What follows belongs to an exercise in optimizing a design on an open flow for small area; a production flow would make more cautious choices. In this exercise RTL edits were held to simulation tests only and were not proved equivalent to the original. Some runs may be left out. An edit can pass the tests and still lose a function that they never use.

==> run_1/placement.png <==
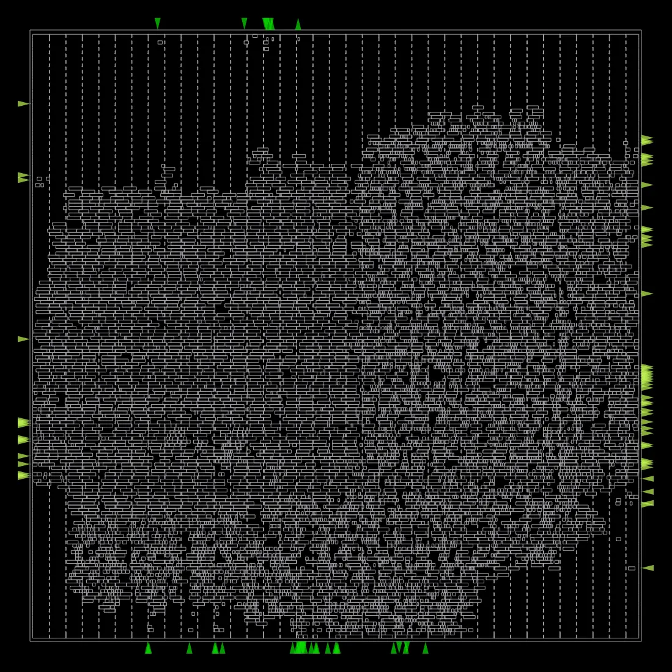
==> run_1/wires.png <==
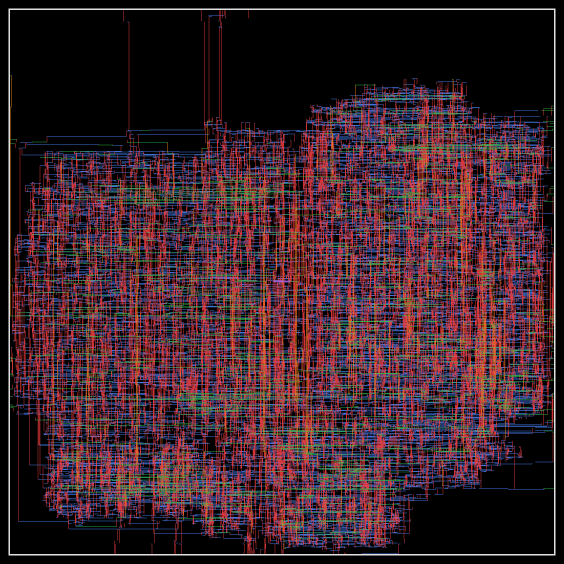
==> run_1/detail.png <==
Window x 374 to 394, y 374 to 394 um. Cells in gray, sequential cells in the stronger gray; small squares are vias.
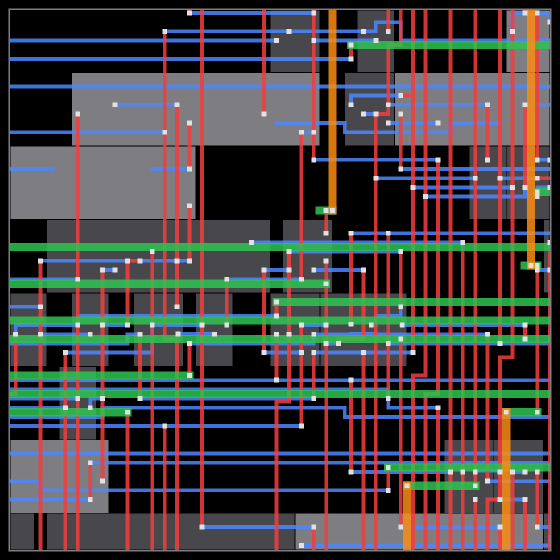
==> run_1/layer_met1.png <==
Cells faint in the background.
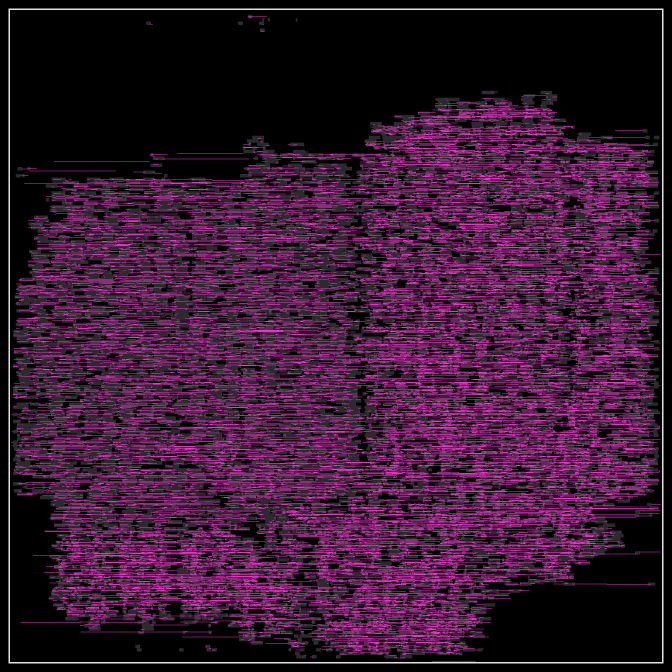
===== flow/run.sh =====
#!/bin/bash
# synth_recipe.tcl (not shown) runs the flow's synth.tcl, then flattens the netlist and writes it again
# the make line also repeats each setting of config.mk as NAME=value (left out here)
make -C /OpenROAD-flow-scripts/flow DESIGN_CONFIG=/design/flow/config.mk WORK_HOME=/design/flow/orfs CLKGATE_MAP_FILE= SYNTH_SCRIPT=/design/flow/synth_recipe.tcl finish

===== flow/config.mk =====
export PLATFORM = sky130hd
export DESIGN_NAME = mst_fifo_top
export DESIGN_NICKNAME = mst_fifo_top
export VERILOG_FILES = /design/flow/design.v
export SDC_FILE = /design/flow/constraint.sdc
export NUM_CORES = 4
export LEC_CHECK = 0
export CAP_MARGIN = 20
export CORE_MARGIN = 2
export CORE_UTILIZATION = 40
export SLEW_MARGIN = 20

===== flow/constraint.sdc =====
create_clock -name core_clock -period 10.0 [get_ports {CLK}]
set_input_delay 2.0000 -clock core_clock [delete_from_list [all_inputs] [get_ports {CLK}]]
set_output_delay 2.0000 -clock core_clock [all_outputs]
set_load 0.01 [all_outputs]

===== flow/design.v =====
module mst_fifo_io (
  input wire HRST_N,
  input wire SRST_N,
  input wire MLTCN,  
  input wire STREN,  
  input wire ERDIS,  
  input wire [3:0] MST_RD_N,	 
  input wire [3:0] MST_WR_N,    
  input wire R_OOB,
  input wire W_OOB, 
  input wire CLK,
  input wire [31:0] DATA_I,
  input wire [3:0]  BE_I,
  output wire [31:0] DATA_O,
  output wire [3:0]  BE_O,
  output wire DT_OE_N,
  output wire BE_OE_N,
  input wire RXF_N,   	 
  input wire TXE_N,
  output wire WR_N,     
  output wire SIWU_N,
  output wire RD_N,
  output wire OE_N,
  output wire [3:0] debug_sig,
  output wire [3:0] seq_err, 
  input wire [31:0] tp_data,
  input wire [3:0]  tp_be,
  input wire tp_dt_oe_n,
  input wire tp_be_oe_n,
  input wire tp_siwu_n,
  input wire tp_wr_n,      
  input wire tp_rd_n,
  input wire tp_oe_n,
  input wire [3:0] tp_debug_sig,  
  input wire [3:0] tp_seq_err, 
  output wire [31:0] tc_data,
  output wire [3:0]  tc_be,
  output wire tc_rst_n,
  output wire tc_clk,
  output wire tc_txe_n,
  output wire tc_rxf_n,
  output wire tc_mltcn,
  output wire tc_stren,
  output wire tc_erdis,  
  output wire tc_r_oob,
  output wire tc_w_oob,  
  output wire [3:0] tc_mst_rd_n,
  output wire [3:0] tc_mst_wr_n
);
  assign tc_clk 	= CLK; 
  assign tc_data  	= DATA_I;
  assign tc_be  	= BE_I;
  assign DATA_O 	= tp_data;
  assign BE_O 		= tp_be;
  assign DT_OE_N	= tp_dt_oe_n;
  assign BE_OE_N	= tp_be_oe_n;
  assign tc_txe_n 	= TXE_N;
  assign tc_rxf_n 	= RXF_N;
  assign SIWU_N  	= tp_siwu_n;
  assign WR_N 		= tp_wr_n;
  assign RD_N    	= tp_rd_n;
  assign OE_N    	= tp_oe_n;
  assign tc_rst_n 		= SRST_N & HRST_N; 
  assign tc_mltcn		= MLTCN;
  assign tc_stren		= STREN;
  assign tc_erdis		= ERDIS;  
  assign tc_r_oob		= R_OOB; 
  assign tc_w_oob		= W_OOB; 
  assign tc_mst_rd_n		= MST_RD_N;
  assign tc_mst_wr_n		= MST_WR_N;
  assign debug_sig		= tp_debug_sig;	
  assign seq_err		= tp_seq_err;
endmodule 
module mst_fifo_fsm (
  input  rst_n,
  input  clk,
  input  txe_n,
  input  rxf_n,
  input  [31:0] idata,
  input  [3:0]  ibe,
  input  mltcn,
  input  stren,
  input  r_oob,
  input  w_oob,  
  input  [3:0] mst_rd_n,
  input  [3:0] mst_wr_n,
  output  reg [31:0] odata,
  output  reg [3:0]  obe,
  output  reg dt_oe_n,
  output  reg be_oe_n,
  output  wire siwu_n,
  output  reg wr_n,    
  output  reg rd_n,
  output  reg oe_n,
  output  [3:0] tp_debug_sig,  
  output  ch0_vld,
  output  ch1_vld,
  output  ch2_vld,
  output  ch3_vld,
  output  [31:0] chk_data,
  input	  [3:0] chk_err,  
  input  [3:0] ififoafull,  
  input  [3:0] ififonempt, 
  output  ififowr,
  output  [ 1:0] ififowrid,
  output  [35:0] ififo_wdat,
  output wire prefena,
  output wire prefreq,
  output wire prefmod,
  output wire [1:0] prefchn,
  input [ 3:0]  prefnempt, 
  input [35:0]  prefdout
);
  localparam IDLE	= 4'b0001;
  localparam MTRD	= 4'b0010;
  localparam MDLE	= 4'b0100;
  localparam MTWR	= 4'b1000;
  reg [3:0] nxt_state, cur_stap1, cur_stap2, cur_stap3, cur_stap4;
  wire [3:0] cur_state;  
  assign tp_debug_sig[3:0] 	= 4'b1010; 
  assign siwu_n		= 1'b1;
  wire [3:0] imst_rd_n;
  wire [3:0] imst_wr_n;
  reg  [3:0] mst_rd_n_p1;
  reg  [3:0] mst_wr_n_p1;
  reg  [3:0] mst_rd_n_p2;
  reg  [3:0] mst_wr_n_p2;
  reg        mst_wr_n_p3;
  reg        mst_wr_n_p4;
  wire [3:0] ibuf_ful;
  wire [3:0] ibuf_nep;
  reg  [1:0] ichannel;
  reg  [36:0] remain[3:0]; 
  reg  [31:0] odata_p1;
  reg  [31:0] odata_p2;
  reg  [3:0]  obe_p1;
  reg  [3:0]  obe_p2;
  reg  rxf_n_p1;
  reg  rxf_n_p2;
  reg  txe_n_p1; 
  reg  w_oob_p1;
  reg  w_oob_p2;
  reg  r_oob_p1;
  reg  r_oob_p2;
  reg  r_oob_p3;
  reg  w_1byte;
  reg  w_1flag; 
  assign imst_rd_n = mst_rd_n_p2;
  assign imst_wr_n = mst_wr_n_p2;
  assign ibuf_ful  = ififoafull; 
  assign ibuf_nep  = ififonempt | prefnempt | {remain[3][36],remain[2][36],remain[1][36],remain[0][36]};
  reg [3:0] irxf_n;
  reg [3:0] itxe_n;
  always @ (posedge clk or negedge rst_n)
  begin
    if (~rst_n)
    begin 
      irxf_n	<=	4'hf;
      itxe_n 	<=	4'hf;
    end 
    else if (((cur_stap2 == IDLE) || (cur_stap2 == MDLE)) && (!txe_n) && wr_n)
      begin
        irxf_n    <= mltcn ? idata[15:12] : {3'b111,rxf_n}; 
        itxe_n    <= mltcn ? idata[11:8]  : {3'b111,txe_n}; 
      end
  end
  always @ (posedge clk or negedge rst_n)
  begin
    if (~rst_n)
      w_1byte <= 1'b0;
    else if (r_oob_p2 & (!r_oob_p3))
      w_1byte <= 1'b1;
    else if (w_1byte && (cur_stap1 == IDLE) && (cur_stap2 == MTWR))
      w_1byte <= 1'b0;
    else if (!r_oob_p2)
      w_1byte <= 1'b0; 
  end 
  always @ (posedge clk or negedge rst_n)
  begin
    if (~rst_n)
      w_1flag <= 1'b0;
    else if (!r_oob_p2) 
      w_1flag <= 1'b0;
    else if (w_1byte & (cur_stap2 == MTWR))
      w_1flag <= 1'b1;
  end 
  reg [3:0] ifsm_cond;
  wire r_oobe;
  assign r_oobe = r_oob_p2 | ((!mltcn) & (!wr_n) & (obe != 4'hF)); 
  always @ (posedge clk or negedge rst_n)
  begin
    if (~rst_n)
      ifsm_cond <= 4'h0;
    else if (!mltcn)
    begin
      ifsm_cond[0] <= (cur_stap1 == IDLE) & (!imst_rd_n[0]) & (!rxf_n)& (!ibuf_ful[0]); 
      ifsm_cond[1] <= (cur_state == MTRD) & ( imst_rd_n[0]  | (rxf_n  & (!rxf_n_p1))  | ibuf_ful[0]) ; 
      ifsm_cond[2] <= (cur_state == MDLE) & (!imst_wr_n[0]) & (!txe_n)& (ibuf_nep[0]  | stren | w_1byte) & (!w_1flag);
      ifsm_cond[3] <= (cur_stap3 == MTWR) & ( imst_wr_n[0]  | (txe_n  & (!txe_n_p1))  | r_oobe |
		                            ((!ififonempt[0]) & (!stren) & (!prefnempt[0]))) ; 
    end 
    else 
    begin 
      ifsm_cond[0] <= (!imst_rd_n[ichannel]) & (!irxf_n[ichannel])  & (!ibuf_ful[ichannel]) & (cur_stap3 == IDLE); 
      ifsm_cond[1] <= ( imst_rd_n[ichannel]  | (rxf_n & (!rxf_n_p1))|   ibuf_ful[ichannel]) & (cur_state == MTRD); 
      ifsm_cond[2] <= (!imst_wr_n[ichannel]) & (!itxe_n[ichannel])  & (ibuf_nep[ichannel] | stren) & (cur_stap3 == MDLE);
      ifsm_cond[3] <= ( imst_wr_n[ichannel]  | (rxf_n & (!rxf_n_p1))| 
			((!ififonempt[ichannel]) & (!stren) & (!prefnempt[ichannel]))) & (cur_stap3 == MTWR); 
    end 
  end 
  always @ (posedge clk, negedge rst_n)
  begin
    if (~rst_n) begin
      cur_stap1 <= IDLE;
      cur_stap2 <= IDLE;
      cur_stap3 <= IDLE;
      cur_stap4 <= IDLE;
    end
    else begin
      cur_stap1 <= cur_state;
      cur_stap2 <= cur_stap1; 
      cur_stap3 <= cur_stap2; 
      cur_stap4 <= cur_stap3; 
    end
  end
  assign cur_state = nxt_state;
  always @ (posedge clk, negedge rst_n) 
  begin
    if (~rst_n)
      nxt_state <= IDLE;
    else if (chk_err != 4'b0000)
      nxt_state <= MDLE;
    else 
      case (cur_state)
        IDLE : nxt_state <= ifsm_cond[0] ? MTRD : (((cur_stap4 == IDLE) & (cur_stap3 == IDLE)  & 
                                                 (cur_stap2 == IDLE) & (cur_stap1 == IDLE)) ? MDLE : IDLE); 
        MTRD : nxt_state <= ifsm_cond[1] ? MDLE : MTRD;
        MDLE : nxt_state <= ifsm_cond[2] ? MTWR : (((cur_stap4 == MDLE) & (cur_stap3 == MDLE)  & 
                                                 (cur_stap2 == MDLE) & (cur_stap1 == MDLE)) ? IDLE : MDLE); 
        MTWR : nxt_state <= (ifsm_cond[3] | (r_oobe & (!wr_n))) ? IDLE : MTWR; 
      endcase
  end
  always @ (posedge clk or negedge rst_n)
  begin 
    if (~rst_n) 
      ichannel <= 2'b00;
    else if (!mltcn)
      ichannel <= 2'b00;
    else if ((cur_stap1 == IDLE) & (cur_stap2 != IDLE))
      ichannel <= ichannel + 1'b1; 
  end 
reg  [31:0] rdata;
reg  [3:0] rbe; 
reg  rvalid;
wire [31:0] wdata;
wire [3:0] wbe; 
  always @ (posedge clk or negedge rst_n)
  begin
    if (~rst_n)
    begin 
      odata	<= 32'hFFFF_FFFF;
      obe	<=  4'hF;
    end
    else if ((cur_state == MTWR) || (cur_stap1 == MTWR)) 
      if (!mltcn) 
      begin
        odata <= r_oobe ? 32'h0000_0036 : (remain[0][36] ? remain[0][31:0]  : wdata[31:0]);
        obe   <= r_oobe ? 4'h1          : (remain[0][36] ? remain[0][35:32] : wbe);
      end 
      else 
      begin 
        if ((cur_stap1 != MTWR) | (cur_stap2 != MTWR))
        begin 
          odata[31:16] <= 16'hffff; 
          odata[15:8]  <= odata[15:8];
          odata[7:0]   <= {6'b000000,ichannel} + 1'b1; 
          obe          <= 4'h1;
        end 
        else 
        begin
          odata <= remain[ichannel][36] ? remain[ichannel][31:0]  : wdata[31:0];
          obe   <= remain[ichannel][36] ? remain[ichannel][35:32] : wbe;
        end 
      end 
    else if ((cur_state == MTRD) & mltcn)
      begin 
        odata[31:16] <= 16'hffff; 
        odata[15:8]  <= odata[15:8];
        odata[7:0]   <= {6'b000000,ichannel} + 1'b1; 
        obe	     <= 4'h0;
      end  
    else if ((cur_stap2 == IDLE) | (cur_stap2 == MDLE)) 
    begin 
      odata	<= 32'hFFFF_FFFF;
      obe	<=  4'hF;
    end
  end
  always @ (posedge clk or negedge rst_n)
  begin
    if (~rst_n)
    begin 
      rdata     <= 'b0;
      rbe	<= 'b0; 
      rvalid    <= 'b0; 
    end
    else if (cur_stap1 == MTRD)
    begin
      rdata 	<= idata;
      rbe	<= ibe;
      if (mltcn)
        rvalid	<= (rxf_n | wr_n) ? 1'b0 : 1'b1;
      else    
        rvalid 	<= (rxf_n | rd_n) ? 1'b0 : (!w_oob_p2);   
    end  
    else 
    begin 
      rdata     <= 'b0;
      rbe	<= 'b0; 
      rvalid    <= 'b0; 
    end
  end 
  always @ (posedge clk or negedge rst_n)
  begin
    if (~rst_n)
    begin 
      dt_oe_n	<= 'b1;
      be_oe_n 	<= 'b1;
      wr_n	<= 'b1;     
      rd_n	<= 'b1; 
      oe_n	<= 'b1;
    end
    else
    begin  
      if ((cur_state == IDLE) || (cur_state == MDLE)) 
      begin 
        dt_oe_n	<= mltcn; 
        be_oe_n	<= 'b0;
        wr_n	<= 'b1;     
        rd_n	<= 'b1; 
        oe_n	<= 'b1;
      end
      else if (cur_state == MTRD)
        if (!mltcn) 
        begin
          dt_oe_n 	<= 'b1;
          be_oe_n 	<= 'b1;
          wr_n		<= 'b1;     
          rd_n		<= (rxf_n_p1 | oe_n) ? 1'b1 : 1'b0; 
          oe_n		<=  rxf_n_p1         ? 1'b1 : 1'b0; 
        end
        else
        begin
          be_oe_n 	<= !(cur_stap1 == IDLE);  
          wr_n		<= (rxf_n_p1 & (!rxf_n_p2)) ? 1'b1 : ((cur_stap1 == IDLE)?  1'b0 : wr_n); 
          rd_n		<= 1'b1; 
          oe_n		<= 1'b1;  
        end
      else if (cur_state == MTWR) 
        if (!mltcn) 
        begin
      	  dt_oe_n	<= 1'b0; 
      	  be_oe_n 	<= 1'b0;
          if ((cur_stap3 == MTWR) && (cur_stap4 == MDLE)) 
            wr_n        <= 1'b0; 
          else if (((!prefnempt[0]) & (!stren)) | r_oobe | txe_n)
	    wr_n 	<= 1'b1;
      	  rd_n		<= 'b1; 
      	  oe_n		<= 'b1;
        end 
        else 
        begin 
          dt_oe_n	<= wr_n;  
          be_oe_n 	<= 1'b0;
          if (rxf_n_p1 & (!rxf_n_p2))
            wr_n	<= 1'b1;
          else if (cur_stap1 == MDLE)
            wr_n	<= 1'b0;
          else if ((!rxf_n_p1) & (((!stren) & (!prefnempt[ichannel])) | ifsm_cond[3])) 
            wr_n	<= 1'b1;
          rd_n		<= 1'b1; 
          oe_n		<= 1'b1; 
        end 
    end 
  end
  wire readburst;
  reg  readburst_p1; 
  wire rd245;
  wire rd600; 
  wire rema600;
  assign rd245 = (!mltcn) && (!txe_n) && (prefnempt[0] | stren) && (!r_oobe) && (cur_stap3 == MTWR) 
                          && (!remain[0][36]) && (!mst_wr_n_p4) && prefena;  
  assign rd600 =   mltcn  && (!wr_n) && (prefnempt[ichannel] | stren) && (cur_stap3 == MTWR); 
  assign rema600 = (!remain[ichannel][36]) & (cur_stap2 == MTWR) & (cur_stap3 != MTWR) & mltcn;
  assign readburst  = rd245 | rd600;
  always @ (posedge clk or negedge rst_n)
  begin
    if (~rst_n)
      begin
        remain[0] <= 37'd0;
        remain[1] <= 37'd0;
        remain[2] <= 37'd0;
        remain[3] <= 37'd0;
      end
    else if ((cur_stap3 == MTWR) && (cur_stap4 == MDLE) && (!mltcn))
      remain[ichannel] <= 37'd0;
    else if ((cur_stap2 == MTWR) && (cur_stap3 == MDLE) && mltcn)
      remain[ichannel] <= 37'd0;
    else if ((!wr_n & txe_n    & readburst_p1 & !mltcn)  |
             ( wr_n & rxf_n_p1 & readburst_p1 & mltcn )  | 
             (!wr_n & rxf_n_p1 & readburst_p1 & mltcn )) 
      remain[ichannel] <= {1'b1,obe_p2,odata_p2};
    else if ((!wr_n & !rxf_n_p1 & !readburst    & mltcn) |
             ( wr_n & !rxf_n_p1 &  readburst_p1 & mltcn))
      remain[ichannel] <= {1'b1,obe,odata};
  end
  always @ (posedge clk or negedge rst_n)
  begin 
    if (~rst_n) 
    begin 
      readburst_p1<= 1'b0;
      rxf_n_p1	  <= 1'b1;
      rxf_n_p2    <= 1'b1;
      txe_n_p1	  <= 1'b1;
      w_oob_p1    <= 1'b0;
      w_oob_p2    <= 1'b0;
      r_oob_p1    <= 1'b0;
      r_oob_p2    <= 1'b0;
      r_oob_p3    <= 1'b0;
      odata_p1    <= 32'h0;
      odata_p2    <= 32'h0;
      obe_p1      <= 4'h0;
      obe_p2      <= 4'h0;
      mst_rd_n_p1 <= 4'hF;
      mst_wr_n_p1 <= 4'hF;
      mst_rd_n_p2 <= 4'hF;
      mst_wr_n_p2 <= 4'hF;
      mst_wr_n_p3 <= 1'b1;
      mst_wr_n_p4 <= 1'b1;
    end 
    else
    begin 
      readburst_p1<= readburst;
      rxf_n_p1    <= rxf_n; 
      rxf_n_p2    <= rxf_n_p1;
      txe_n_p1    <= txe_n; 
      w_oob_p1    <= w_oob;		
      w_oob_p2    <= w_oob_p1;
      r_oob_p1    <= r_oob;		
      r_oob_p2    <= r_oob_p1;
      r_oob_p3    <= r_oob_p2;
      odata_p1    <= odata;
      odata_p2    <= odata_p1;
      obe_p1      <= obe;
      obe_p2      <= obe_p1;
      mst_rd_n_p1 <= mst_rd_n;
      mst_wr_n_p1 <= mst_wr_n;
      mst_rd_n_p2 <= mst_rd_n_p1;
      mst_wr_n_p2 <= mst_wr_n_p1;
      mst_wr_n_p3 <= mst_wr_n_p2[0];
      mst_wr_n_p4 <= mst_wr_n_p3;
    end 
  end
assign ch0_vld = rvalid & stren & (ichannel == 2'b00);
assign ch1_vld = rvalid & stren & (ichannel == 2'b01) & mltcn;
assign ch2_vld = rvalid & stren & (ichannel == 2'b10) & mltcn;
assign ch3_vld = rvalid & stren & (ichannel == 2'b11) & mltcn;
assign chk_data= rdata;
assign prefena = (cur_state == MTWR);
assign prefreq = readburst | rema600;
assign prefmod = stren;
assign prefchn = ichannel;
assign wdata   = prefdout[31:0];
assign wbe     = prefdout[35:32];
assign ififowr  	= rvalid & (!stren);
assign ififowrid 	= ichannel;
assign ififo_wdat 	= {rbe,rdata}; 
endmodule 
module mst_fifo_ctl #(
  parameter CAW = 3,           
  parameter AW  = CAW + 2      
  ) ( 
  input  clk,
  input  rst_n,
  input  mltcn, 
  input  fiford,    
  input  [1:0] fifordid,  
  input  fifowr,
  input  [1:0] fifowrid,     
  output reg [3:0] fifoafull,  
  output wire [3:0] fifonempt,  
  input  [35:0] fifo_din,
  output wire [35:0] fifo_dout, 
  output  wire mem_we,           
  output  wire [AW-1:0] mem_a,     
  output  wire [35:0] mem_d,	 
  input   wire [35:0] mem_q	 
  );
wire mem_re;
reg [AW-1:0] wrcnt0;
reg [CAW-1:0] wrcnt1;
reg [CAW-1:0] wrcnt2;
reg [CAW-1:0] wrcnt3;
reg [CAW-1:0] wrcnt;
reg [AW-1:0] rdcnt0;
reg [CAW-1:0] rdcnt1;
reg [CAW-1:0] rdcnt2;
reg [CAW-1:0] rdcnt3;
reg [CAW-1:0] rdcnt;
wire [AW-1:0] mem_wa;
assign      mem_wa = mltcn ? {fifowrid,wrcnt} : wrcnt0;
wire [AW-1:0] mem_ra;
assign      mem_ra = mltcn ? {fifordid,rdcnt} : rdcnt0;
always @ (*)  
  begin 
  case (fifowrid)
    2'b00: wrcnt = wrcnt0[CAW-1:0];
    2'b01: wrcnt = wrcnt1;
    2'b10: wrcnt = wrcnt2;
    2'b11: wrcnt = wrcnt3;
  endcase
  end  
always @ (*)  
  begin 
  case (fifordid)
    2'b00: rdcnt = rdcnt0[CAW-1:0];
    2'b01: rdcnt = rdcnt1;
    2'b10: rdcnt = rdcnt2;
    2'b11: rdcnt = rdcnt3;
  endcase
  end 
assign mem_a = mem_we ? mem_wa : mem_ra;
assign mem_d = fifo_din;
assign fifo_dout = mem_q; 
always @(posedge clk or negedge rst_n)
  begin
  if(!rst_n)
    wrcnt0 <= {AW{1'b0}};   
  else if (mem_we & (fifowrid == 2'b00)) 
    wrcnt0 <= wrcnt0 + 1'b1;
  end
always @(posedge clk or negedge rst_n)
  begin
  if(!rst_n)
    wrcnt1 <= {CAW{1'b0}};   
  else if (mem_we & (fifowrid == 2'b01)) 
    wrcnt1 <= wrcnt1 + 1'b1;
  end
always @(posedge clk or negedge rst_n)
  begin
  if(!rst_n)
    wrcnt2 <= {CAW{1'b0}};   
  else if (mem_we & (fifowrid == 2'b10)) 
    wrcnt2 <= wrcnt2 + 1'b1;
  end
always @(posedge clk or negedge rst_n)
  begin
  if(!rst_n)
    wrcnt3 <= {CAW{1'b0}};   
  else if (mem_we & (fifowrid == 2'b11)) 
    wrcnt3 <= wrcnt3 + 1'b1;
  end
always @(posedge clk or negedge rst_n)
  begin
  if(!rst_n)
    rdcnt0 <= {AW{1'b0}};   
  else if (mem_re & (fifordid == 2'b00)) 
    rdcnt0 <= rdcnt0 + 1'b1;
  end
always @(posedge clk or negedge rst_n)
  begin
  if(!rst_n)
    rdcnt1 <= {CAW{1'b0}};   
  else if (mem_re & (fifordid == 2'b01)) 
    rdcnt1 <= rdcnt1 + 1'b1;
  end
always @(posedge clk or negedge rst_n)
  begin
  if(!rst_n)
    rdcnt2 <= {CAW{1'b0}};   
  else if (mem_re & (fifordid == 2'b10)) 
    rdcnt2 <= rdcnt2 + 1'b1;
  end
always @(posedge clk or negedge rst_n)
  begin
  if(!rst_n)
    rdcnt3 <= {CAW{1'b0}};   
  else if (mem_re & (fifordid == 2'b11)) 
    rdcnt3 <= rdcnt3 + 1'b1;
  end
wire [3:0] fifofull;
wire full;
assign full  =   fifofull[fifowrid];
wire notempty;
assign notempty    =   fifonempt[fifordid];
assign mem_we      =   fifowr & (!full);
assign mem_re      =   fiford & (notempty);
reg [AW:0] fifolen0;
reg [CAW:0] fifolen1;
reg [CAW:0] fifolen2;
reg [CAW:0] fifolen3;
assign fifonempt[0] = |fifolen0;
assign fifonempt[1] = |fifolen1;
assign fifonempt[2] = |fifolen2;
assign fifonempt[3] = |fifolen3; 
assign fifofull[0] = mltcn ? fifolen0[CAW] : fifolen0[AW];
assign fifofull[1] = mltcn ? fifolen1[CAW] : 1'b0;
assign fifofull[2] = mltcn ? fifolen2[CAW] : 1'b0; 
assign fifofull[3] = mltcn ? fifolen3[CAW] : 1'b0; 
always @ (posedge clk or negedge rst_n)
  begin 
    if (!rst_n) 
      fifolen0 <= {(AW+1){1'b0}};
    else if (mem_we & (fifowrid == 2'b00))
      fifolen0 <= fifolen0 + 1'b1;
    else if (mem_re & (fifordid == 2'b00))
      fifolen0 <= fifolen0 - 1'b1;
  end 
always @ (posedge clk or negedge rst_n)
  begin 
    if (!rst_n) 
      fifolen1 <= {(CAW+1){1'b0}};
    else if (mem_we & (fifowrid == 2'b01))
      fifolen1 <= fifolen1 + 1'b1;
    else if (mem_re & (fifordid == 2'b01))
      fifolen1 <= fifolen1 - 1'b1;
  end 
always @ (posedge clk or negedge rst_n)
  begin 
    if (!rst_n) 
      fifolen2 <= {(CAW+1){1'b0}};
    else if (mem_we & (fifowrid == 2'b10))
      fifolen2 <= fifolen2 + 1'b1;
    else if (mem_re & (fifordid == 2'b10))
      fifolen2 <= fifolen2 - 1'b1;
  end 
always @ (posedge clk or negedge rst_n)
  begin 
    if (!rst_n) 
      fifolen3 <= {(CAW+1){1'b0}};
    else if (mem_we & (fifowrid == 2'b11))
      fifolen3 <= fifolen3 + 1'b1;
    else if (mem_re & (fifordid == 2'b11))
      fifolen3 <= fifolen3 - 1'b1;
  end 
always @ (posedge clk or negedge rst_n)
  begin 
    if (!rst_n)
      fifoafull <= 4'h0;
    else if (mltcn) 
      begin
      fifoafull[0] <= (fifolen0 >= (1 << CAW) - 5);
      fifoafull[1] <= (fifolen1 >= (1 << CAW) - 5);
      fifoafull[2] <= (fifolen2 >= (1 << CAW) - 5);
      fifoafull[3] <= (fifolen3 >= (1 << CAW) - 5);
      end
    else  
      begin
      fifoafull[0] <= (fifolen0 >= (1 << AW) - 5);
      fifoafull[1] <= 1'b0;
      fifoafull[2] <= 1'b0; 
      fifoafull[3] <= 1'b0;
      end
  end 
endmodule
module mst_sp_ram #(
  parameter AW = 5,
  parameter DW = 36
  ) (
  input  wire [AW-1:0] address,
  input  wire          clock,
  input  wire [DW-1:0] data,
  input  wire          wren,
  output wire [DW-1:0] q
);
  reg [DW-1:0] mem [0:(1<<AW)-1];
  reg [AW-1:0] addr_r;
  always @(posedge clock)
  begin
    if (wren)
      mem[address] <= data;
    addr_r <= address;
  end
  assign q = mem[addr_r];
endmodule
module mst_data_gen (
  input rst_n, 
  input clk,
  input bus16,
  input ch0_req,
  input ch1_req,
  input ch2_req,
  input ch3_req,
  output reg [31:0] ch0_dat,
  output reg [31:0] ch1_dat,
  output reg [31:0] ch2_dat,
  output reg [31:0] ch3_dat 
);
  always @ (posedge clk or negedge rst_n)
  begin
    if (!rst_n)
        ch0_dat <= 32'hFFFF_FFFF;
    else if (ch0_req)  
      if (bus16) 
            ch0_dat <= (&ch0_dat[15:0]) ? 32'h0000_0000 : {16'h0000,ch0_dat[15:0] + 1'b1};
      else  
            ch0_dat <= (&ch0_dat) ? 32'h0000_0000 : ch0_dat + 1'b1;
  end 
  always @ (posedge clk or negedge rst_n)
  begin
    if (!rst_n)
        ch1_dat <= 32'hFFFF_FFFF;
    else if (ch1_req)  
      if (bus16) 
            ch1_dat <= (&ch1_dat[15:0]) ? 32'h0000_0000 : {16'h0000,ch1_dat[15:0] + 1'b1};
      else  
            ch1_dat <= (&ch1_dat) ? 32'h0000_0000 : ch1_dat + 1'b1;
  end 
  always @ (posedge clk or negedge rst_n)
  begin
    if (!rst_n)
        ch2_dat <= 32'hFFFF_FFFF;
    else if (ch2_req)  
      if (bus16) 
            ch2_dat <= (&ch2_dat[15:0]) ? 32'h0000_0000 : {16'h0000,ch2_dat[15:0] + 1'b1};
      else  
            ch2_dat <= (&ch2_dat) ? 32'h0000_0000 : ch2_dat + 1'b1;
  end 
  always @ (posedge clk or negedge rst_n)
  begin
    if (!rst_n)
        ch3_dat <= 32'hFFFF_FFFF;
    else if (ch3_req)  
      if (bus16) 
            ch3_dat <= (&ch3_dat[15:0]) ? 32'h0000_0000 : {16'h0000,ch3_dat[15:0] + 1'b1};
      else  
            ch3_dat <= (&ch3_dat) ? 32'h0000_0000 : ch3_dat + 1'b1;
  end
endmodule 
module mst_data_chk (
  input  rst_n, 
  input  clk,
  input  bus16,
  input  erdis, 
  input  ch0_vld,
  input  ch1_vld,
  input  ch2_vld,
  input  ch3_vld,
  input  [31:0] rdata,
  output wire [3:0] seq_err 
);
  reg [31:0] cmp0_dat;
  reg [31:0] cmp1_dat;
  reg [31:0] cmp2_dat;
  reg [31:0] cmp3_dat;
  reg cmp0_err;
  reg cmp1_err;
  reg cmp2_err;
  reg cmp3_err;
  assign seq_err = {cmp3_err,cmp2_err,cmp1_err,cmp0_err} & {4{!erdis}};
  always @ (posedge clk or negedge rst_n)
  begin
    if (!rst_n)
      begin 
        cmp0_dat <= 32'h0000_0000;
        cmp0_err <= 1'b0;
      end 
    else if (ch0_vld & (!cmp0_err) & (!erdis))
      if (bus16) 
        if (rdata[15:0] == cmp0_dat[15:0])
          begin  
            cmp0_dat <= (&cmp0_dat[15:0]) ? 32'h0000_0000 : {16'h0000,cmp0_dat[15:0] + 1'b1};
            cmp0_err <= 1'b0;
          end 
        else
          begin 
            cmp0_dat <= cmp0_dat;
            cmp0_err <= 1'b1;
          end 
      else  
        if (rdata == cmp0_dat)
          begin  
            cmp0_dat <= (&cmp0_dat) ? 32'h0000_0000 : cmp0_dat + 1'b1;
            cmp0_err <= 1'b0;
          end 
        else
          begin 
            cmp0_dat <= cmp0_dat;
            cmp0_err <= 1'b1;
          end
  end 
  always @ (posedge clk or negedge rst_n)
  begin
    if (!rst_n)
      begin 
        cmp1_dat <= 32'h0000_0000;
        cmp1_err <= 1'b0;
      end 
    else if (ch1_vld & (!cmp1_err) & (!erdis)) 
      if (bus16) 
        if (rdata[15:0] == cmp1_dat[15:0])
          begin  
            cmp1_dat <= (&cmp1_dat[15:0]) ? 32'h0000_0000 : {16'h0000,cmp1_dat[15:0] + 1'b1};
            cmp1_err <= 1'b0;
          end 
        else
          begin 
            cmp1_dat <= cmp1_dat;
            cmp1_err <= 1'b1;
          end 
      else  
        if (rdata == cmp1_dat)
          begin  
            cmp1_dat <= (&cmp1_dat) ? 32'h0000_0000 : cmp1_dat + 1'b1;
            cmp1_err <= 1'b0;
          end 
        else
          begin 
            cmp1_dat <= cmp1_dat;
            cmp1_err <= 1'b1;
          end
  end 
  always @ (posedge clk or negedge rst_n)
  begin
    if (!rst_n)
      begin 
        cmp2_dat <= 32'h0000_0000;
        cmp2_err <= 1'b0;
      end 
    else if (ch2_vld & (!cmp2_err) & (!erdis)) 
      if (bus16) 
        if (rdata[15:0] == cmp2_dat[15:0])
          begin  
            cmp2_dat <= (&cmp2_dat[15:0]) ? 32'h0000_0000 : {16'h0000,cmp2_dat[15:0] + 1'b1};
            cmp2_err <= 1'b0;
          end 
        else
          begin 
            cmp2_dat <= cmp2_dat;
            cmp2_err <= 1'b1;
          end 
      else  
        if (rdata == cmp2_dat)
          begin  
            cmp2_dat <= (&cmp2_dat) ? 32'h0000_0000 : cmp2_dat + 1'b1;
            cmp2_err <= 1'b0;
          end 
        else
          begin 
            cmp2_dat <= cmp2_dat;
            cmp2_err <= 1'b1;
          end
  end 
  always @ (posedge clk or negedge rst_n)
  begin
    if (!rst_n)
      begin 
        cmp3_dat <= 32'h0000_0000;
        cmp3_err <= 1'b0;
      end 
    else if (ch3_vld & (!cmp3_err) & (!erdis)) 
      if (bus16) 
        if (rdata[15:0] == cmp3_dat[15:0])
          begin  
            cmp3_dat <= (&cmp3_dat[15:0]) ? 32'h0000_0000 : {16'h0000,cmp3_dat[15:0] + 1'b1};
            cmp3_err <= 1'b0;
          end 
        else
          begin 
            cmp3_dat <= cmp3_dat;
            cmp3_err <= 1'b1;
          end 
      else  
        if (rdata == cmp3_dat)
          begin  
            cmp3_dat <= (&cmp3_dat) ? 32'h0000_0000 : cmp3_dat + 1'b1;
            cmp3_err <= 1'b0;
          end 
        else
          begin 
            cmp3_dat <= cmp3_dat;
            cmp3_err <= 1'b1;
          end
  end 
endmodule 
module mst_pre_fet 
    (
     clk,
     rst_n,
     rxf_n,
     mltcn,
     wr_n,
     prefena,        
     prefreq,        
     prefmod,	     
     prefchn,	     
     prefnempt,      
     prefdout,       
     ififord,        
     ifnempt,        
     ififodat,       
     gen0req,         
     gen1req,         
     gen2req,         
     gen3req,         
     gen0dat,         
     gen1dat,         
     gen2dat,         
     gen3dat          
     );
parameter ADDRBIT = 2;
parameter LENGTH  = 4;
parameter WIDTH   = 36;
input clk;
input rst_n;
input rxf_n;
input mltcn;
input wr_n;
input prefena;      
input prefreq;      
input prefmod;	    
input [1:0]  prefchn;
output[3:0]  prefnempt;      
output[WIDTH -1:0]  prefdout;      
output ififord;
input [3:0] ifnempt;
input [WIDTH -1:0] ififodat; 
output gen0req;
output gen1req;
output gen2req;
output gen3req;
input[WIDTH-5:0]  gen0dat; 
input[WIDTH-5:0]  gen1dat; 
input[WIDTH-5:0]  gen2dat; 
input[WIDTH-5:0]  gen3dat; 
reg     [WIDTH-1:0]     pref_dat0 [LENGTH-1:0];
reg     [WIDTH-1:0]     pref_dat1 [LENGTH-1:0];
reg     [WIDTH-1:0]     pref_dat2 [LENGTH-1:0];
reg     [WIDTH-1:0]     pref_dat3 [LENGTH-1:0];
reg     [ADDRBIT:0]     pref_len0;
reg     [ADDRBIT:0]     pref_len1;
reg     [ADDRBIT:0]     pref_len2;
reg     [ADDRBIT:0]     pref_len3;
reg     [ADDRBIT-1:0]   wrcnt0;
reg     [ADDRBIT-1:0]   wrcnt1;
reg     [ADDRBIT-1:0]   wrcnt2;
reg     [ADDRBIT-1:0]   wrcnt3;
wire    [3:0] prefnempt; 
assign  prefnempt[0]    =   (pref_len0!={1'b0,{ADDRBIT{1'b0}}});
assign  prefnempt[1]    =   (pref_len1!={1'b0,{ADDRBIT{1'b0}}});
assign  prefnempt[2]    =   (pref_len2!={1'b0,{ADDRBIT{1'b0}}});
assign  prefnempt[3]    =   (pref_len3!={1'b0,{ADDRBIT{1'b0}}});
wire    [3:0] preffull;
assign  preffull[0]    =   (pref_len0[ADDRBIT]);
assign  preffull[1]    =   (pref_len1[ADDRBIT]);
assign  preffull[2]    =   (pref_len2[ADDRBIT]);
assign  preffull[3]    =   (pref_len3[ADDRBIT]);
wire    prefwr; 
wire    write;
assign  write       =   (prefwr & !preffull[prefchn]);
reg wr_n_p1;
always @(posedge clk or negedge rst_n)
begin
  if (~rst_n)
    wr_n_p1	<= 1'b0;
  else
    wr_n_p1 <= wr_n;
end
reg wr_start;
always @(posedge clk or negedge rst_n)
begin
  if (~rst_n)
    wr_start <= 1'b0;
  else if (!wr_n && wr_n_p1)
    wr_start <= 1'b1;
  else
    wr_start <= 1'b0;
end
wire    rd245;
wire    rd600;
assign  rd245       =   prefreq & prefnempt[prefchn];
assign  rd600       =   (!rxf_n | (wr_start & prefreq)) & prefnempt[prefchn];
wire    [ADDRBIT-1:0]   rdcnt0;
wire    [ADDRBIT-1:0]   rdcnt1;
wire    [ADDRBIT-1:0]   rdcnt2;
wire    [ADDRBIT-1:0]   rdcnt3;
assign  rdcnt0       =   wrcnt0 - pref_len0[ADDRBIT-1:0];
assign  rdcnt1       =   wrcnt1 - pref_len1[ADDRBIT-1:0];
assign  rdcnt2       =   wrcnt2 - pref_len2[ADDRBIT-1:0];
assign  rdcnt3       =   wrcnt3 - pref_len3[ADDRBIT-1:0];
integer     i;
reg [WIDTH-1:0] prefdat0 [LENGTH-1:0];
reg [WIDTH-1:0] prefdat1 [LENGTH-1:0];
reg [WIDTH-1:0] prefdat2 [LENGTH-1:0];
reg [WIDTH-1:0] prefdat3 [LENGTH-1:0];
reg [WIDTH-1:0] prefdin; 
always @(posedge clk or negedge rst_n)
begin
  if(!rst_n) 
    for(i=0; i<LENGTH; i=i+1)
    begin 
      prefdat0[i]      <= {WIDTH{1'b0}};
      prefdat1[i]      <= {WIDTH{1'b0}};
      prefdat2[i]      <= {WIDTH{1'b0}};
      prefdat3[i]      <= {WIDTH{1'b0}};
    end 
  else if(write)
    case (prefchn) 
      2'b00 :  prefdat0[wrcnt0] <= prefdin;
      2'b01 :  prefdat1[wrcnt1] <= prefdin;
      2'b10 :  prefdat2[wrcnt2] <= prefdin;
      2'b11 :  prefdat3[wrcnt3] <= prefdin;
    endcase 
end
always @(posedge clk or negedge rst_n)
begin
  if(!rst_n) 
  begin
    wrcnt0 <= {ADDRBIT{1'b0}};
    wrcnt1 <= {ADDRBIT{1'b0}};
    wrcnt2 <= {ADDRBIT{1'b0}};
    wrcnt3 <= {ADDRBIT{1'b0}};
  end 
  else if(write)
    case (prefchn)
      2'b00:  wrcnt0 <= wrcnt0 + 1'b1;
      2'b01:  wrcnt1 <= wrcnt1 + 1'b1;
      2'b10:  wrcnt2 <= wrcnt2 + 1'b1;
      2'b11:  wrcnt3 <= wrcnt3 + 1'b1;
    endcase
end  
always @(posedge clk or negedge rst_n)
begin
  if(!rst_n) pref_len0  <= {1'b0,{ADDRBIT{1'b0}}};
  else if ((prefchn == 2'b00) && !mltcn)
    case({rd245,write})
      2'b01:   pref_len0 <= pref_len0 + 1'b1;
      2'b10:   pref_len0 <= pref_len0 - 1'b1;
      default: pref_len0 <= pref_len0;
    endcase
  else if (prefchn == 2'b00)
    case({rd600,write})
      2'b01:   pref_len0 <= pref_len0 + 1'b1;
      2'b10:   pref_len0 <= pref_len0 - 1'b1;
      default: pref_len0 <= pref_len0;
    endcase
end
always @(posedge clk or negedge rst_n)
begin
  if(!rst_n) pref_len1  <= {1'b0,{ADDRBIT{1'b0}}};
  else if ((prefchn == 2'b01) && !mltcn)
    case({rd245,write})
      2'b01:   pref_len1 <= pref_len1 + 1'b1;
      2'b10:   pref_len1 <= pref_len1 - 1'b1;
      default: pref_len1 <= pref_len1;
    endcase
  else if (prefchn == 2'b01)
    case({rd600,write})
      2'b01:   pref_len1 <= pref_len1 + 1'b1;
      2'b10:   pref_len1 <= pref_len1 - 1'b1;
      default: pref_len1 <= pref_len1;
    endcase
end
always @(posedge clk or negedge rst_n)
begin
  if(!rst_n) pref_len2  <= {1'b0,{ADDRBIT{1'b0}}};
  else if ((prefchn == 2'b10) && !mltcn)
    case({rd245,write})
      2'b01:   pref_len2 <= pref_len2 + 1'b1;
      2'b10:   pref_len2 <= pref_len2 - 1'b1;
      default: pref_len2 <= pref_len2;
    endcase
  else if (prefchn == 2'b10)
    case({rd600,write})
      2'b01:   pref_len2 <= pref_len2 + 1'b1;
      2'b10:   pref_len2 <= pref_len2 - 1'b1;
      default: pref_len2 <= pref_len2;
    endcase
end
always @(posedge clk or negedge rst_n)
begin
  if(!rst_n) pref_len3  <= {1'b0,{ADDRBIT{1'b0}}};
  else if ((prefchn == 2'b11) && !mltcn)
    case({rd245,write})
      2'b01:   pref_len3 <= pref_len3 + 1'b1;
      2'b10:   pref_len3 <= pref_len3 - 1'b1;
      default: pref_len3 <= pref_len3;
    endcase
  else if (prefchn == 2'b11)
    case({rd600,write})
      2'b01:   pref_len3 <= pref_len3 + 1'b1;
      2'b10:   pref_len3 <= pref_len3 - 1'b1;
      default: pref_len3 <= pref_len3;
    endcase
end
wire [WIDTH-1:0] pref_dout[3:0];
assign pref_dout[0] = prefdat0[rdcnt0]; 
assign pref_dout[1] = prefdat1[rdcnt1]; 
assign pref_dout[2] = prefdat2[rdcnt2]; 
assign pref_dout[3] = prefdat3[rdcnt3];
wire [WIDTH-1:0] prefdout;  
assign prefdout = pref_dout[prefchn];
wire[3:0] prenotful; 
assign prenotful[0] = (pref_len0 < 3);
assign prenotful[1] = (pref_len1 < 3);
assign prenotful[2] = (pref_len2 < 3);
assign prenotful[3] = (pref_len3 < 3);
wire datareq;
wire ififord;  
assign datareq = prefena && prenotful[prefchn] && (ifnempt[prefchn] | prefmod) ;
assign ififord = datareq && (!prefmod);  
reg datareq_p1;
always @(posedge clk or negedge rst_n)
begin
  if(!rst_n) 
    datareq_p1 <= 1'b0;
  else
    datareq_p1 <= datareq; 
end
assign prefwr = datareq_p1;
always @(*)  
begin 
  if (!prefmod)
    prefdin = ififodat; 
  else 
    case (prefchn)
      2'b00: prefdin = {4'hf,gen0dat};
      2'b01: prefdin = {4'hf,gen1dat}; 
      2'b10: prefdin = {4'hf,gen2dat}; 
      2'b11: prefdin = {4'hf,gen3dat}; 
    endcase 
end 
wire gen0req;
wire gen1req;
wire gen2req;
wire gen3req;
assign gen0req = datareq & (prefchn == 2'b00) & prefmod; 
assign gen1req = datareq & (prefchn == 2'b01) & prefmod; 
assign gen2req = datareq & (prefchn == 2'b10) & prefmod; 
assign gen3req = datareq & (prefchn == 2'b11) & prefmod;
endmodule 
module mst_fifo_top (
  input wire HRST_N,
  input wire MLTCN,  
  input wire STREN,  
  input wire ERDIS,  
  input wire R_OOB,
  input wire W_OOB,  
  input wire WAKEUP_N, 
  input wire CLK,
  input wire [31:0] DATA_I,   
  input wire [3:0]  BE_I,
  output wire [31:0] DATA_O,  
  output wire [3:0]  BE_O,
  output wire DT_OE_N,        
  output wire BE_OE_N,        
  input wire RXF_N,     
  input wire TXE_N,
  output wire WR_N,     
  output wire SIWU_N,
  output wire RD_N,
  output wire OE_N,
  output wire [3:0] debug_sig,
  output wire [3:0] STRER
);
  assign debug_sig[0]   = WAKEUP_N; 
  assign debug_sig[3:1] = 3'b101;
  wire [31:0] tp_data;
  wire [3:0]  tp_be;
  wire tp_dt_oe_n;
  wire tp_be_oe_n;
  wire tp_siwu_n;
  wire tp_wr_n;      
  wire tp_rd_n;
  wire tp_oe_n;
  wire [3:0] tp_debug_sig;
  wire [3:0] tp_seq_err;
  wire [31:0] tc_data;
  wire [3:0]  tc_be;
  wire tc_rst_n;
  wire tc_clk;
  wire tc_txe_n;
  wire tc_rxf_n;
  wire tc_mltcn;
  wire tc_stren;
  wire tc_bus16;
  wire tc_erdis;
  wire tc_r_oob;
  wire tc_w_oob;
  wire [3:0] tc_mst_rd_n;
  wire [3:0] tc_mst_wr_n; 
  mst_fifo_io i0_io (
    .HRST_N	(HRST_N),
    .SRST_N	(1'b1),
    .MLTCN	(MLTCN), 
    .STREN	(STREN), 
    .ERDIS	(ERDIS), 
    .MST_RD_N	(4'h0),   
    .MST_WR_N	(4'h0), 
    .R_OOB	(R_OOB), 
    .W_OOB	(W_OOB), 
    .CLK		(CLK),
    .DATA_I	(DATA_I),
    .BE_I	(BE_I),
    .DATA_O	(DATA_O),
    .BE_O	(BE_O),
    .DT_OE_N	(DT_OE_N),
    .BE_OE_N	(BE_OE_N),
    .RXF_N	(RXF_N),   
    .TXE_N	(TXE_N),
    .WR_N	(WR_N),
    .SIWU_N	(SIWU_N),
    .RD_N	(RD_N),
    .OE_N	(OE_N),
    .debug_sig	(),  
    .seq_err	(STRER),
    .tp_data	(tp_data),
    .tp_be	(tp_be),
    .tp_dt_oe_n	(tp_dt_oe_n),
    .tp_be_oe_n	(tp_be_oe_n),
    .tp_siwu_n	(tp_siwu_n),
    .tp_wr_n	(tp_wr_n),   
    .tp_rd_n	(tp_rd_n),
    .tp_oe_n	(tp_oe_n),
    .tp_debug_sig(tp_debug_sig),
    .tp_seq_err	(tp_seq_err),
    .tc_data	(tc_data),
    .tc_be	(tc_be),
    .tc_rst_n	(tc_rst_n),
    .tc_clk	(tc_clk),
    .tc_txe_n	(tc_txe_n),
    .tc_rxf_n	(tc_rxf_n),
    .tc_mltcn	(tc_mltcn),
    .tc_stren	(tc_stren),
    .tc_erdis	(tc_erdis),
    .tc_r_oob	(tc_r_oob),
    .tc_w_oob	(tc_w_oob),
    .tc_mst_rd_n(tc_mst_rd_n),
    .tc_mst_wr_n(tc_mst_wr_n) 
  );
  wire ch0_vld;
  wire ch1_vld;
  wire ch2_vld;
  wire ch3_vld;
  wire [31:0] chk_data;
  wire ch0_req;
  wire ch1_req;
  wire ch2_req;
  wire ch3_req;
  wire [31:0] ch0_dat;
  wire [31:0] ch1_dat;
  wire [31:0] ch2_dat;
  wire [31:0] ch3_dat;
  wire ififord;
  wire ififowr;
  wire [1:0] ififowrid;
  wire [3:0] ififoafull;
  wire [3:0] ififonempt;
  wire [35:0] ififo_wdat;
  wire [35:0] ififo_rdat;
  wire prefena;
  wire prefreq;
  wire prefmod;
  wire[ 1:0]  prefchn;
  wire[ 3:0]  prefnempt;
  wire[35:0]  prefdout; 
  mst_fifo_fsm i1_fsm (
    .rst_n	(tc_rst_n),
    .clk		(tc_clk),
    .txe_n	(tc_txe_n),
    .rxf_n	(tc_rxf_n),
    .idata	(tc_data),
    .ibe		(tc_be),
    .mltcn	(tc_mltcn),
    .stren	(tc_stren),
    .r_oob	(tc_r_oob),
    .w_oob	(tc_w_oob),
    .mst_rd_n	(tc_mst_rd_n),
    .mst_wr_n	(tc_mst_wr_n), 
    .odata	(tp_data),
    .obe		(tp_be),
    .dt_oe_n(tp_dt_oe_n),
    .be_oe_n(tp_be_oe_n),
    .siwu_n	(tp_siwu_n),
    .wr_n	(tp_wr_n),
    .rd_n	(tp_rd_n),
    .oe_n	(tp_oe_n),
    .tp_debug_sig(tp_debug_sig),
    .ch0_vld	(ch0_vld),
    .ch1_vld	(ch1_vld),
    .ch2_vld	(ch2_vld),
    .ch3_vld	(ch3_vld),
    .chk_data	(chk_data),
    .chk_err	(tp_seq_err),
    .ififoafull	(ififoafull),
    .ififonempt	(ififonempt),
    .ififowr	(ififowr),
    .ififowrid	(ififowrid),
    .ififo_wdat	(ififo_wdat),
    .prefena   (prefena),
    .prefreq   (prefreq),
    .prefmod   (prefmod),
    .prefchn   (prefchn),
    .prefnempt (prefnempt),
    .prefdout  (prefdout)
  );
   mst_pre_fet i2_pref (
    .clk      (tc_clk),
    .rst_n    (tc_rst_n),
    .rxf_n    (tc_rxf_n),
    .mltcn    (tc_mltcn),
    .wr_n     (tp_wr_n),
    .prefena  (prefena),    
    .prefreq  (prefreq),    
    .prefmod  (prefmod),
    .prefchn  (prefchn),       
    .prefnempt(prefnempt),     
    .prefdout (prefdout),     
    .ififord  (ififord),
    .ifnempt  (ififonempt),    
    .ififodat (ififo_rdat),  
    .gen0req  (ch0_req),  
    .gen1req  (ch1_req), 
    .gen2req  (ch2_req),
    .gen3req  (ch3_req),
    .gen0dat  (ch0_dat),
    .gen1dat  (ch1_dat),
    .gen2dat  (ch2_dat),
    .gen3dat  (ch3_dat) 
     );
  wire chk_rst_n;
  assign chk_rst_n = (!tc_w_oob) & tc_rst_n;
  assign tc_bus16  = 1'b0;
  mst_data_chk i3_chk(
    .rst_n	(chk_rst_n),
    .clk	(tc_clk),
    .bus16	(tc_bus16),
    .erdis 	(tc_erdis), 
    .ch0_vld	(ch0_vld),
    .ch1_vld	(ch1_vld),
    .ch2_vld	(ch2_vld),
    .ch3_vld	(ch3_vld),
    .rdata	(chk_data),
    .seq_err	(tp_seq_err) 
  );
  wire gen_rst_n;
  assign gen_rst_n = (!tc_r_oob) & tc_rst_n;
  mst_data_gen i4_gen(
    .rst_n	(gen_rst_n),
    .clk	(tc_clk),
    .bus16	(tc_bus16),
    .ch0_req	(ch0_req),
    .ch1_req	(ch1_req),
    .ch2_req	(ch2_req),
    .ch3_req	(ch3_req),
    .ch0_dat	(ch0_dat),
    .ch1_dat	(ch1_dat),
    .ch2_dat	(ch2_dat),
    .ch3_dat	(ch3_dat)
  ); 
  wire mem_w;       
  wire [4:0] mem_a;
  wire [35:0] mem_d;   
  wire [35:0] mem_q; 
  mst_fifo_ctl i5_ctl(
    .clk	(tc_clk),
    .rst_n	(tc_rst_n),
    .mltcn	(tc_mltcn),
    .fiford	(ififord),
    .fifordid	(prefchn),
    .fifowr	(ififowr),
    .fifowrid	(ififowrid),
    .fifoafull	(ififoafull),
    .fifonempt	(ififonempt),
    .fifo_din	(ififo_wdat),
    .fifo_dout	(ififo_rdat), 
    .mem_we	(mem_w),
    .mem_a	(mem_a),
    .mem_d	(mem_d),
    .mem_q	(mem_q) 
    );
  mst_sp_ram i6_ram (
    .address	(mem_a),
    .clock	(tc_clk),
    .data	(mem_d),
    .wren	(mem_w),
    .q		(mem_q) 
  );
endmodule 

==> key figures, run 1 <==
Synth
  – EDFF count, synth: 1152
  – Area leader, netlist: edfxtp_1
  – Top-area cell type share of the netlist area: 33.5%
  – Mapped Area: 103000 um^2
  – Mux contribution to synthesized area: 10.6%
  – Yosys warnings: 11
  – Top post-synthesis cells by area: edfxtp_1 33%, dfrtp_1 26%, mux4_2 8.8%
  – Largest family of logic cells by synthesized area: multiplexers
  – Synth Instances: 7709
  – Prevailing post-synth register cell: edfxtp_1
  – Compound-Gate Fraction of Synth Area: 9.44%

Placed design
  – Routability cong.: slightly below 0.9
  – Worst slack, placed: 3550 ps
  – Hpwl dp: 186 mm
  – # placed instances: 10900
  – Number of port buffers: 89

Global route
  – Number of global-route vias before repair: between 60000 and 70000
  – M3 GR Usage: 3.82%
  – Met2 Use GR: a little over a third
  – Largest net degree at the start of global routing: roughly 180

CTS
  – Total CTS buffers: 237
  – Clk slew on worst S/H paths: 70 ps
  – Max clock buf depth: 3
  – # hold bufs at CTS: 0
  – Htree depth: 4
  – CTS Root Cell: clkbuf_16

Detailed routing
  – Vias/cell: 5.83
  – Top sig layer: met5
  – DR iter-0 viols: 7349
  – DRC violation count after routing: 0
  – Met2 Wirelength: 141 mm

Setup path
  – Buffers & Inverters on Critical Path: 3
  – CP Capture Point: i6_ram.mem[31][2]$_DFFE_PP_
  – Crit Path Class: in2reg
  – Crit path arrival time: around 6100 ps
  – Critical path launch point type: primary input
  – R2R Path Start: i1_fsm.ichannel[0]$_DFFE_PN0P_
  – CP endpoint kind: flop
  – Critical Path Start: MLTCN
  – Critical path's largest stage delay: 750 ps
  – Critical path's slowest cell: nor2_4
  – CP max FO: 28

Floorplanning
  – Die width: between 500 and 600 um
  – Row count: ~190
  – Die Y: 512 um

Final layout
  – Non-Filler Instances: 11400
  – Layout cells sized above 1: around 17%
  – Post-route cell area: about 120000 um^2
  – Area Growth Syn to Fin: 12.9%
  – Commonest non-fill, non-tap cell in the layout: edfxtp_1
  – Most frequent cells in the layout: 1152 x edfxtp_1, 1098 x nand2_1, 1063 x dfrtp_1, 770 x o21ai_0, 402 x mux4_2

Status
  – Outcome: finished clean

Timing
  – Final WS setup: 4500 ps
  – RSZ-0062 raised after global routing: false
  – Hold WS: 338 ps
  – Slew HR: 23.8%
  – Final hold viol count: 0
  – Post-route minimum period: 5500 ps

Hold path
  – Worst Hold End: i1_fsm.odata_p2[0]$_DFF_PN0_
-- placement.png (at the start) --
core region area: 257000 um^2
Seq/total area: 56.9%

-- wires.png (at the start) --
Key: metal 4 = orange [wire length 8690 um]; metal 3 = green [wire length 23.3 mm]; metal 1 = blue [wire length 128 mm]; metal 2 = red [wire length 141 mm]; metal 5 = purple [wire length 13.8 um]
GR Util All Layers: 22.7%
Vias: 66300
wire per inst: 26.4 um
Total Wirelength: 300 mm

-- detail.png (at the start) --
Key: metal 2 = red; metal 4 = orange; metal 3 = green; metal 1 = blue
21 logic cells have their middle in the window. Netlist names of flops here include i2_pref.prefdat0 (2). Sequential cells in the window: 4. Most frequent: o21ai_0 (7), nand2_1 (5), dfrtp_1 (4).

-- layer_met1.png (at the start) --
The longest straight run is 121 um. The wires run mostly horizontal. The layer carries 128 mm of wire. The layer holds 42% of the routed length. 7485 nets have wire on it.
met1 GRT Util: 32.2%

[run 1: synth_stat cells (all sizes together), types with 50 or more instances]
master,instances
edfxtp,1152
nand2,1116
dfrtp,1067
o21ai,783
mux4,402
clkbuf,357
nor2,327
xnor2,234
a21oi,226
dfstp,189
mux2i,169
nand3,151
a22o,148
xor2,145
buf,136
nand4,107
nor3,77
a222oi,75
nor4,74
inv,70
ha,65
and2,59
and3,56
o22ai,50
[run 1: area by class of cell]
type / instances / area [um^2]
well taps: 3384 / 4230
inverters: 71 / 268
diodes: 8 / 20.0
multi-input cells: 4735 / 35300
clock buffers: 328 / 6700
repair buffers: 299 / 2570
fillers: 22600 / 140000
flip-flops and latches: 2413 / 66400
clock inverters: 123 / 1280
[run 1: state kept, by name (all words and copies together), names as in the netlist, 144 cells and up, named ones only]
signal	count
i6_ram.mem	1152
i1_fsm.remain	148
i2_pref.prefdat1	144
i2_pref.prefdat3	144
i2_pref.prefdat0	144
i2_pref.prefdat2	144
## Run 2: files that changed since run 1, shown whole
==> flow/design.v <==
module mst_fifo_io (
  input wire HRST_N,
  input wire SRST_N,
  input wire MLTCN,  
  input wire STREN,  
  input wire ERDIS,  
  input wire [3:0] MST_RD_N,	 
  input wire [3:0] MST_WR_N,    
  input wire R_OOB,
  input wire W_OOB, 
  input wire CLK,
  input wire [31:0] DATA_I,
  input wire [3:0]  BE_I,
  output wire [31:0] DATA_O,
  output wire [3:0]  BE_O,
  output wire DT_OE_N,
  output wire BE_OE_N,
  input wire RXF_N,   	 
  input wire TXE_N,
  output wire WR_N,     
  output wire SIWU_N,
  output wire RD_N,
  output wire OE_N,
  output wire [3:0] debug_sig,
  output wire [3:0] seq_err, 
  input wire [31:0] tp_data,
  input wire [3:0]  tp_be,
  input wire tp_dt_oe_n,
  input wire tp_be_oe_n,
  input wire tp_siwu_n,
  input wire tp_wr_n,      
  input wire tp_rd_n,
  input wire tp_oe_n,
  input wire [3:0] tp_debug_sig,  
  input wire [3:0] tp_seq_err, 
  output wire [31:0] tc_data,
  output wire [3:0]  tc_be,
  output wire tc_rst_n,
  output wire tc_clk,
  output wire tc_txe_n,
  output wire tc_rxf_n,
  output wire tc_mltcn,
  output wire tc_stren,
  output wire tc_erdis,  
  output wire tc_r_oob,
  output wire tc_w_oob,  
  output wire [3:0] tc_mst_rd_n,
  output wire [3:0] tc_mst_wr_n
);
  assign tc_clk 	= CLK; 
  assign tc_data  	= DATA_I;
  assign tc_be  	= BE_I;
  assign DATA_O 	= tp_data;
  assign BE_O 		= tp_be;
  assign DT_OE_N	= tp_dt_oe_n;
  assign BE_OE_N	= tp_be_oe_n;
  assign tc_txe_n 	= TXE_N;
  assign tc_rxf_n 	= RXF_N;
  assign SIWU_N  	= tp_siwu_n;
  assign WR_N 		= tp_wr_n;
  assign RD_N    	= tp_rd_n;
  assign OE_N    	= tp_oe_n;
  assign tc_rst_n 		= SRST_N & HRST_N; 
  assign tc_mltcn		= MLTCN;
  assign tc_stren		= STREN;
  assign tc_erdis		= ERDIS;  
  assign tc_r_oob		= R_OOB; 
  assign tc_w_oob		= W_OOB; 
  assign tc_mst_rd_n		= MST_RD_N;
  assign tc_mst_wr_n		= MST_WR_N;
  assign debug_sig		= tp_debug_sig;	
  assign seq_err		= tp_seq_err;
endmodule 
module mst_fifo_fsm (
  input  rst_n,
  input  clk,
  input  txe_n,
  input  rxf_n,
  input  [31:0] idata,
  input  [3:0]  ibe,
  input  mltcn,
  input  stren,
  input  r_oob,
  input  w_oob,
  output  reg [31:0] odata,
  output  reg [3:0]  obe,
  output  reg dt_oe_n,
  output  reg be_oe_n,
  output  reg wr_n,
  output  reg rd_n,
  output  reg oe_n,
  output  rvalid_o,
  output  [1:0] chan,
  output  [31:0] chk_data,
  input	  [3:0] chk_err,
  input  [3:0] ififoafull,
  input  [3:0] ififonempt,
  output  ififowr,
  output  [35:0] ififo_wdat,
  output wire prefena,
  output wire prefreq,
  input [ 3:0]  prefnempt,
  input [35:0]  prefdout
);
  localparam IDLE	= 2'd0;
  localparam MTRD	= 2'd1;
  localparam MDLE	= 2'd2;
  localparam MTWR	= 2'd3;
  reg [1:0] nxt_state, cur_stap1, cur_stap2, cur_stap3, cur_stap4;
  wire [1:0] cur_state;
  reg  mst_p1, mst_p2, mst_p3, mst_p4;
  wire [3:0] imst_rd_n;
  wire [3:0] imst_wr_n;
  wire       mst_wr_n_p4;
  wire [3:0] ibuf_ful;
  wire [3:0] ibuf_nep;
  reg  [1:0] ichannel;
  reg  [3:0]  rem_v;
  reg  [35:0] rem_d [3:0];
  reg  [31:0] odata_p1;
  reg  [31:0] odata_p2;
  reg  [3:0]  obe_p1;
  reg  [3:0]  obe_p2;
  reg  rxf_n_p1;
  reg  rxf_n_p2;
  reg  txe_n_p1;
  reg  w_oob_p1;
  reg  w_oob_p2;
  reg  r_oob_p1;
  reg  r_oob_p2;
  reg  r_oob_p3;
  reg  w_1byte;
  reg  w_1flag;
  assign imst_rd_n = {4{mst_p2}};
  assign imst_wr_n = {4{mst_p2}};
  assign mst_wr_n_p4 = mst_p4;
  assign ibuf_ful  = ififoafull;
  assign ibuf_nep  = ififonempt | prefnempt | rem_v;
  reg [3:0] irxf_n;
  reg [3:0] itxe_n;
  always @ (posedge clk or negedge rst_n)
  begin
    if (~rst_n)
    begin
      irxf_n	<=	4'hf;
      itxe_n 	<=	4'hf;
    end
    else if (((cur_stap2 == IDLE) || (cur_stap2 == MDLE)) && (!txe_n) && wr_n)
      begin
        irxf_n    <= mltcn ? idata[15:12] : {3'b111,rxf_n};
        itxe_n    <= mltcn ? idata[11:8]  : {3'b111,txe_n};
      end
  end
  always @ (posedge clk or negedge rst_n)
  begin
    if (~rst_n)
      w_1byte <= 1'b0;
    else if (r_oob_p2 & (!r_oob_p3))
      w_1byte <= 1'b1;
    else if (w_1byte && (cur_stap1 == IDLE) && (cur_stap2 == MTWR))
      w_1byte <= 1'b0;
    else if (!r_oob_p2)
      w_1byte <= 1'b0;
  end
  always @ (posedge clk or negedge rst_n)
  begin
    if (~rst_n)
      w_1flag <= 1'b0;
    else if (!r_oob_p2)
      w_1flag <= 1'b0;
    else if (w_1byte & (cur_stap2 == MTWR))
      w_1flag <= 1'b1;
  end
  reg [3:0] ifsm_cond;
  wire r_oobe;
  assign r_oobe = r_oob_p2 | ((!mltcn) & (!wr_n) & (obe != 4'hF));
  always @ (posedge clk or negedge rst_n)
  begin
    if (~rst_n)
      ifsm_cond <= 4'h0;
    else if (!mltcn)
    begin
      ifsm_cond[0] <= (cur_stap1 == IDLE) & (!imst_rd_n[0]) & (!rxf_n)& (!ibuf_ful[0]);
      ifsm_cond[1] <= (cur_state == MTRD) & ( imst_rd_n[0]  | (rxf_n  & (!rxf_n_p1))  | ibuf_ful[0]) ;
      ifsm_cond[2] <= (cur_state == MDLE) & (!imst_wr_n[0]) & (!txe_n)& (ibuf_nep[0]  | stren | w_1byte) & (!w_1flag);
      ifsm_cond[3] <= (cur_stap3 == MTWR) & ( imst_wr_n[0]  | (txe_n  & (!txe_n_p1))  | r_oobe |
		                            ((!ififonempt[0]) & (!stren) & (!prefnempt[0]))) ;
    end
    else
    begin
      ifsm_cond[0] <= (!imst_rd_n[ichannel]) & (!irxf_n[ichannel])  & (!ibuf_ful[ichannel]) & (cur_stap3 == IDLE);
      ifsm_cond[1] <= ( imst_rd_n[ichannel]  | (rxf_n & (!rxf_n_p1))|   ibuf_ful[ichannel]) & (cur_state == MTRD);
      ifsm_cond[2] <= (!imst_wr_n[ichannel]) & (!itxe_n[ichannel])  & (ibuf_nep[ichannel] | stren) & (cur_stap3 == MDLE);
      ifsm_cond[3] <= ( imst_wr_n[ichannel]  | (rxf_n & (!rxf_n_p1))|
			((!ififonempt[ichannel]) & (!stren) & (!prefnempt[ichannel]))) & (cur_stap3 == MTWR);
    end
  end
  always @ (posedge clk, negedge rst_n)
  begin
    if (~rst_n) begin
      cur_stap1 <= IDLE;
      cur_stap2 <= IDLE;
      cur_stap3 <= IDLE;
      cur_stap4 <= IDLE;
    end
    else begin
      cur_stap1 <= cur_state;
      cur_stap2 <= cur_stap1;
      cur_stap3 <= cur_stap2;
      cur_stap4 <= cur_stap3;
    end
  end
  assign cur_state = nxt_state;
  always @ (posedge clk, negedge rst_n)
  begin
    if (~rst_n)
      nxt_state <= IDLE;
    else if (chk_err != 4'b0000)
      nxt_state <= MDLE;
    else
      case (cur_state)
        IDLE : nxt_state <= ifsm_cond[0] ? MTRD : (((cur_stap4 == IDLE) & (cur_stap3 == IDLE)  &
                                                 (cur_stap2 == IDLE) & (cur_stap1 == IDLE)) ? MDLE : IDLE);
        MTRD : nxt_state <= ifsm_cond[1] ? MDLE : MTRD;
        MDLE : nxt_state <= ifsm_cond[2] ? MTWR : (((cur_stap4 == MDLE) & (cur_stap3 == MDLE)  &
                                                 (cur_stap2 == MDLE) & (cur_stap1 == MDLE)) ? IDLE : MDLE);
        MTWR : nxt_state <= (ifsm_cond[3] | (r_oobe & (!wr_n))) ? IDLE : MTWR;
      endcase
  end
  always @ (posedge clk or negedge rst_n)
  begin
    if (~rst_n)
      ichannel <= 2'b00;
    else if (!mltcn)
      ichannel <= 2'b00;
    else if ((cur_stap1 == IDLE) & (cur_stap2 != IDLE))
      ichannel <= ichannel + 1'b1;
  end
reg  [31:0] rdata;
reg  [3:0] rbe;
reg  rvalid;
wire [31:0] wdata;
wire [3:0] wbe;
wire [36:0] remain_c = {rem_v[ichannel], rem_d[ichannel]};
  always @ (posedge clk or negedge rst_n)
  begin
    if (~rst_n)
    begin
      odata	<= 32'hFFFF_FFFF;
      obe	<=  4'hF;
    end
    else if ((cur_state == MTWR) || (cur_stap1 == MTWR))
      if (!mltcn)
      begin
        odata <= r_oobe ? 32'h0000_0036 : (remain_c[36] ? remain_c[31:0]  : wdata[31:0]);
        obe   <= r_oobe ? 4'h1          : (remain_c[36] ? remain_c[35:32] : wbe);
      end
      else
      begin
        if ((cur_stap1 != MTWR) | (cur_stap2 != MTWR))
        begin
          odata[31:16] <= 16'hffff;
          odata[15:8]  <= odata[15:8];
          odata[7:0]   <= {6'b000000,ichannel} + 1'b1;
          obe          <= 4'h1;
        end
        else
        begin
          odata <= remain_c[36] ? remain_c[31:0]  : wdata[31:0];
          obe   <= remain_c[36] ? remain_c[35:32] : wbe;
        end
      end
    else if ((cur_state == MTRD) & mltcn)
      begin
        odata[31:16] <= 16'hffff;
        odata[15:8]  <= odata[15:8];
        odata[7:0]   <= {6'b000000,ichannel} + 1'b1;
        obe	     <= 4'h0;
      end
    else if ((cur_stap2 == IDLE) | (cur_stap2 == MDLE))
    begin
      odata	<= 32'hFFFF_FFFF;
      obe	<=  4'hF;
    end
  end
  always @ (posedge clk)
  begin
    rdata <= idata;
    rbe   <= ibe;
  end
  always @ (posedge clk or negedge rst_n)
  begin
    if (~rst_n)
      rvalid    <= 'b0;
    else if (cur_stap1 == MTRD)
    begin
      if (mltcn)
        rvalid	<= (rxf_n | wr_n) ? 1'b0 : 1'b1;
      else
        rvalid 	<= (rxf_n | rd_n) ? 1'b0 : (!w_oob_p2);
    end
    else
      rvalid    <= 'b0;
  end
  always @ (posedge clk or negedge rst_n)
  begin
    if (~rst_n)
    begin
      dt_oe_n	<= 'b1;
      be_oe_n 	<= 'b1;
      wr_n	<= 'b1;
      rd_n	<= 'b1;
      oe_n	<= 'b1;
    end
    else
    begin
      if ((cur_state == IDLE) || (cur_state == MDLE))
      begin
        dt_oe_n	<= mltcn;
        be_oe_n	<= 'b0;
        wr_n	<= 'b1;
        rd_n	<= 'b1;
        oe_n	<= 'b1;
      end
      else if (cur_state == MTRD)
        if (!mltcn)
        begin
          dt_oe_n 	<= 'b1;
          be_oe_n 	<= 'b1;
          wr_n		<= 'b1;
          rd_n		<= (rxf_n_p1 | oe_n) ? 1'b1 : 1'b0;
          oe_n		<=  rxf_n_p1         ? 1'b1 : 1'b0;
        end
        else
        begin
          be_oe_n 	<= !(cur_stap1 == IDLE);
          wr_n		<= (rxf_n_p1 & (!rxf_n_p2)) ? 1'b1 : ((cur_stap1 == IDLE)?  1'b0 : wr_n);
          rd_n		<= 1'b1;
          oe_n		<= 1'b1;
        end
      else if (cur_state == MTWR)
        if (!mltcn)
        begin
      	  dt_oe_n	<= 1'b0;
      	  be_oe_n 	<= 1'b0;
          if ((cur_stap3 == MTWR) && (cur_stap4 == MDLE))
            wr_n        <= 1'b0;
          else if (((!prefnempt[0]) & (!stren)) | r_oobe | txe_n)
	    wr_n 	<= 1'b1;
      	  rd_n		<= 'b1;
      	  oe_n		<= 'b1;
        end
        else
        begin
          dt_oe_n	<= wr_n;
          be_oe_n 	<= 1'b0;
          if (rxf_n_p1 & (!rxf_n_p2))
            wr_n	<= 1'b1;
          else if (cur_stap1 == MDLE)
            wr_n	<= 1'b0;
          else if ((!rxf_n_p1) & (((!stren) & (!prefnempt[ichannel])) | ifsm_cond[3]))
            wr_n	<= 1'b1;
          rd_n		<= 1'b1;
          oe_n		<= 1'b1;
        end
    end
  end
  wire readburst;
  reg  readburst_p1;
  wire rd245;
  wire rd600;
  wire rema600;
  assign rd245 = (!mltcn) && (!txe_n) && (prefnempt[0] | stren) && (!r_oobe) && (cur_stap3 == MTWR)
                          && (!rem_v[0]) && (!mst_wr_n_p4) && prefena;
  assign rd600 =   mltcn  && (!wr_n) && (prefnempt[ichannel] | stren) && (cur_stap3 == MTWR);
  assign rema600 = (!remain_c[36]) & (cur_stap2 == MTWR) & (cur_stap3 != MTWR) & mltcn;
  assign readburst  = rd245 | rd600;
  wire rem_clr = ((cur_stap3 == MTWR) && (cur_stap4 == MDLE) && (!mltcn)) ||
                 ((cur_stap2 == MTWR) && (cur_stap3 == MDLE) && mltcn);
  wire rem_ld2 = (!wr_n & txe_n    & readburst_p1 & !mltcn)  |
                 ( wr_n & rxf_n_p1 & readburst_p1 & mltcn )  |
                 (!wr_n & rxf_n_p1 & readburst_p1 & mltcn );
  wire rem_ld1 = (!wr_n & !rxf_n_p1 & !readburst    & mltcn) |
                 ( wr_n & !rxf_n_p1 &  readburst_p1 & mltcn);
  integer k;
  always @ (posedge clk or negedge rst_n)
  begin
    if (~rst_n)
      rem_v <= 4'd0;
    else
      for (k = 0; k < 4; k = k + 1)
        if (ichannel == k)
        begin
          if (rem_clr)
            rem_v[k] <= 1'b0;
          else if (rem_ld2 | rem_ld1)
            rem_v[k] <= 1'b1;
        end
  end
  always @ (posedge clk)
  begin
    if (!rem_clr & (rem_ld2 | rem_ld1))
      rem_d[ichannel] <= rem_ld2 ? {obe_p2,odata_p2} : {obe,odata};
  end
  always @ (posedge clk or negedge rst_n)
  begin
    if (~rst_n)
    begin
      readburst_p1<= 1'b0;
      rxf_n_p1	  <= 1'b1;
      rxf_n_p2    <= 1'b1;
      txe_n_p1	  <= 1'b1;
      w_oob_p1    <= 1'b0;
      w_oob_p2    <= 1'b0;
      r_oob_p1    <= 1'b0;
      r_oob_p2    <= 1'b0;
      r_oob_p3    <= 1'b0;
      mst_p1      <= 1'b1;
      mst_p2      <= 1'b1;
      mst_p3      <= 1'b1;
      mst_p4      <= 1'b1;
    end
    else
    begin
      readburst_p1<= readburst;
      rxf_n_p1    <= rxf_n;
      rxf_n_p2    <= rxf_n_p1;
      txe_n_p1    <= txe_n;
      w_oob_p1    <= w_oob;
      w_oob_p2    <= w_oob_p1;
      r_oob_p1    <= r_oob;
      r_oob_p2    <= r_oob_p1;
      r_oob_p3    <= r_oob_p2;
      mst_p1      <= 1'b0;
      mst_p2      <= mst_p1;
      mst_p3      <= mst_p2;
      mst_p4      <= mst_p3;
    end
  end
  always @ (posedge clk)
  begin
    odata_p1    <= odata;
    odata_p2    <= odata_p1;
    obe_p1      <= obe;
    obe_p2      <= obe_p1;
  end
assign rvalid_o = rvalid;
assign chan     = ichannel;
assign chk_data = rdata;
assign prefena = (cur_state == MTWR);
assign prefreq = readburst | rema600;
assign wdata   = prefdout[31:0];
assign wbe     = prefdout[35:32];
assign ififowr  	= rvalid & (!stren);
assign ififo_wdat 	= {rbe,rdata};
endmodule
module mst_fifo_ctl #(
  parameter CAW = 3,           
  parameter AW  = CAW + 2      
  ) (
  input  clk,
  input  rst_n,
  input  mltcn,
  input  fiford,
  input  [1:0] fifordid,
  input  fifowr,
  input  [1:0] fifowrid,
  output reg [3:0] fifoafull,  
  output wire [3:0] fifonempt,  
  input  [35:0] fifo_din,
  output wire [35:0] fifo_dout,
  output  wire mem_we,           
  output  wire [AW-1:0] mem_a,     
  output  wire [35:0] mem_d,	 
  input   wire [35:0] mem_q	 
  );
wire mem_re;
reg [AW-1:0] wrcnt0;
reg [CAW-1:0] wrcnt1;
reg [CAW-1:0] wrcnt2;
reg [CAW-1:0] wrcnt3;
reg [AW:0] fifolen0;
reg [CAW:0] fifolen1;
reg [CAW:0] fifolen2;
reg [CAW:0] fifolen3;
reg [AW-1:0] wrsel;
reg [AW-1:0] lensel;
always @ (*)
  begin
  case (fifowrid)
    2'b00: begin wrsel = wrcnt0;                 lensel = fifolen0[AW-1:0];         end
    2'b01: begin wrsel = {{(AW-CAW){1'b0}}, wrcnt1}; lensel = {{(AW-CAW-1){1'b0}}, fifolen1}; end
    2'b10: begin wrsel = {{(AW-CAW){1'b0}}, wrcnt2}; lensel = {{(AW-CAW-1){1'b0}}, fifolen2}; end
    2'b11: begin wrsel = {{(AW-CAW){1'b0}}, wrcnt3}; lensel = {{(AW-CAW-1){1'b0}}, fifolen3}; end
  endcase
  end
wire [AW-1:0] rdsel = wrsel - lensel;
wire [AW-1:0] mem_wa;
assign      mem_wa = mltcn ? {fifowrid,wrsel[CAW-1:0]} : wrsel;
wire [AW-1:0] mem_ra;
assign      mem_ra = mltcn ? {fifordid,rdsel[CAW-1:0]} : rdsel;
assign mem_a = mem_we ? mem_wa : mem_ra;
assign mem_d = fifo_din;
assign fifo_dout = mem_q;
always @(posedge clk or negedge rst_n)
  begin
  if(!rst_n)
    wrcnt0 <= {AW{1'b0}};
  else if (mem_we & (fifowrid == 2'b00))
    wrcnt0 <= wrcnt0 + 1'b1;
  end
always @(posedge clk or negedge rst_n)
  begin
  if(!rst_n)
    wrcnt1 <= {CAW{1'b0}};
  else if (mem_we & (fifowrid == 2'b01))
    wrcnt1 <= wrcnt1 + 1'b1;
  end
always @(posedge clk or negedge rst_n)
  begin
  if(!rst_n)
    wrcnt2 <= {CAW{1'b0}};
  else if (mem_we & (fifowrid == 2'b10))
    wrcnt2 <= wrcnt2 + 1'b1;
  end
always @(posedge clk or negedge rst_n)
  begin
  if(!rst_n)
    wrcnt3 <= {CAW{1'b0}};
  else if (mem_we & (fifowrid == 2'b11))
    wrcnt3 <= wrcnt3 + 1'b1;
  end
wire [3:0] fifofull;
wire full;
assign full  =   fifofull[fifowrid];
wire notempty;
assign notempty    =   fifonempt[fifordid];
assign mem_we      =   fifowr & (!full);
assign mem_re      =   fiford & (notempty);
assign fifonempt[0] = |fifolen0;
assign fifonempt[1] = |fifolen1;
assign fifonempt[2] = |fifolen2;
assign fifonempt[3] = |fifolen3;
assign fifofull[0] = mltcn ? fifolen0[CAW] : fifolen0[AW];
assign fifofull[1] = mltcn ? fifolen1[CAW] : 1'b0;
assign fifofull[2] = mltcn ? fifolen2[CAW] : 1'b0;
assign fifofull[3] = mltcn ? fifolen3[CAW] : 1'b0;
always @ (posedge clk or negedge rst_n)
  begin
    if (!rst_n)
      fifolen0 <= {(AW+1){1'b0}};
    else if (mem_we & (fifowrid == 2'b00))
      fifolen0 <= fifolen0 + 1'b1;
    else if (mem_re & (fifordid == 2'b00))
      fifolen0 <= fifolen0 - 1'b1;
  end
always @ (posedge clk or negedge rst_n)
  begin
    if (!rst_n)
      fifolen1 <= {(CAW+1){1'b0}};
    else if (mem_we & (fifowrid == 2'b01))
      fifolen1 <= fifolen1 + 1'b1;
    else if (mem_re & (fifordid == 2'b01))
      fifolen1 <= fifolen1 - 1'b1;
  end
always @ (posedge clk or negedge rst_n)
  begin
    if (!rst_n)
      fifolen2 <= {(CAW+1){1'b0}};
    else if (mem_we & (fifowrid == 2'b10))
      fifolen2 <= fifolen2 + 1'b1;
    else if (mem_re & (fifordid == 2'b10))
      fifolen2 <= fifolen2 - 1'b1;
  end
always @ (posedge clk or negedge rst_n)
  begin
    if (!rst_n)
      fifolen3 <= {(CAW+1){1'b0}};
    else if (mem_we & (fifowrid == 2'b11))
      fifolen3 <= fifolen3 + 1'b1;
    else if (mem_re & (fifordid == 2'b11))
      fifolen3 <= fifolen3 - 1'b1;
  end
always @ (posedge clk or negedge rst_n)
  begin
    if (!rst_n)
      fifoafull <= 4'h0;
    else if (mltcn)
      begin
      fifoafull[0] <= (fifolen0 >= (1 << CAW) - 5);
      fifoafull[1] <= (fifolen1 >= (1 << CAW) - 5);
      fifoafull[2] <= (fifolen2 >= (1 << CAW) - 5);
      fifoafull[3] <= (fifolen3 >= (1 << CAW) - 5);
      end
    else
      begin
      fifoafull[0] <= (fifolen0 >= (1 << AW) - 5);
      fifoafull[1] <= 1'b0;
      fifoafull[2] <= 1'b0;
      fifoafull[3] <= 1'b0;
      end
  end
endmodule
module mst_sp_ram #(
  parameter AW = 5,
  parameter DW = 36
  ) (
  input  wire [AW-1:0] address,
  input  wire          clock,
  input  wire [DW-1:0] data,
  input  wire          wren,
  output wire [DW-1:0] q,
  input  wire          stren,
  input  wire [1:0]    chan,
  input  wire          gen_we,
  input  wire          gen_sel,    
  input  wire [31:0]   gen_src,
  input  wire          chk_we,
  output wire [31:0]   hi_q
);
  reg [DW-1:0] mem [0:(1<<AW)-1];
  reg [AW-1:0] addr_r;
  wire [3:0]    wa    = stren ? {2'b00, chan} : address[3:0];
  wire          we_lo = stren ? gen_we : (wren & !address[4]);
  wire          we_hi = stren ? chk_we : (wren &  address[4]);
  wire [31:0]   base  = gen_sel ? gen_src : data[31:0];
  wire [DW-1:0] d_w   = {data[DW-1:32], base + {31'd0, stren}};
  integer r;
  always @(posedge clock)
  begin
    for (r = 0; r < 16; r = r + 1)
    begin
      if (we_lo && (wa == r))
        mem[r] <= d_w;
      if (we_hi && (wa == r))
        mem[r+16] <= d_w;
    end
    addr_r <= address;
  end
  wire [3:0]    ra   = stren ? {2'b00, chan} : addr_r[3:0];
  wire [DW-1:0] lo_w = mem[{1'b0, ra}];
  wire [DW-1:0] hi_w = mem[{1'b1, ra}];
  assign q    = (addr_r[4] & !stren) ? hi_w : lo_w;
  assign hi_q = hi_w[31:0];
endmodule
module mst_data_gen (
  input rst_n,
  input clk,
  input req,               
  input [1:0] chan,
  output vld_c             
);
  reg [3:0] vld;
  assign vld_c   = vld[chan];
  always @ (posedge clk or negedge rst_n)
  begin
    if (!rst_n)
      vld <= 4'h0;
    else if (req)
      vld[chan] <= 1'b1;
  end
endmodule
module mst_data_chk (
  input  rst_n,
  input  clk,
  input  erdis,
  input  vld,               
  input  [1:0] chan,
  input  [31:0] rdata,
  input  [31:0] row,        
  output upd,               
  output wire [3:0] seq_err
);
  reg [3:0] cvld;
  reg [3:0] cmp_err;
  wire [31:0] cmp_val = row & {32{cvld[chan]}};
  wire        go      = vld & !cmp_err[chan] & !erdis;
  wire        match   = (rdata == cmp_val);
  assign upd     = go & match;
  assign seq_err = cmp_err & {4{!erdis}};
  always @ (posedge clk or negedge rst_n)
  begin
    if (!rst_n)
    begin
      cvld    <= 4'h0;
      cmp_err <= 4'h0;
    end
    else if (go)
    begin
      if (match)
        cvld[chan] <= 1'b1;
      else
        cmp_err[chan] <= 1'b1;
    end
  end
endmodule
module mst_pre_fet
    (
     input clk,
     input rst_n,
     input rxf_n,
     input mltcn,
     input wr_n,
     input prefena,             
     input prefreq,             
     input prefmod,             
     input [1:0] prefchn,       
     output [3:0] prefnempt,    
     output [35:0] prefdout,    
     output ififord,            
     input [3:0] ifnempt,       
     input [35:0] prefdin,      
     output genreq              
     );
reg     [35:0]  pref_dat [15:0];
reg     [2:0]   pref_len [3:0];
reg     [1:0]   wrcnt    [3:0];
reg     [3:0]   wrapped;
wire [2:0] len_c   = pref_len[prefchn];
wire [1:0] wrcnt_c = wrcnt[prefchn];
assign  prefnempt[0]    =   (pref_len[0] != 3'd0);
assign  prefnempt[1]    =   (pref_len[1] != 3'd0);
assign  prefnempt[2]    =   (pref_len[2] != 3'd0);
assign  prefnempt[3]    =   (pref_len[3] != 3'd0);
wire    nempt_c  = (len_c != 3'd0);
wire    full_c   = len_c[2];
reg     datareq_p1;
wire    write;
assign  write       =   (datareq_p1 & !full_c);
reg wr_n_p1;
always @(posedge clk or negedge rst_n)
begin
  if (~rst_n)
    wr_n_p1	<= 1'b0;
  else
    wr_n_p1 <= wr_n;
end
reg wr_start;
always @(posedge clk or negedge rst_n)
begin
  if (~rst_n)
    wr_start <= 1'b0;
  else if (!wr_n && wr_n_p1)
    wr_start <= 1'b1;
  else
    wr_start <= 1'b0;
end
wire    rd245;
wire    rd600;
assign  rd245       =   prefreq & nempt_c;
assign  rd600       =   (!rxf_n | (wr_start & prefreq)) & nempt_c;
wire    rd          =   mltcn ? rd600 : rd245;
always @(posedge clk)
begin
  if (write)
    pref_dat[{prefchn, wrcnt_c}] <= prefdin;
end
integer i;
always @(posedge clk or negedge rst_n)
begin
  if(!rst_n)
  begin
    for (i = 0; i < 4; i = i + 1)
    begin
      wrcnt[i]    <= 2'b00;
      pref_len[i] <= 3'b000;
    end
    wrapped <= 4'h0;
  end
  else
  begin
    if (write)
    begin
      wrcnt[prefchn] <= wrcnt_c + 1'b1;
      if (wrcnt_c == 2'b11)
        wrapped[prefchn] <= 1'b1;
    end
    case ({rd, write})
      2'b01:   pref_len[prefchn] <= len_c + 1'b1;
      2'b10:   pref_len[prefchn] <= len_c - 1'b1;
      default: ;
    endcase
  end
end
wire [1:0] rdcnt_c = wrcnt_c - len_c[1:0];
wire [3:0] rsel = {prefchn, rdcnt_c};
wire gate = wrapped[prefchn] | nempt_c;
reg [35:0] pd_or;
integer k;
always @(*) begin
  pd_or = 36'd0;
  for (k = 0; k < 16; k = k + 1)
    pd_or = pd_or | (pref_dat[k] & {36{(rsel == k) & gate}});
end
assign prefdout = pd_or;
wire prenotful_c = (len_c < 3'd3);
wire datareq;
assign datareq = prefena && prenotful_c && (ifnempt[prefchn] | prefmod) ;
assign ififord = datareq && (!prefmod);
always @(posedge clk or negedge rst_n)
begin
  if(!rst_n)
    datareq_p1 <= 1'b0;
  else
    datareq_p1 <= datareq;
end
assign genreq = datareq & prefmod;
endmodule
module mst_fifo_top (
  input wire HRST_N,
  input wire MLTCN,  
  input wire STREN,  
  input wire ERDIS,  
  input wire R_OOB,
  input wire W_OOB,  
  input wire WAKEUP_N, 
  input wire CLK,
  input wire [31:0] DATA_I,   
  input wire [3:0]  BE_I,
  output wire [31:0] DATA_O,  
  output wire [3:0]  BE_O,
  output wire DT_OE_N,        
  output wire BE_OE_N,        
  input wire RXF_N,     
  input wire TXE_N,
  output wire WR_N,     
  output wire SIWU_N,
  output wire RD_N,
  output wire OE_N,
  output wire [3:0] debug_sig,
  output wire [3:0] STRER
);
  assign debug_sig[0]   = WAKEUP_N; 
  assign debug_sig[3:1] = 3'b101;
  wire [31:0] tp_data;
  wire [3:0]  tp_be;
  wire tp_dt_oe_n;
  wire tp_be_oe_n;
  wire tp_siwu_n;
  wire tp_wr_n;      
  wire tp_rd_n;
  wire tp_oe_n;
  wire [3:0] tp_debug_sig;
  wire [3:0] tp_seq_err;
  wire [31:0] tc_data;
  wire [3:0]  tc_be;
  wire tc_rst_n;
  wire tc_clk;
  wire tc_txe_n;
  wire tc_rxf_n;
  wire tc_mltcn;
  wire tc_stren;
  wire tc_bus16;
  wire tc_erdis;
  wire tc_r_oob;
  wire tc_w_oob;
  wire [3:0] tc_mst_rd_n;
  wire [3:0] tc_mst_wr_n; 
  mst_fifo_io i0_io (
    .HRST_N	(HRST_N),
    .SRST_N	(1'b1),
    .MLTCN	(MLTCN), 
    .STREN	(STREN), 
    .ERDIS	(ERDIS), 
    .MST_RD_N	(4'h0),   
    .MST_WR_N	(4'h0), 
    .R_OOB	(R_OOB), 
    .W_OOB	(W_OOB), 
    .CLK		(CLK),
    .DATA_I	(DATA_I),
    .BE_I	(BE_I),
    .DATA_O	(DATA_O),
    .BE_O	(BE_O),
    .DT_OE_N	(DT_OE_N),
    .BE_OE_N	(BE_OE_N),
    .RXF_N	(RXF_N),   
    .TXE_N	(TXE_N),
    .WR_N	(WR_N),
    .SIWU_N	(SIWU_N),
    .RD_N	(RD_N),
    .OE_N	(OE_N),
    .debug_sig	(),  
    .seq_err	(STRER),
    .tp_data	(tp_data),
    .tp_be	(tp_be),
    .tp_dt_oe_n	(tp_dt_oe_n),
    .tp_be_oe_n	(tp_be_oe_n),
    .tp_siwu_n	(tp_siwu_n),
    .tp_wr_n	(tp_wr_n),   
    .tp_rd_n	(tp_rd_n),
    .tp_oe_n	(tp_oe_n),
    .tp_debug_sig(tp_debug_sig),
    .tp_seq_err	(tp_seq_err),
    .tc_data	(tc_data),
    .tc_be	(tc_be),
    .tc_rst_n	(tc_rst_n),
    .tc_clk	(tc_clk),
    .tc_txe_n	(tc_txe_n),
    .tc_rxf_n	(tc_rxf_n),
    .tc_mltcn	(tc_mltcn),
    .tc_stren	(tc_stren),
    .tc_erdis	(tc_erdis),
    .tc_r_oob	(tc_r_oob),
    .tc_w_oob	(tc_w_oob),
    .tc_mst_rd_n(tc_mst_rd_n),
    .tc_mst_wr_n(tc_mst_wr_n) 
  );
  wire rvalid;
  wire [1:0] chan;
  wire [31:0] chk_data;
  wire ififord;
  wire ififowr;
  wire [3:0] ififoafull;
  wire [3:0] ififonempt;
  wire [35:0] ififo_wdat;
  wire [35:0] ififo_rdat;
  wire prefena;
  wire prefreq;
  wire[ 3:0]  prefnempt;
  wire[35:0]  prefdout;
  wire[35:0]  prefdin;
  wire        genreq;
  mst_fifo_fsm i1_fsm (
    .rst_n	(tc_rst_n),
    .clk		(tc_clk),
    .txe_n	(tc_txe_n),
    .rxf_n	(tc_rxf_n),
    .idata	(tc_data),
    .ibe		(tc_be),
    .mltcn	(tc_mltcn),
    .stren	(tc_stren),
    .r_oob	(tc_r_oob),
    .w_oob	(tc_w_oob),
    .odata	(tp_data),
    .obe		(tp_be),
    .dt_oe_n(tp_dt_oe_n),
    .be_oe_n(tp_be_oe_n),
    .wr_n	(tp_wr_n),
    .rd_n	(tp_rd_n),
    .oe_n	(tp_oe_n),
    .rvalid_o	(rvalid),
    .chan	(chan),
    .chk_data	(chk_data),
    .chk_err	(tp_seq_err),
    .ififoafull	(ififoafull),
    .ififonempt	(ififonempt),
    .ififowr	(ififowr),
    .ififo_wdat	(ififo_wdat),
    .prefena   (prefena),
    .prefreq   (prefreq),
    .prefnempt (prefnempt),
    .prefdout  (prefdout)
  );
  assign tp_siwu_n    = 1'b1;
  assign tp_debug_sig = 4'b1010;
   mst_pre_fet i2_pref (
    .clk      (tc_clk),
    .rst_n    (tc_rst_n),
    .rxf_n    (tc_rxf_n),
    .mltcn    (tc_mltcn),
    .wr_n     (tp_wr_n),
    .prefena  (prefena),
    .prefreq  (prefreq),
    .prefmod  (tc_stren),
    .prefchn  (chan),
    .prefnempt(prefnempt),
    .prefdout (prefdout),
    .ififord  (ififord),
    .ifnempt  (ififonempt),
    .prefdin  (prefdin),
    .genreq   (genreq)
     );
  wire chk_rst_n;
  assign chk_rst_n = (!tc_w_oob) & tc_rst_n;
  wire chk_upd;
  wire [31:0] chk_row;
  mst_data_chk i3_chk(
    .rst_n	(chk_rst_n),
    .clk	(tc_clk),
    .erdis 	(tc_erdis),
    .vld	(rvalid & tc_stren),
    .chan	(chan),
    .rdata	(chk_data),
    .row	(chk_row),
    .upd	(chk_upd),
    .seq_err	(tp_seq_err)
  );
  wire gen_rst_n;
  assign gen_rst_n = (!tc_r_oob) & tc_rst_n;
  wire        gen_vld;
  mst_data_gen i4_gen(
    .rst_n	(gen_rst_n),
    .clk	(tc_clk),
    .req	(genreq),
    .chan	(chan),
    .vld_c	(gen_vld)
  );
  assign prefdin = {ififo_rdat[35:32] | {4{tc_stren}},
                    ififo_rdat[31:0]  | {32{tc_stren & !gen_vld}}};
  wire mem_w;
  wire [4:0] mem_a;
  wire [35:0] mem_d;
  wire [35:0] mem_q;
  mst_fifo_ctl i5_ctl(
    .clk	(tc_clk),
    .rst_n	(tc_rst_n),
    .mltcn	(tc_mltcn),
    .fiford	(ififord),
    .fifordid	(chan),
    .fifowr	(ififowr),
    .fifowrid	(chan),
    .fifoafull	(ififoafull),
    .fifonempt	(ififonempt),
    .fifo_din	(ififo_wdat),
    .fifo_dout	(ififo_rdat),
    .mem_we	(mem_w),
    .mem_a	(mem_a),
    .mem_d	(mem_d),
    .mem_q	(mem_q)
    );
  mst_sp_ram i6_ram (
    .address	(mem_a),
    .clock	(tc_clk),
    .data	(mem_d),
    .wren	(mem_w),
    .q		(mem_q),
    .stren	(tc_stren),
    .chan	(chan),
    .gen_we	(genreq),
    .gen_sel	(tc_stren & !rvalid),
    .gen_src	(prefdin[31:0]),
    .chk_we	(chk_upd),
    .hi_q	(chk_row)
  );
endmodule 
==> flow/config.mk <==
export PLATFORM = sky130hd
export DESIGN_NAME = mst_fifo_top
export DESIGN_NICKNAME = mst_fifo_top
export VERILOG_FILES = /design/flow/design.v
export SDC_FILE = /design/flow/constraint.sdc
export NUM_CORES = 4
export LEC_CHECK = 0
export CAP_MARGIN = 20
export CORE_MARGIN = 2
export CORE_UTILIZATION = 65
export CTS_BUF_LIST = sky130_fd_sc_hd__clkbuf_8
export CTS_CLUSTER_DIAMETER = 60
export CTS_CLUSTER_SIZE = 12
export SLEW_MARGIN = 20
==> run_2/detail.png <==
Window x 262 to 282, y 262 to 282 um. Cells in gray, sequential cells in the stronger gray; small squares are vias.
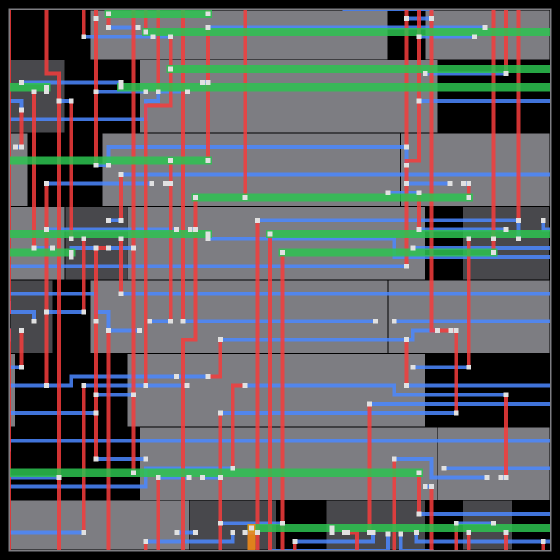
Key: metal 3 = green; metal 2 = red; metal 1 = blue; metal 4 = orange
16 logic cells have their middle in the window. Sequential cells in the window: 10. Netlist names of flops here include i2_pref.pref_dat (10). Most frequent: edfxtp_1 (10), a22o_1 (2).

==> run 2 against run 1 <==
Synthesized cell count down 32%. Clock-buffer cell count fell by 128. Still clean on timing, DRC and antenna. Clock skew increased by 9.2 ps. Highest routed layer unchanged. Area after synthesis decreased by 19%. Critical path type unchanged. Critical endpoint is now i6_ram.mem[31][1]$_DFFE_PP_. First-iteration DRC count increased by 25%. Design area decreased by 22%. Final cell count fell by 36%. Wire length decreased by 7.2%. Core utilization increased by 26 points. Via count shrank 18%.
==> key figures, run 2 <==
Floorplanning
  – Row count: 131
  – Die Y: 363 um
  – Die width: approximately 360 um

CTS
  – Clk slew on worst S/H paths: 90 ps
  – CTS Root Cell: clkbuf_8
  – Total CTS buffers: 200
  – Max clock buf depth: 3
  – # hold bufs at CTS: 0
  – Htree depth: 4

Synth
  – EDFF count, synth: 1872
  – Largest family of logic cells by synthesized area: compound AO/OA/AOI/OAI gates
  – Async S/R FF share, synth: 7.46%
  – Commonest cells post-synth: 1872 x edfxtp_1, 290 x a22oi_1, 244 x o21ai_0, 222 x nand2_1, 166 x clkbuf_1
  – Top post-synthesis cells by area: edfxtp_1 67%, dfrtp_1 3.1%, dfxtp_1 2.7%
  – Count leader, synth: edfxtp_1
  – Mux contribution to synthesized area: 3.12%
  – Compound-Gate Fraction of Synth Area: approximately an eighth
  – Top-area cell type share of the netlist area: 67.0%
  – Netlist cell types: 118
  – Mapped Area: 83900 um^2
  – Area leader, netlist: edfxtp_1
  – Yosys warnings: 9
  – Synth Instances: 5224
  – Prevailing post-synth register cell: edfxtp_1

Detailed routing
  – Wire per inst: between 30 and 40 um
  – DRC violation count after routing: 0
  – DR iter-0 viols: 9182
  – Vias/cell: 7.54

Hold path
  – Worst Hold End: i1_fsm.obe_p2[1]$_DFF_P_

Setup path
  – Critical path's slowest cell: a2111oi_0
  – Crit Path Class: in2reg
  – CP endpoint kind: flop
  – Buffers & Inverters on Critical Path: 4
  – Critical path's largest stage delay: 870 ps
  – Critical Path Start: STREN
  – Critical path launch point type: primary input
  – CP max FO: 51
  – CP Capture Point: i6_ram.mem[31][1]$_DFFE_PP_
  – R2R Path Start: i6_ram.addr_r[2]$_DFF_P_
  – Crit path arrival time: around 7800 ps

Placed design
  – Routability cong.: 0.994
  – Number of port buffers: approximately 90
  – Hpwl dp: 170 mm
  – # placed instances: 6876

Final layout
  – Layout cells sized above 1: 15.6%
  – Fillcell total: 8235
  – Max reg flops: 1152
  – Non-Filler Instances: 7230
  – Area Growth Syn to Fin: 8.95%
  – Most frequent cells in the layout: 1872 x edfxtp_1, 290 x a22oi_1, 238 x o21ai_0, 224 x buf_4, 220 x nand2_1
  – Most flops, register: i6_ram.mem
  – Commonest non-fill, non-tap cell in the layout: edfxtp_1

Timing
  – Final period utilization: 71.8%
  – Hold WS: 331 ps
  – RSZ-0062 raised after global routing: false
  – Slew HR: between 10% and 20%
  – Setup-failing EPs final: 0
  – Final setup skew: about 61 ps
  – Final hold viol count: 0

Global route
  – GR Util All Layers: 42.4%
  – Largest net degree at the start of global routing: between 80 and 90
  – Number of global-route vias before repair: 51500
  – Initial antenna violation count: 16

Job
  – Max cap viols: 0

Status
  – Outcome: finished clean
==> run_2/layer_met1.png <==
Cells faint in the background.
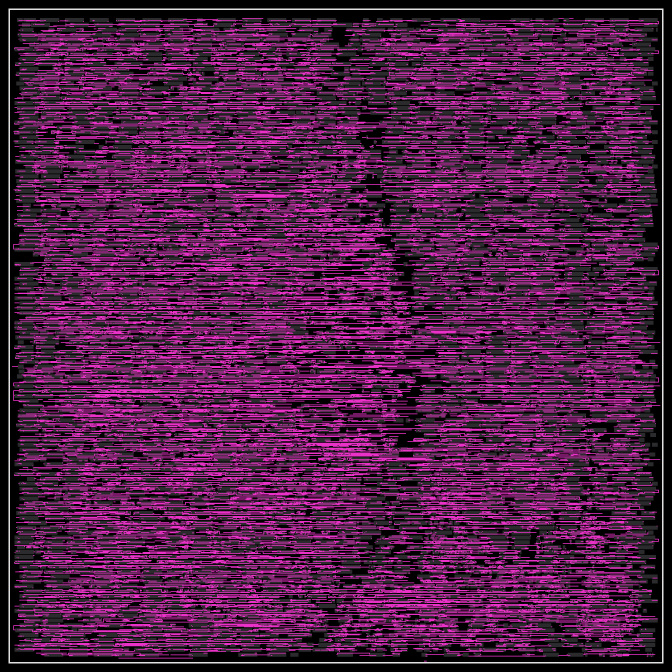
The layer carries 96.1 mm of wire. The longest straight run is 108 um. The wires run mostly horizontal. 5283 nets have wire on it.
Vias: 54500
met1 GRT Util: 56.8%
Total Wirelength: 279 mm

[run 2: cell families after synthesis]
kind of cell,count (synthesis)
flip-flops,2145
AO/OA/AOI/OAI,1390
AND/OR/NAND/NOR,990
buffers and inverters,382
multiplexers,198
XOR/XNOR,77
adder cells (fa/ha/maj),40
other,2
[run 2: layout make-up]
type | count | area (um^2) | area share [%]
antenna | 6 | 15.0 | 0.0164
timing repair buffer | 321 | 2730 | 2.99
clock inverter | 145 | 733 | 0.802
tap | 1662 | 2080 | 2.28
inverter | 51 | 191 | 0.209
sequential | 2145 | 62600 | 68.5
clock buffer | 200 | 2750 | 3.01
multi-input combinational | 2700 | 20300 | 22.2
[run 2: layer usage]
layer,global-route usage [%],wire (um),vias up
li1,-,-,21400
met1,56.8,96100,27000
met2,61.7,120000,4936
met3,12.2,40500,1130
met4,26.5,21600,14
met5,0.109,93,-
[run 2: metrics by stage]
step | instance area (um^2) | setup slack (ps)
floorplan | 83900 | 2390
global placement | 87800 | 2270
detailed placement | 87900 | 2150
CTS | 91300 | 3230
global route | 91400 | 2880
finish | 91400 | 2820
## Run 3: what changed since run 2
==> flow/flow/run.sh (new file) <==
#!/bin/bash
# Layout flow: the standard flow (standard.sh) with these changes.
#  - Synthesis is the standard flow's own script (synth_recipe.tcl) with an area-oriented
#    ABC mapping script (flow/area.abc) in place of ORFS's speed script.
#    Everything else, and every register, is as in the standard synthesis.
#  - Clock tree synthesis uses clkbuf_8 cells in clusters of up to 14 sinks
#    and 50 um, and inserts no dummy loads.
#  - Every input and output port still gets its buffer, a buf_1.
# Each tool's full output goes to a log file in this folder.
set -euo pipefail
W=$(pwd)
cat > "$W/own_synth.tcl" <<EOT
proc abc {args} {
  set i [lsearch -exact \$args -script]
  if {\$i >= 0} { set args [lreplace \$args [expr {\$i+1}] [expr {\$i+1}] $W/flow/area.abc] }
  puts "own_synth: abc \$args"
  yosys abc {*}\$args
}
source $W/synth_recipe.tcl
EOT
CTS="-sink_clustering_enable -repair_clock_nets -buf_list sky130_fd_sc_hd__clkbuf_8 -sink_clustering_size 14 -sink_clustering_max_diameter 50 -dont_use_dummy_load"
bash "$W/standard.sh" "SYNTH_SCRIPT=$W/own_synth.tcl" "CTS_ARGS=$CTS" "BUFFER_PORTS_ARGS=-buffer_cell sky130_fd_sc_hd__buf_1" finish > "$W/standard_flow.log" 2>&1
# keep the tools' own logs beside this flow's log
cp -r "$W/orfs/logs" "$W/orfs_logs" 2>/dev/null || true
==> flow/flow/area.abc (new file) <==
strash
&get -n
&fraig -x
&put
scorr
dc2
strash
dc2
strash
&get -n
&dch -f
&nf -R 1000
&put
&get -n
&dch -f
&nf -R 1000
&put
==> flow/standard.sh (new file) <==
#!/bin/bash
# synth_recipe.tcl (not shown) runs the flow's synth.tcl, then flattens the netlist and writes it again
# the make line also repeats each setting of config.mk as NAME=value (left out here)
make -C /OpenROAD-flow-scripts/flow DESIGN_CONFIG=/design/flow/config.mk WORK_HOME=/design/flow/orfs CLKGATE_MAP_FILE= SYNTH_SCRIPT=/design/flow/synth_recipe.tcl "${@:-finish}"
--- a/flow/config.mk
+++ b/flow/config.mk
@@ -8,7 +8,4 @@
 export CAP_MARGIN = 20
 export CORE_MARGIN = 2
 export CORE_UTILIZATION = 65
-export CTS_BUF_LIST = sky130_fd_sc_hd__clkbuf_8
-export CTS_CLUSTER_DIAMETER = 60
-export CTS_CLUSTER_SIZE = 12
 export SLEW_MARGIN = 20
removed: flow/run.sh
==> run_3/by_instance.png <==
Other sequential cells in the stronger gray, the rest of the logic in the fainter gray.
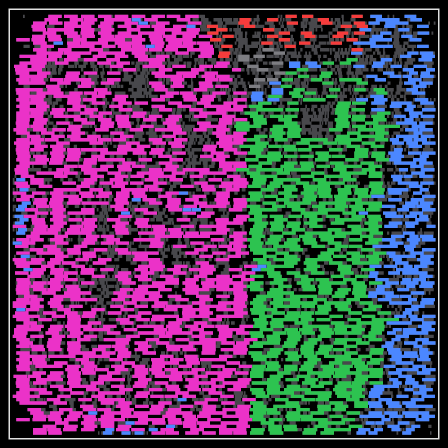
Key: i1_fsm = blue [sequential cells 337]; i5_ctl = red [sequential cells 36]; i6_ram = magenta [sequential cells 1157]; i2_pref = green [sequential cells 603]
Non-Filler Instances: 6199
Core Util, Final: 71.6%
die area: 122000 um^2

==> run 3 against run 2 <==
Still clean on timing, DRC and antenna. Setup slack worse by 1300 ps. Wire length down 18%. Via count down 15%. Synthesized cell count down 20%. Area after synthesis down 7.6%. Largest cell class unchanged.
==> key figures, run 3 <==
Timing
  – Post-route minimum period: 8450 ps
  – Final hold viol count: 0
  – Slew HR: 19.5%
  – Final setup skew: 78.6 ps
  – Hold WS: 331 ps
  – Final WS setup: approximately 1500 ps
  – Final period utilization: 84.5%
  – RSZ-0062 raised after global routing: false
  – Setup-failing EPs final: 0

Synth
  – Mapped Area: ~78000 um^2
  – Area leader, netlist: edfxtp_1
  – Count leader, synth: edfxtp_1
  – Async S/R FF share, synth: around 7.5%
  – Yosys warnings: 9
  – Netlist cell types: 60
  – Top-area cell type share of the netlist area: between 70% and 80%
  – Prevailing post-synth register cell: edfxtp_1
  – Commonest cells post-synth: 1872 x edfxtp_1, 405 x a222oi_1, 249 x nand2_1, 201 x nor2_1, 114 x a22oi_1
  – Synth Instances: between 4000 and 5000
  – EDFF count, synth: 1872
  – Top post-synthesis cells by area: edfxtp_1 73%, a222oi_1 5.2%, dfrtp_1 3.4%

Final layout
  – Footprint of the multi-input gates: 15500 um^2
  – Layout cells sized above 1: around an eighth
  – Commonest non-fill, non-tap cell in the layout: edfxtp_1
  – Most flops, register: i6_ram.mem
  – Register Area: 62600 um^2
  – Fillcell total: 7351
  – Registers with the most flip-flops: i6_ram.mem (1152), i2_pref.pref_dat (576), i1_fsm.rem_d (144)
  – Most frequent cells in the layout: 1872 x edfxtp_1, 405 x a222oi_1, 248 x nand2_1, 182 x clkbuf_8, 178 x buf_4
  – Area Growth Syn to Fin: 9.27%
  – Post-route cell area: 84700 um^2

CTS
  – Htree depth: 4
  – Clk slew on worst S/H paths: 80 ps
  – CTS Root Cell: clkbuf_8
  – Clock Latency Late Sink: approximately 950 ps
  – Max clock buf depth: 3
  – Total CTS buffers: 182
  – # hold bufs at CTS: 0

Detailed routing
  – DR iter-0 viols: 8349
  – DRC violation count after routing: 0
  – Wire per inst: 36.7 um
  – Vias: ~46000

Setup path
  – Critical Path Start: STREN
  – Critical path launch point type: primary input
  – RR Endpoint: i6_ram.mem[28][2]$_DFFE_PP_
  – CP max FO: 34
  – CP Capture Point: i6_ram.mem[28][2]$_DFFE_PP_
  – CP endpoint kind: flop
  – R2R Path Start: i1_fsm.ichannel[1]$_DFFE_PN0P_
  – Crit Path Class: in2reg
  – Critical path's slowest cell: nor2_4
  – Buffers & Inverters on Critical Path: 8

Global route
  – Initial antenna violation count: 8
  – Number of global-route vias before repair: 44700
  – GR Util All Layers: 37.6%
  – Largest net degree at the start of global routing: 60

Placed design
  – Worst slack, placed: about 840 ps
  – Hpwl dp: 132 mm
  – Number of port buffers: 89
  – # placed instances: ~6000
  – Area post-placement: around 82000 um^2
  – Routability cong.: around 0.89

Job
  – Max cap viols: 0

Floorplanning
  – Die width: 349 um
  – Die Y: 349 um

Status
  – Outcome: finished clean

Hold path
  – Worst Hold End: i1_fsm.odata_p2[11]$_DFF_P_
==> run_3/placement.png <==
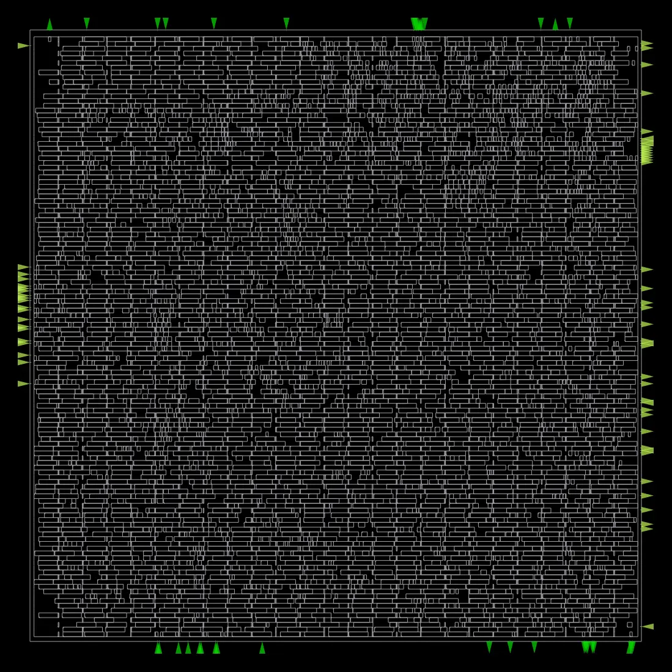
row count: 126
tap cells: 1536

-- run 3: changes by cell type in the layout (fill, tap and decap cells not counted), sizes merged, moves of 49 or more --
| cell | delta |
|---|---|
| clkdlybuf4s50 | -87 |
| a22oi | -176 |
| o21ai | -140 |
| a21oi | -54 |
| buf | +49 |
| and3 | -71 |
| a22o | -116 |
| nor3 | -58 |
| mux2i | -67 |
| inv | -176 |
| a222oi | +345 |
-- run 3: area by class of cell --
cell class	instances	area share, %
repair buffers	284	2.38
diodes	8	0.0236
well taps	1536	2.27
inverters	45	0.199
clock buffers	182	2.96
flip-flops and latches	2145	73.9
multi-input cells	1999	18.3
-- run 3: cell families after synthesis --
group / Yosys count / share of synthesized area, %
DFF: 2145 / 80.7
AOI/OAI and AO/OA: 982 / 10.4
and+or+nand+nor: 765 / 4.65
muxes: 120 / 2.30
xor gates and xnor gates: 87 / 0.983
buffers and inverters: 50 / 0.266
adders and majority gates: 40 / 0.694
other: 2 / 0.00969
-- run 3: routing by layer --
metal	vias up	part of all wire, %	global-route usage (%)
met1	23300	36	51.9
met4	4	4.6	15.6
met2	3661	47	60.0
met5	-	0.012	0
met3	661	12	7.08
li1	18700	-	-
## Run 4: what changed since run 3
--- a/flow/design.v
+++ b/flow/design.v
@@ -100,7 +100,10 @@
   output wire prefena,
   output wire prefreq,
   input [ 3:0]  prefnempt,
-  input [35:0]  prefdout
+  input [35:0]  prefdout,     
+  output [3:0]  rem_valid,
+  output [3:0]  rem_we,
+  output [35:0] rem_din
 );
   localparam IDLE	= 2'd0;
   localparam MTRD	= 2'd1;
@@ -116,7 +119,6 @@
   wire [3:0] ibuf_nep;
   reg  [1:0] ichannel;
   reg  [3:0]  rem_v;
-  reg  [35:0] rem_d [3:0];
   reg  [31:0] odata_p1;
   reg  [31:0] odata_p2;
   reg  [3:0]  obe_p1;
@@ -241,7 +243,7 @@
 reg  rvalid;
 wire [31:0] wdata;
 wire [3:0] wbe;
-wire [36:0] remain_c = {rem_v[ichannel], rem_d[ichannel]};
+wire        remain_v = rem_v[ichannel];
   always @ (posedge clk or negedge rst_n)
   begin
     if (~rst_n)
@@ -252,8 +254,8 @@
     else if ((cur_state == MTWR) || (cur_stap1 == MTWR))
       if (!mltcn)
       begin
-        odata <= r_oobe ? 32'h0000_0036 : (remain_c[36] ? remain_c[31:0]  : wdata[31:0]);
-        obe   <= r_oobe ? 4'h1          : (remain_c[36] ? remain_c[35:32] : wbe);
+        odata <= r_oobe ? 32'h0000_0036 : wdata[31:0];
+        obe   <= r_oobe ? 4'h1          : wbe;
       end
       else
       begin
@@ -266,8 +268,8 @@
         end
         else
         begin
-          odata <= remain_c[36] ? remain_c[31:0]  : wdata[31:0];
-          obe   <= remain_c[36] ? remain_c[35:32] : wbe;
+          odata <= wdata[31:0];
+          obe   <= wbe;
         end
       end
     else if ((cur_state == MTRD) & mltcn)
@@ -373,7 +375,7 @@
   assign rd245 = (!mltcn) && (!txe_n) && (prefnempt[0] | stren) && (!r_oobe) && (cur_stap3 == MTWR)
                           && (!rem_v[0]) && (!mst_wr_n_p4) && prefena;
   assign rd600 =   mltcn  && (!wr_n) && (prefnempt[ichannel] | stren) && (cur_stap3 == MTWR);
-  assign rema600 = (!remain_c[36]) & (cur_stap2 == MTWR) & (cur_stap3 != MTWR) & mltcn;
+  assign rema600 = (!remain_v) & (cur_stap2 == MTWR) & (cur_stap3 != MTWR) & mltcn;
   assign readburst  = rd245 | rd600;
   wire rem_clr = ((cur_stap3 == MTWR) && (cur_stap4 == MDLE) && (!mltcn)) ||
                  ((cur_stap2 == MTWR) && (cur_stap3 == MDLE) && mltcn);
@@ -397,11 +399,15 @@
             rem_v[k] <= 1'b1;
         end
   end
-  always @ (posedge clk)
-  begin
-    if (!rem_clr & (rem_ld2 | rem_ld1))
-      rem_d[ichannel] <= rem_ld2 ? {obe_p2,odata_p2} : {obe,odata};
-  end
+  genvar g;
+  generate
+    for (g = 0; g < 4; g = g + 1)
+    begin : g_rem_we
+      assign rem_we[g] = !rem_clr & (rem_ld2 | rem_ld1) & (ichannel == g);
+    end
+  endgenerate
+  assign rem_din   = rem_ld2 ? {obe_p2,odata_p2} : {obe,odata};
+  assign rem_valid = rem_v;
   always @ (posedge clk or negedge rst_n)
   begin
     if (~rst_n)
@@ -710,7 +716,10 @@
      output ififord,            
      input [3:0] ifnempt,       
      input [35:0] prefdin,      
-     output genreq              
+     output genreq,             
+     input [3:0]  rem_v,        
+     input [3:0]  rem_we,       
+     input [35:0] rem_din
      );
 reg     [35:0]  pref_dat [15:0];
 reg     [2:0]   pref_len [3:0];
@@ -784,13 +793,23 @@
 end
 wire [1:0] rdcnt_c = wrcnt_c - len_c[1:0];
 wire [3:0] rsel = {prefchn, rdcnt_c};
-wire gate = wrapped[prefchn] | nempt_c;
+reg [35:0] rem_d [3:0];
+integer j;
+always @(posedge clk)
+begin
+  for (j = 0; j < 4; j = j + 1)
+    if (rem_we[j])
+      rem_d[j] <= rem_din;
+end
+wire gate = (wrapped[prefchn] | nempt_c) & !rem_v[prefchn];
 reg [35:0] pd_or;
 integer k;
 always @(*) begin
   pd_or = 36'd0;
   for (k = 0; k < 16; k = k + 1)
     pd_or = pd_or | (pref_dat[k] & {36{(rsel == k) & gate}});
+  for (k = 0; k < 4; k = k + 1)
+    pd_or = pd_or | (rem_d[k] & {36{(prefchn == k) & rem_v[k]}});
 end
 assign prefdout = pd_or;
 wire prenotful_c = (len_c < 3'd3);
@@ -920,6 +939,9 @@
   wire[35:0]  prefdout;
   wire[35:0]  prefdin;
   wire        genreq;
+  wire [3:0]  rem_valid;
+  wire [3:0]  rem_we;
+  wire [35:0] rem_din;
   mst_fifo_fsm i1_fsm (
     .rst_n	(tc_rst_n),
     .clk		(tc_clk),
@@ -949,7 +971,10 @@
     .prefena   (prefena),
     .prefreq   (prefreq),
     .prefnempt (prefnempt),
-    .prefdout  (prefdout)
+    .prefdout  (prefdout),
+    .rem_valid (rem_valid),
+    .rem_we    (rem_we),
+    .rem_din   (rem_din)
   );
   assign tp_siwu_n    = 1'b1;
   assign tp_debug_sig = 4'b1010;
@@ -968,7 +993,10 @@
     .ififord  (ififord),
     .ifnempt  (ififonempt),
     .prefdin  (prefdin),
-    .genreq   (genreq)
+    .genreq   (genreq),
+    .rem_v    (rem_valid),
+    .rem_we   (rem_we),
+    .rem_din  (rem_din)
      );
   wire chk_rst_n;
   assign chk_rst_n = (!tc_w_oob) & tc_rst_n;
==> run_4/detail.png <==
Window x 251 to 271, y 251 to 271 um. Cells in gray, sequential cells in the stronger gray; small squares are vias.
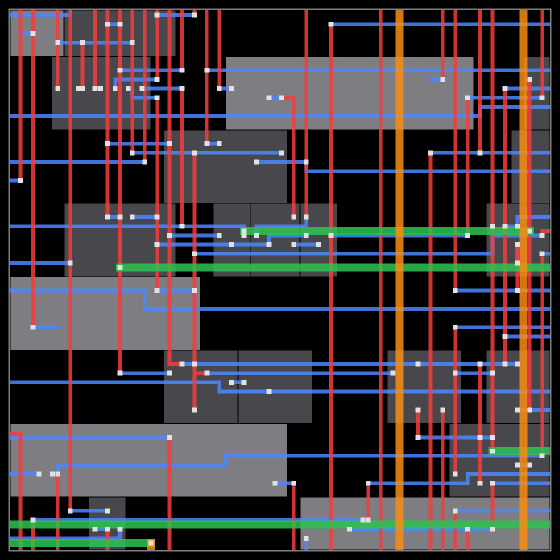
Key: metal 3 = green; metal 4 = orange; metal 1 = blue; metal 2 = red
Sequential cells in the window: 4. Most frequent: and3_2 (5). 18 logic cells have their middle in the window. Netlist names of flops here include i2_pref.pref_dat (2), i2_pref.wrcnt (2).

==> run 4 against run 3 <==
Worst hold slack got worse by 47 ps. Sequential cell count did not move. Critical path depth rose by 6. Area after synthesis fell by 0.45%. Global-route usage rose by 1.8 points. Wire length rose by 4.3%. Non-clock buffer count rose by 32. Largest cell class unchanged. Clock skew rose by 2.0 ps.
==> key figures, run 4 <==
Detailed routing
  – Wl on met1: a little over 80 mm
  – Total Wirelength: between 200 and 250 mm
  – Vias/cell: 7.59
  – DR iter-0 viols: ~8700
  – Drt first pass iters: 10
  – Met2 Wirelength: between 100 and 150 mm
  – Vias: roughly 47000
  – Top sig layer: met5
  – Post-DRT Antenna Nets: 0
  – DRC violation count after routing: 0
  – Met3 WL: about 31 mm
  – Wire per inst: 38.1 um

Setup path
  – CP endpoint kind: flop
  – Critical Path Start: STREN
  – Crit path arrival time: 9640 ps
  – Worst EP required: 10640 ps
  – CP max FO: 32
  – Worst R2R Path Depth: 30
  – FF-to-FF setup slack: about 1400 ps
  – CP Capture Point: i6_ram.mem[6][30]$_DFFE_PP_
  – Crit Path Class: in2reg
  – Critical path's largest stage delay: 620 ps
  – Buffers & Inverters on Critical Path: 3
  – R2R Path Start: i1_fsm.ichannel[1]$_DFFE_PN0P_
  – Critical path launch point type: primary input
  – CP most frequent cell: nand2_1
  – WP depth: 29
  – Critical path's slowest cell: xnor2_4
  – Crit-path leading delay family: simple AND/OR/NAND/NOR gates
  – RR Endpoint: i6_ram.mem[6][30]$_DFFE_PP_

Final layout
  – Bufs w/o clock: 316
  – Non-Filler Instances: roughly 6200
  – Register Area: ~63000 um^2
  – Commonest non-fill, non-tap cell in the layout: edfxtp_1
  – Non-clk buf share: about 2.7%
  – Footprint of the multi-input gates: 15200 um^2
  – Seq Cell Count: 2145
  – Antenna diodes: 3
  – Most flops, register: i6_ram.mem
  – Multi-input logic portion of the cell area: between 10% and 20%
  – Area Growth Syn to Fin: 9.69%
  – Max reg flops: 1152
  – Clkbuf count: 182
  – Fin nets: between 4000 and 5000
  – Final clock-cell share: 2.96%
  – Layout cells sized above 1: 12.6%
  – Post-route cell area: 84600 um^2
  – Registers with the most flip-flops: i6_ram.mem (1152), i2_pref.pref_dat (576), i2_pref.rem_d (144)
  – Most frequent cells in the layout: 1872 x edfxtp_1, 418 x a222oi_1, 230 x nand2_1, 205 x buf_4, 182 x clkbuf_8
  – Multi-input gates: 1989
  – Inverters: 45
  – Biggest Area Class: sequential cells
  – Fillcell total: ~7400
  – Seq/total area: 73.9%

Timing
  – Final WS setup: between 900 and 1000 ps
  – Final period utilization: around 90%
  – Peak Freq: between 0.1 and 0.15 GHz
  – Hold WS: between 200 and 300 ps
  – Setup-failing EPs final: 0
  – Post-route minimum period: approximately 9000 ps
  – Final setup skew: a little over 80 ps
  – Slew HR: 26.3%
  – Slew Viols, Final: 0
  – Final hold viol count: 0
  – Worst Tran Pin Value: 1100 ps
  – RSZ-0062 raised after global routing: false

Synth
  – Top-area cell type share of the netlist area: roughly 73%
  – Top post-synthesis cells by area: edfxtp_1 73%, a222oi_1 5.4%, dfrtp_1 3.4%
  – Seq cells post-synth: 2145
  – Sequential fraction of the synthesis area: 81.1%
  – EDFF count, synth: 1872
  – Mapped Area: 77200 um^2
  – Syn avg cell area: about 18 um^2
  – Area leader, netlist: edfxtp_1
  – Prevailing post-synth register cell: edfxtp_1
  – Count leader, synth: edfxtp_1
  – Yosys warnings: 10
  – Synth Instances: 4181
  – Async S/R FF share, synth: 7.46%
  – Commonest cells post-synth: 1872 x edfxtp_1, 418 x a222oi_1, 231 x nand2_1, 175 x nor2_1, 157 x a22oi_1
  – Netlist cell types: 59

Floorplanning
  – Core region area: 118000 um^2
  – Die width: 349 um
  – Number of placed I/O pins: 96
  – Row count: around 130
  – Tap cells: around 1500
  – Initial Utilization: about two thirds
  – Die Y: 349 um

CTS
  – Clock Latency Late Sink: about 960 ps
  – Htree depth: 4
  – CTS tree: yes
  – Clk sinks: 2145
  – # hold bufs at CTS: 0
  – Post-CTS Setup Bufs: 0
  – Max clock buf depth: 3
  – Total CTS buffers: 182
  – Clk slew on worst S/H paths: 90 ps
  – CTS Root Cell: clkbuf_8
  – Post_cts resized: 0

Placed design
  – Hpwl dp: 135 mm
  – # placed instances: 6031
  – Number of port buffers: 89
  – Routability cong.: 0.914
  – Area post-placement: approximately 80000 um^2
  – Worst slack, placed: 171 ps

Hold path
  – Hold Startpoint: i1_fsm.odata_p1[0]$_DFF_P_
  – Hold Path Depth: 0
  – Worst Hold End: i1_fsm.odata_p2[0]$_DFF_P_
  – Hold Path Class: reg2reg

Global route
  – Initial antenna violation count: 10
  – First-pass GRT wire length: about 340 mm
  – Largest net degree at the start of global routing: 63
  – Number of global-route vias before repair: 45800
  – Met2 Use GR: 62.7%
  – Met1 GRT Util: 53.7%
  – GR Util All Layers: 39.4%
  – Remaining global-route overflow: 0
  – Gr busiest metal: met2
  – M3 GR Usage: ~7.5%

Status
  – Outcome: finished clean

Job
  – Max cap viols: 0
==> run_4/by_instance.png <==
Other sequential cells in the stronger gray, the rest of the logic in the fainter gray.
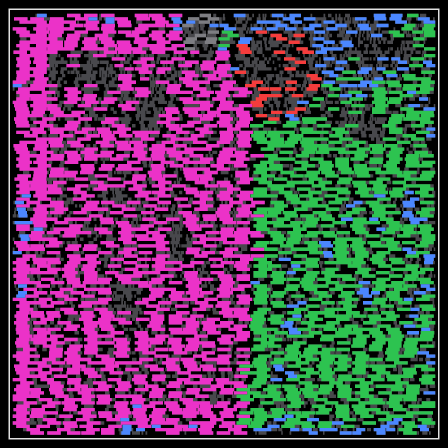
Key: i1_fsm = blue [sequential cells 193, where widely spread]; i2_pref = green [sequential cells 747]; i6_ram = magenta [sequential cells 1157]; i5_ctl = red [sequential cells 36]
Another 12 sequential cells are not colored.
Core Util, Final: 71.8%
die area: 121000 um^2

==> run 4: cells by family (layout without fill, tap and decap cells) <==
family | Yosys count | count (layout) | synth area share (%)
muxes | 83 | 83 | 1.23
other | 2 | 8 | 0.00973
AOI/OAI and AO/OA | 1021 | 1021 | 11.0
xor gates and xnor gates | 90 | 90 | 1.02
DFF | 2145 | 2145 | 81.1
and+or+nand+nor | 749 | 749 | 4.65
buffers and inverters | 50 | 543 | 0.268
adders and majority gates | 41 | 41 | 0.713
==> run 4: stage by stage <==
stage | setup TNS (ps)
6_report | 0
3_3_place_gp | 0
2_1_floorplan | -146060
3_5_place_dp | 0
5_1_grt | 0
4_1_cts | 0

==> layout pictures side by side <==
Routed metal, one color a layer.
Plate I
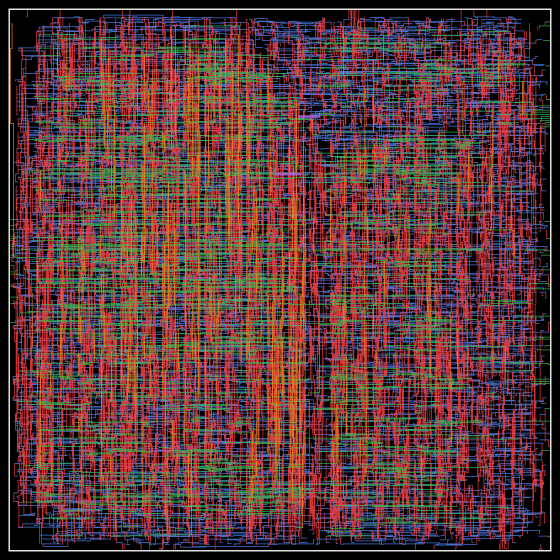
Plate II
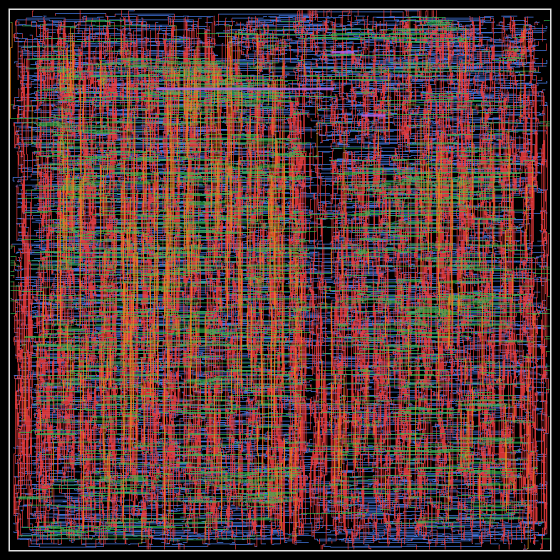
Plate III
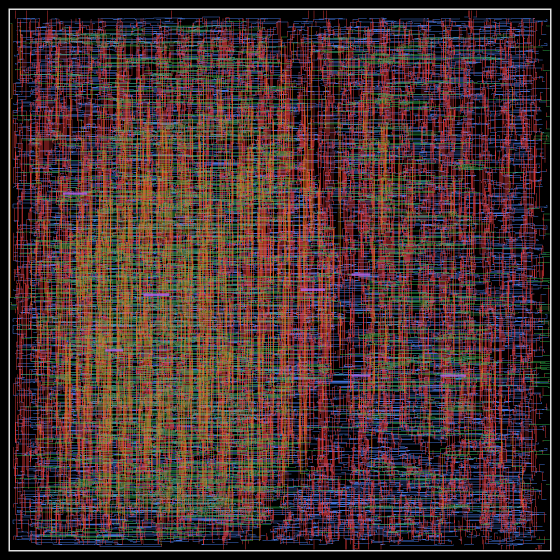
- most wire: Plate III
run 2: Plate III
run 3: Plate I
run 4: Plate II

static timing again, ports no longer ideal:
The flow's constraints put no driver on any port. The routed layouts listed below were extracted and timed again, unchanged, in two steps. Step 1 (the two cells are an assumption about what drives the block):
set clk [get_ports {CLK}]
set_driving_cell -lib_cell sky130_fd_sc_hd__clkbuf_16 $clk
set_driving_cell -lib_cell sky130_fd_sc_hd__buf_2 [delete_from_list [all_inputs] $clk]
Step 2, shift: input delay + t, output delay - t, t = (earliest + latest rising clock arrival at the registers) / 2. This alone moves slack from input paths to output paths. Three values: ideal, step 1, step 2; two values: the first two.
run | t, ns | setup slack, ns | latest minus earliest clock arrival (ns)
run 1 | 0.951 | 4.500 / 4.563 / 3.613 | 0.053 / 0.053
run 2 | 1.061 | 2.818 / 2.858 / 1.797 | 0.062 / 0.062
run 3 | 0.990 | 1.548 / 1.591 / 0.601 | 0.079 / 0.078
run 4 | 1.003 | 0.995 / 1.043 / 0.040 | 0.081 / 0.080
After both steps every run listed still meets setup and hold. For run 2, which loses most, drivers alone change the setup slack by +0.040 ns; drivers and shift together by -1.021 ns.
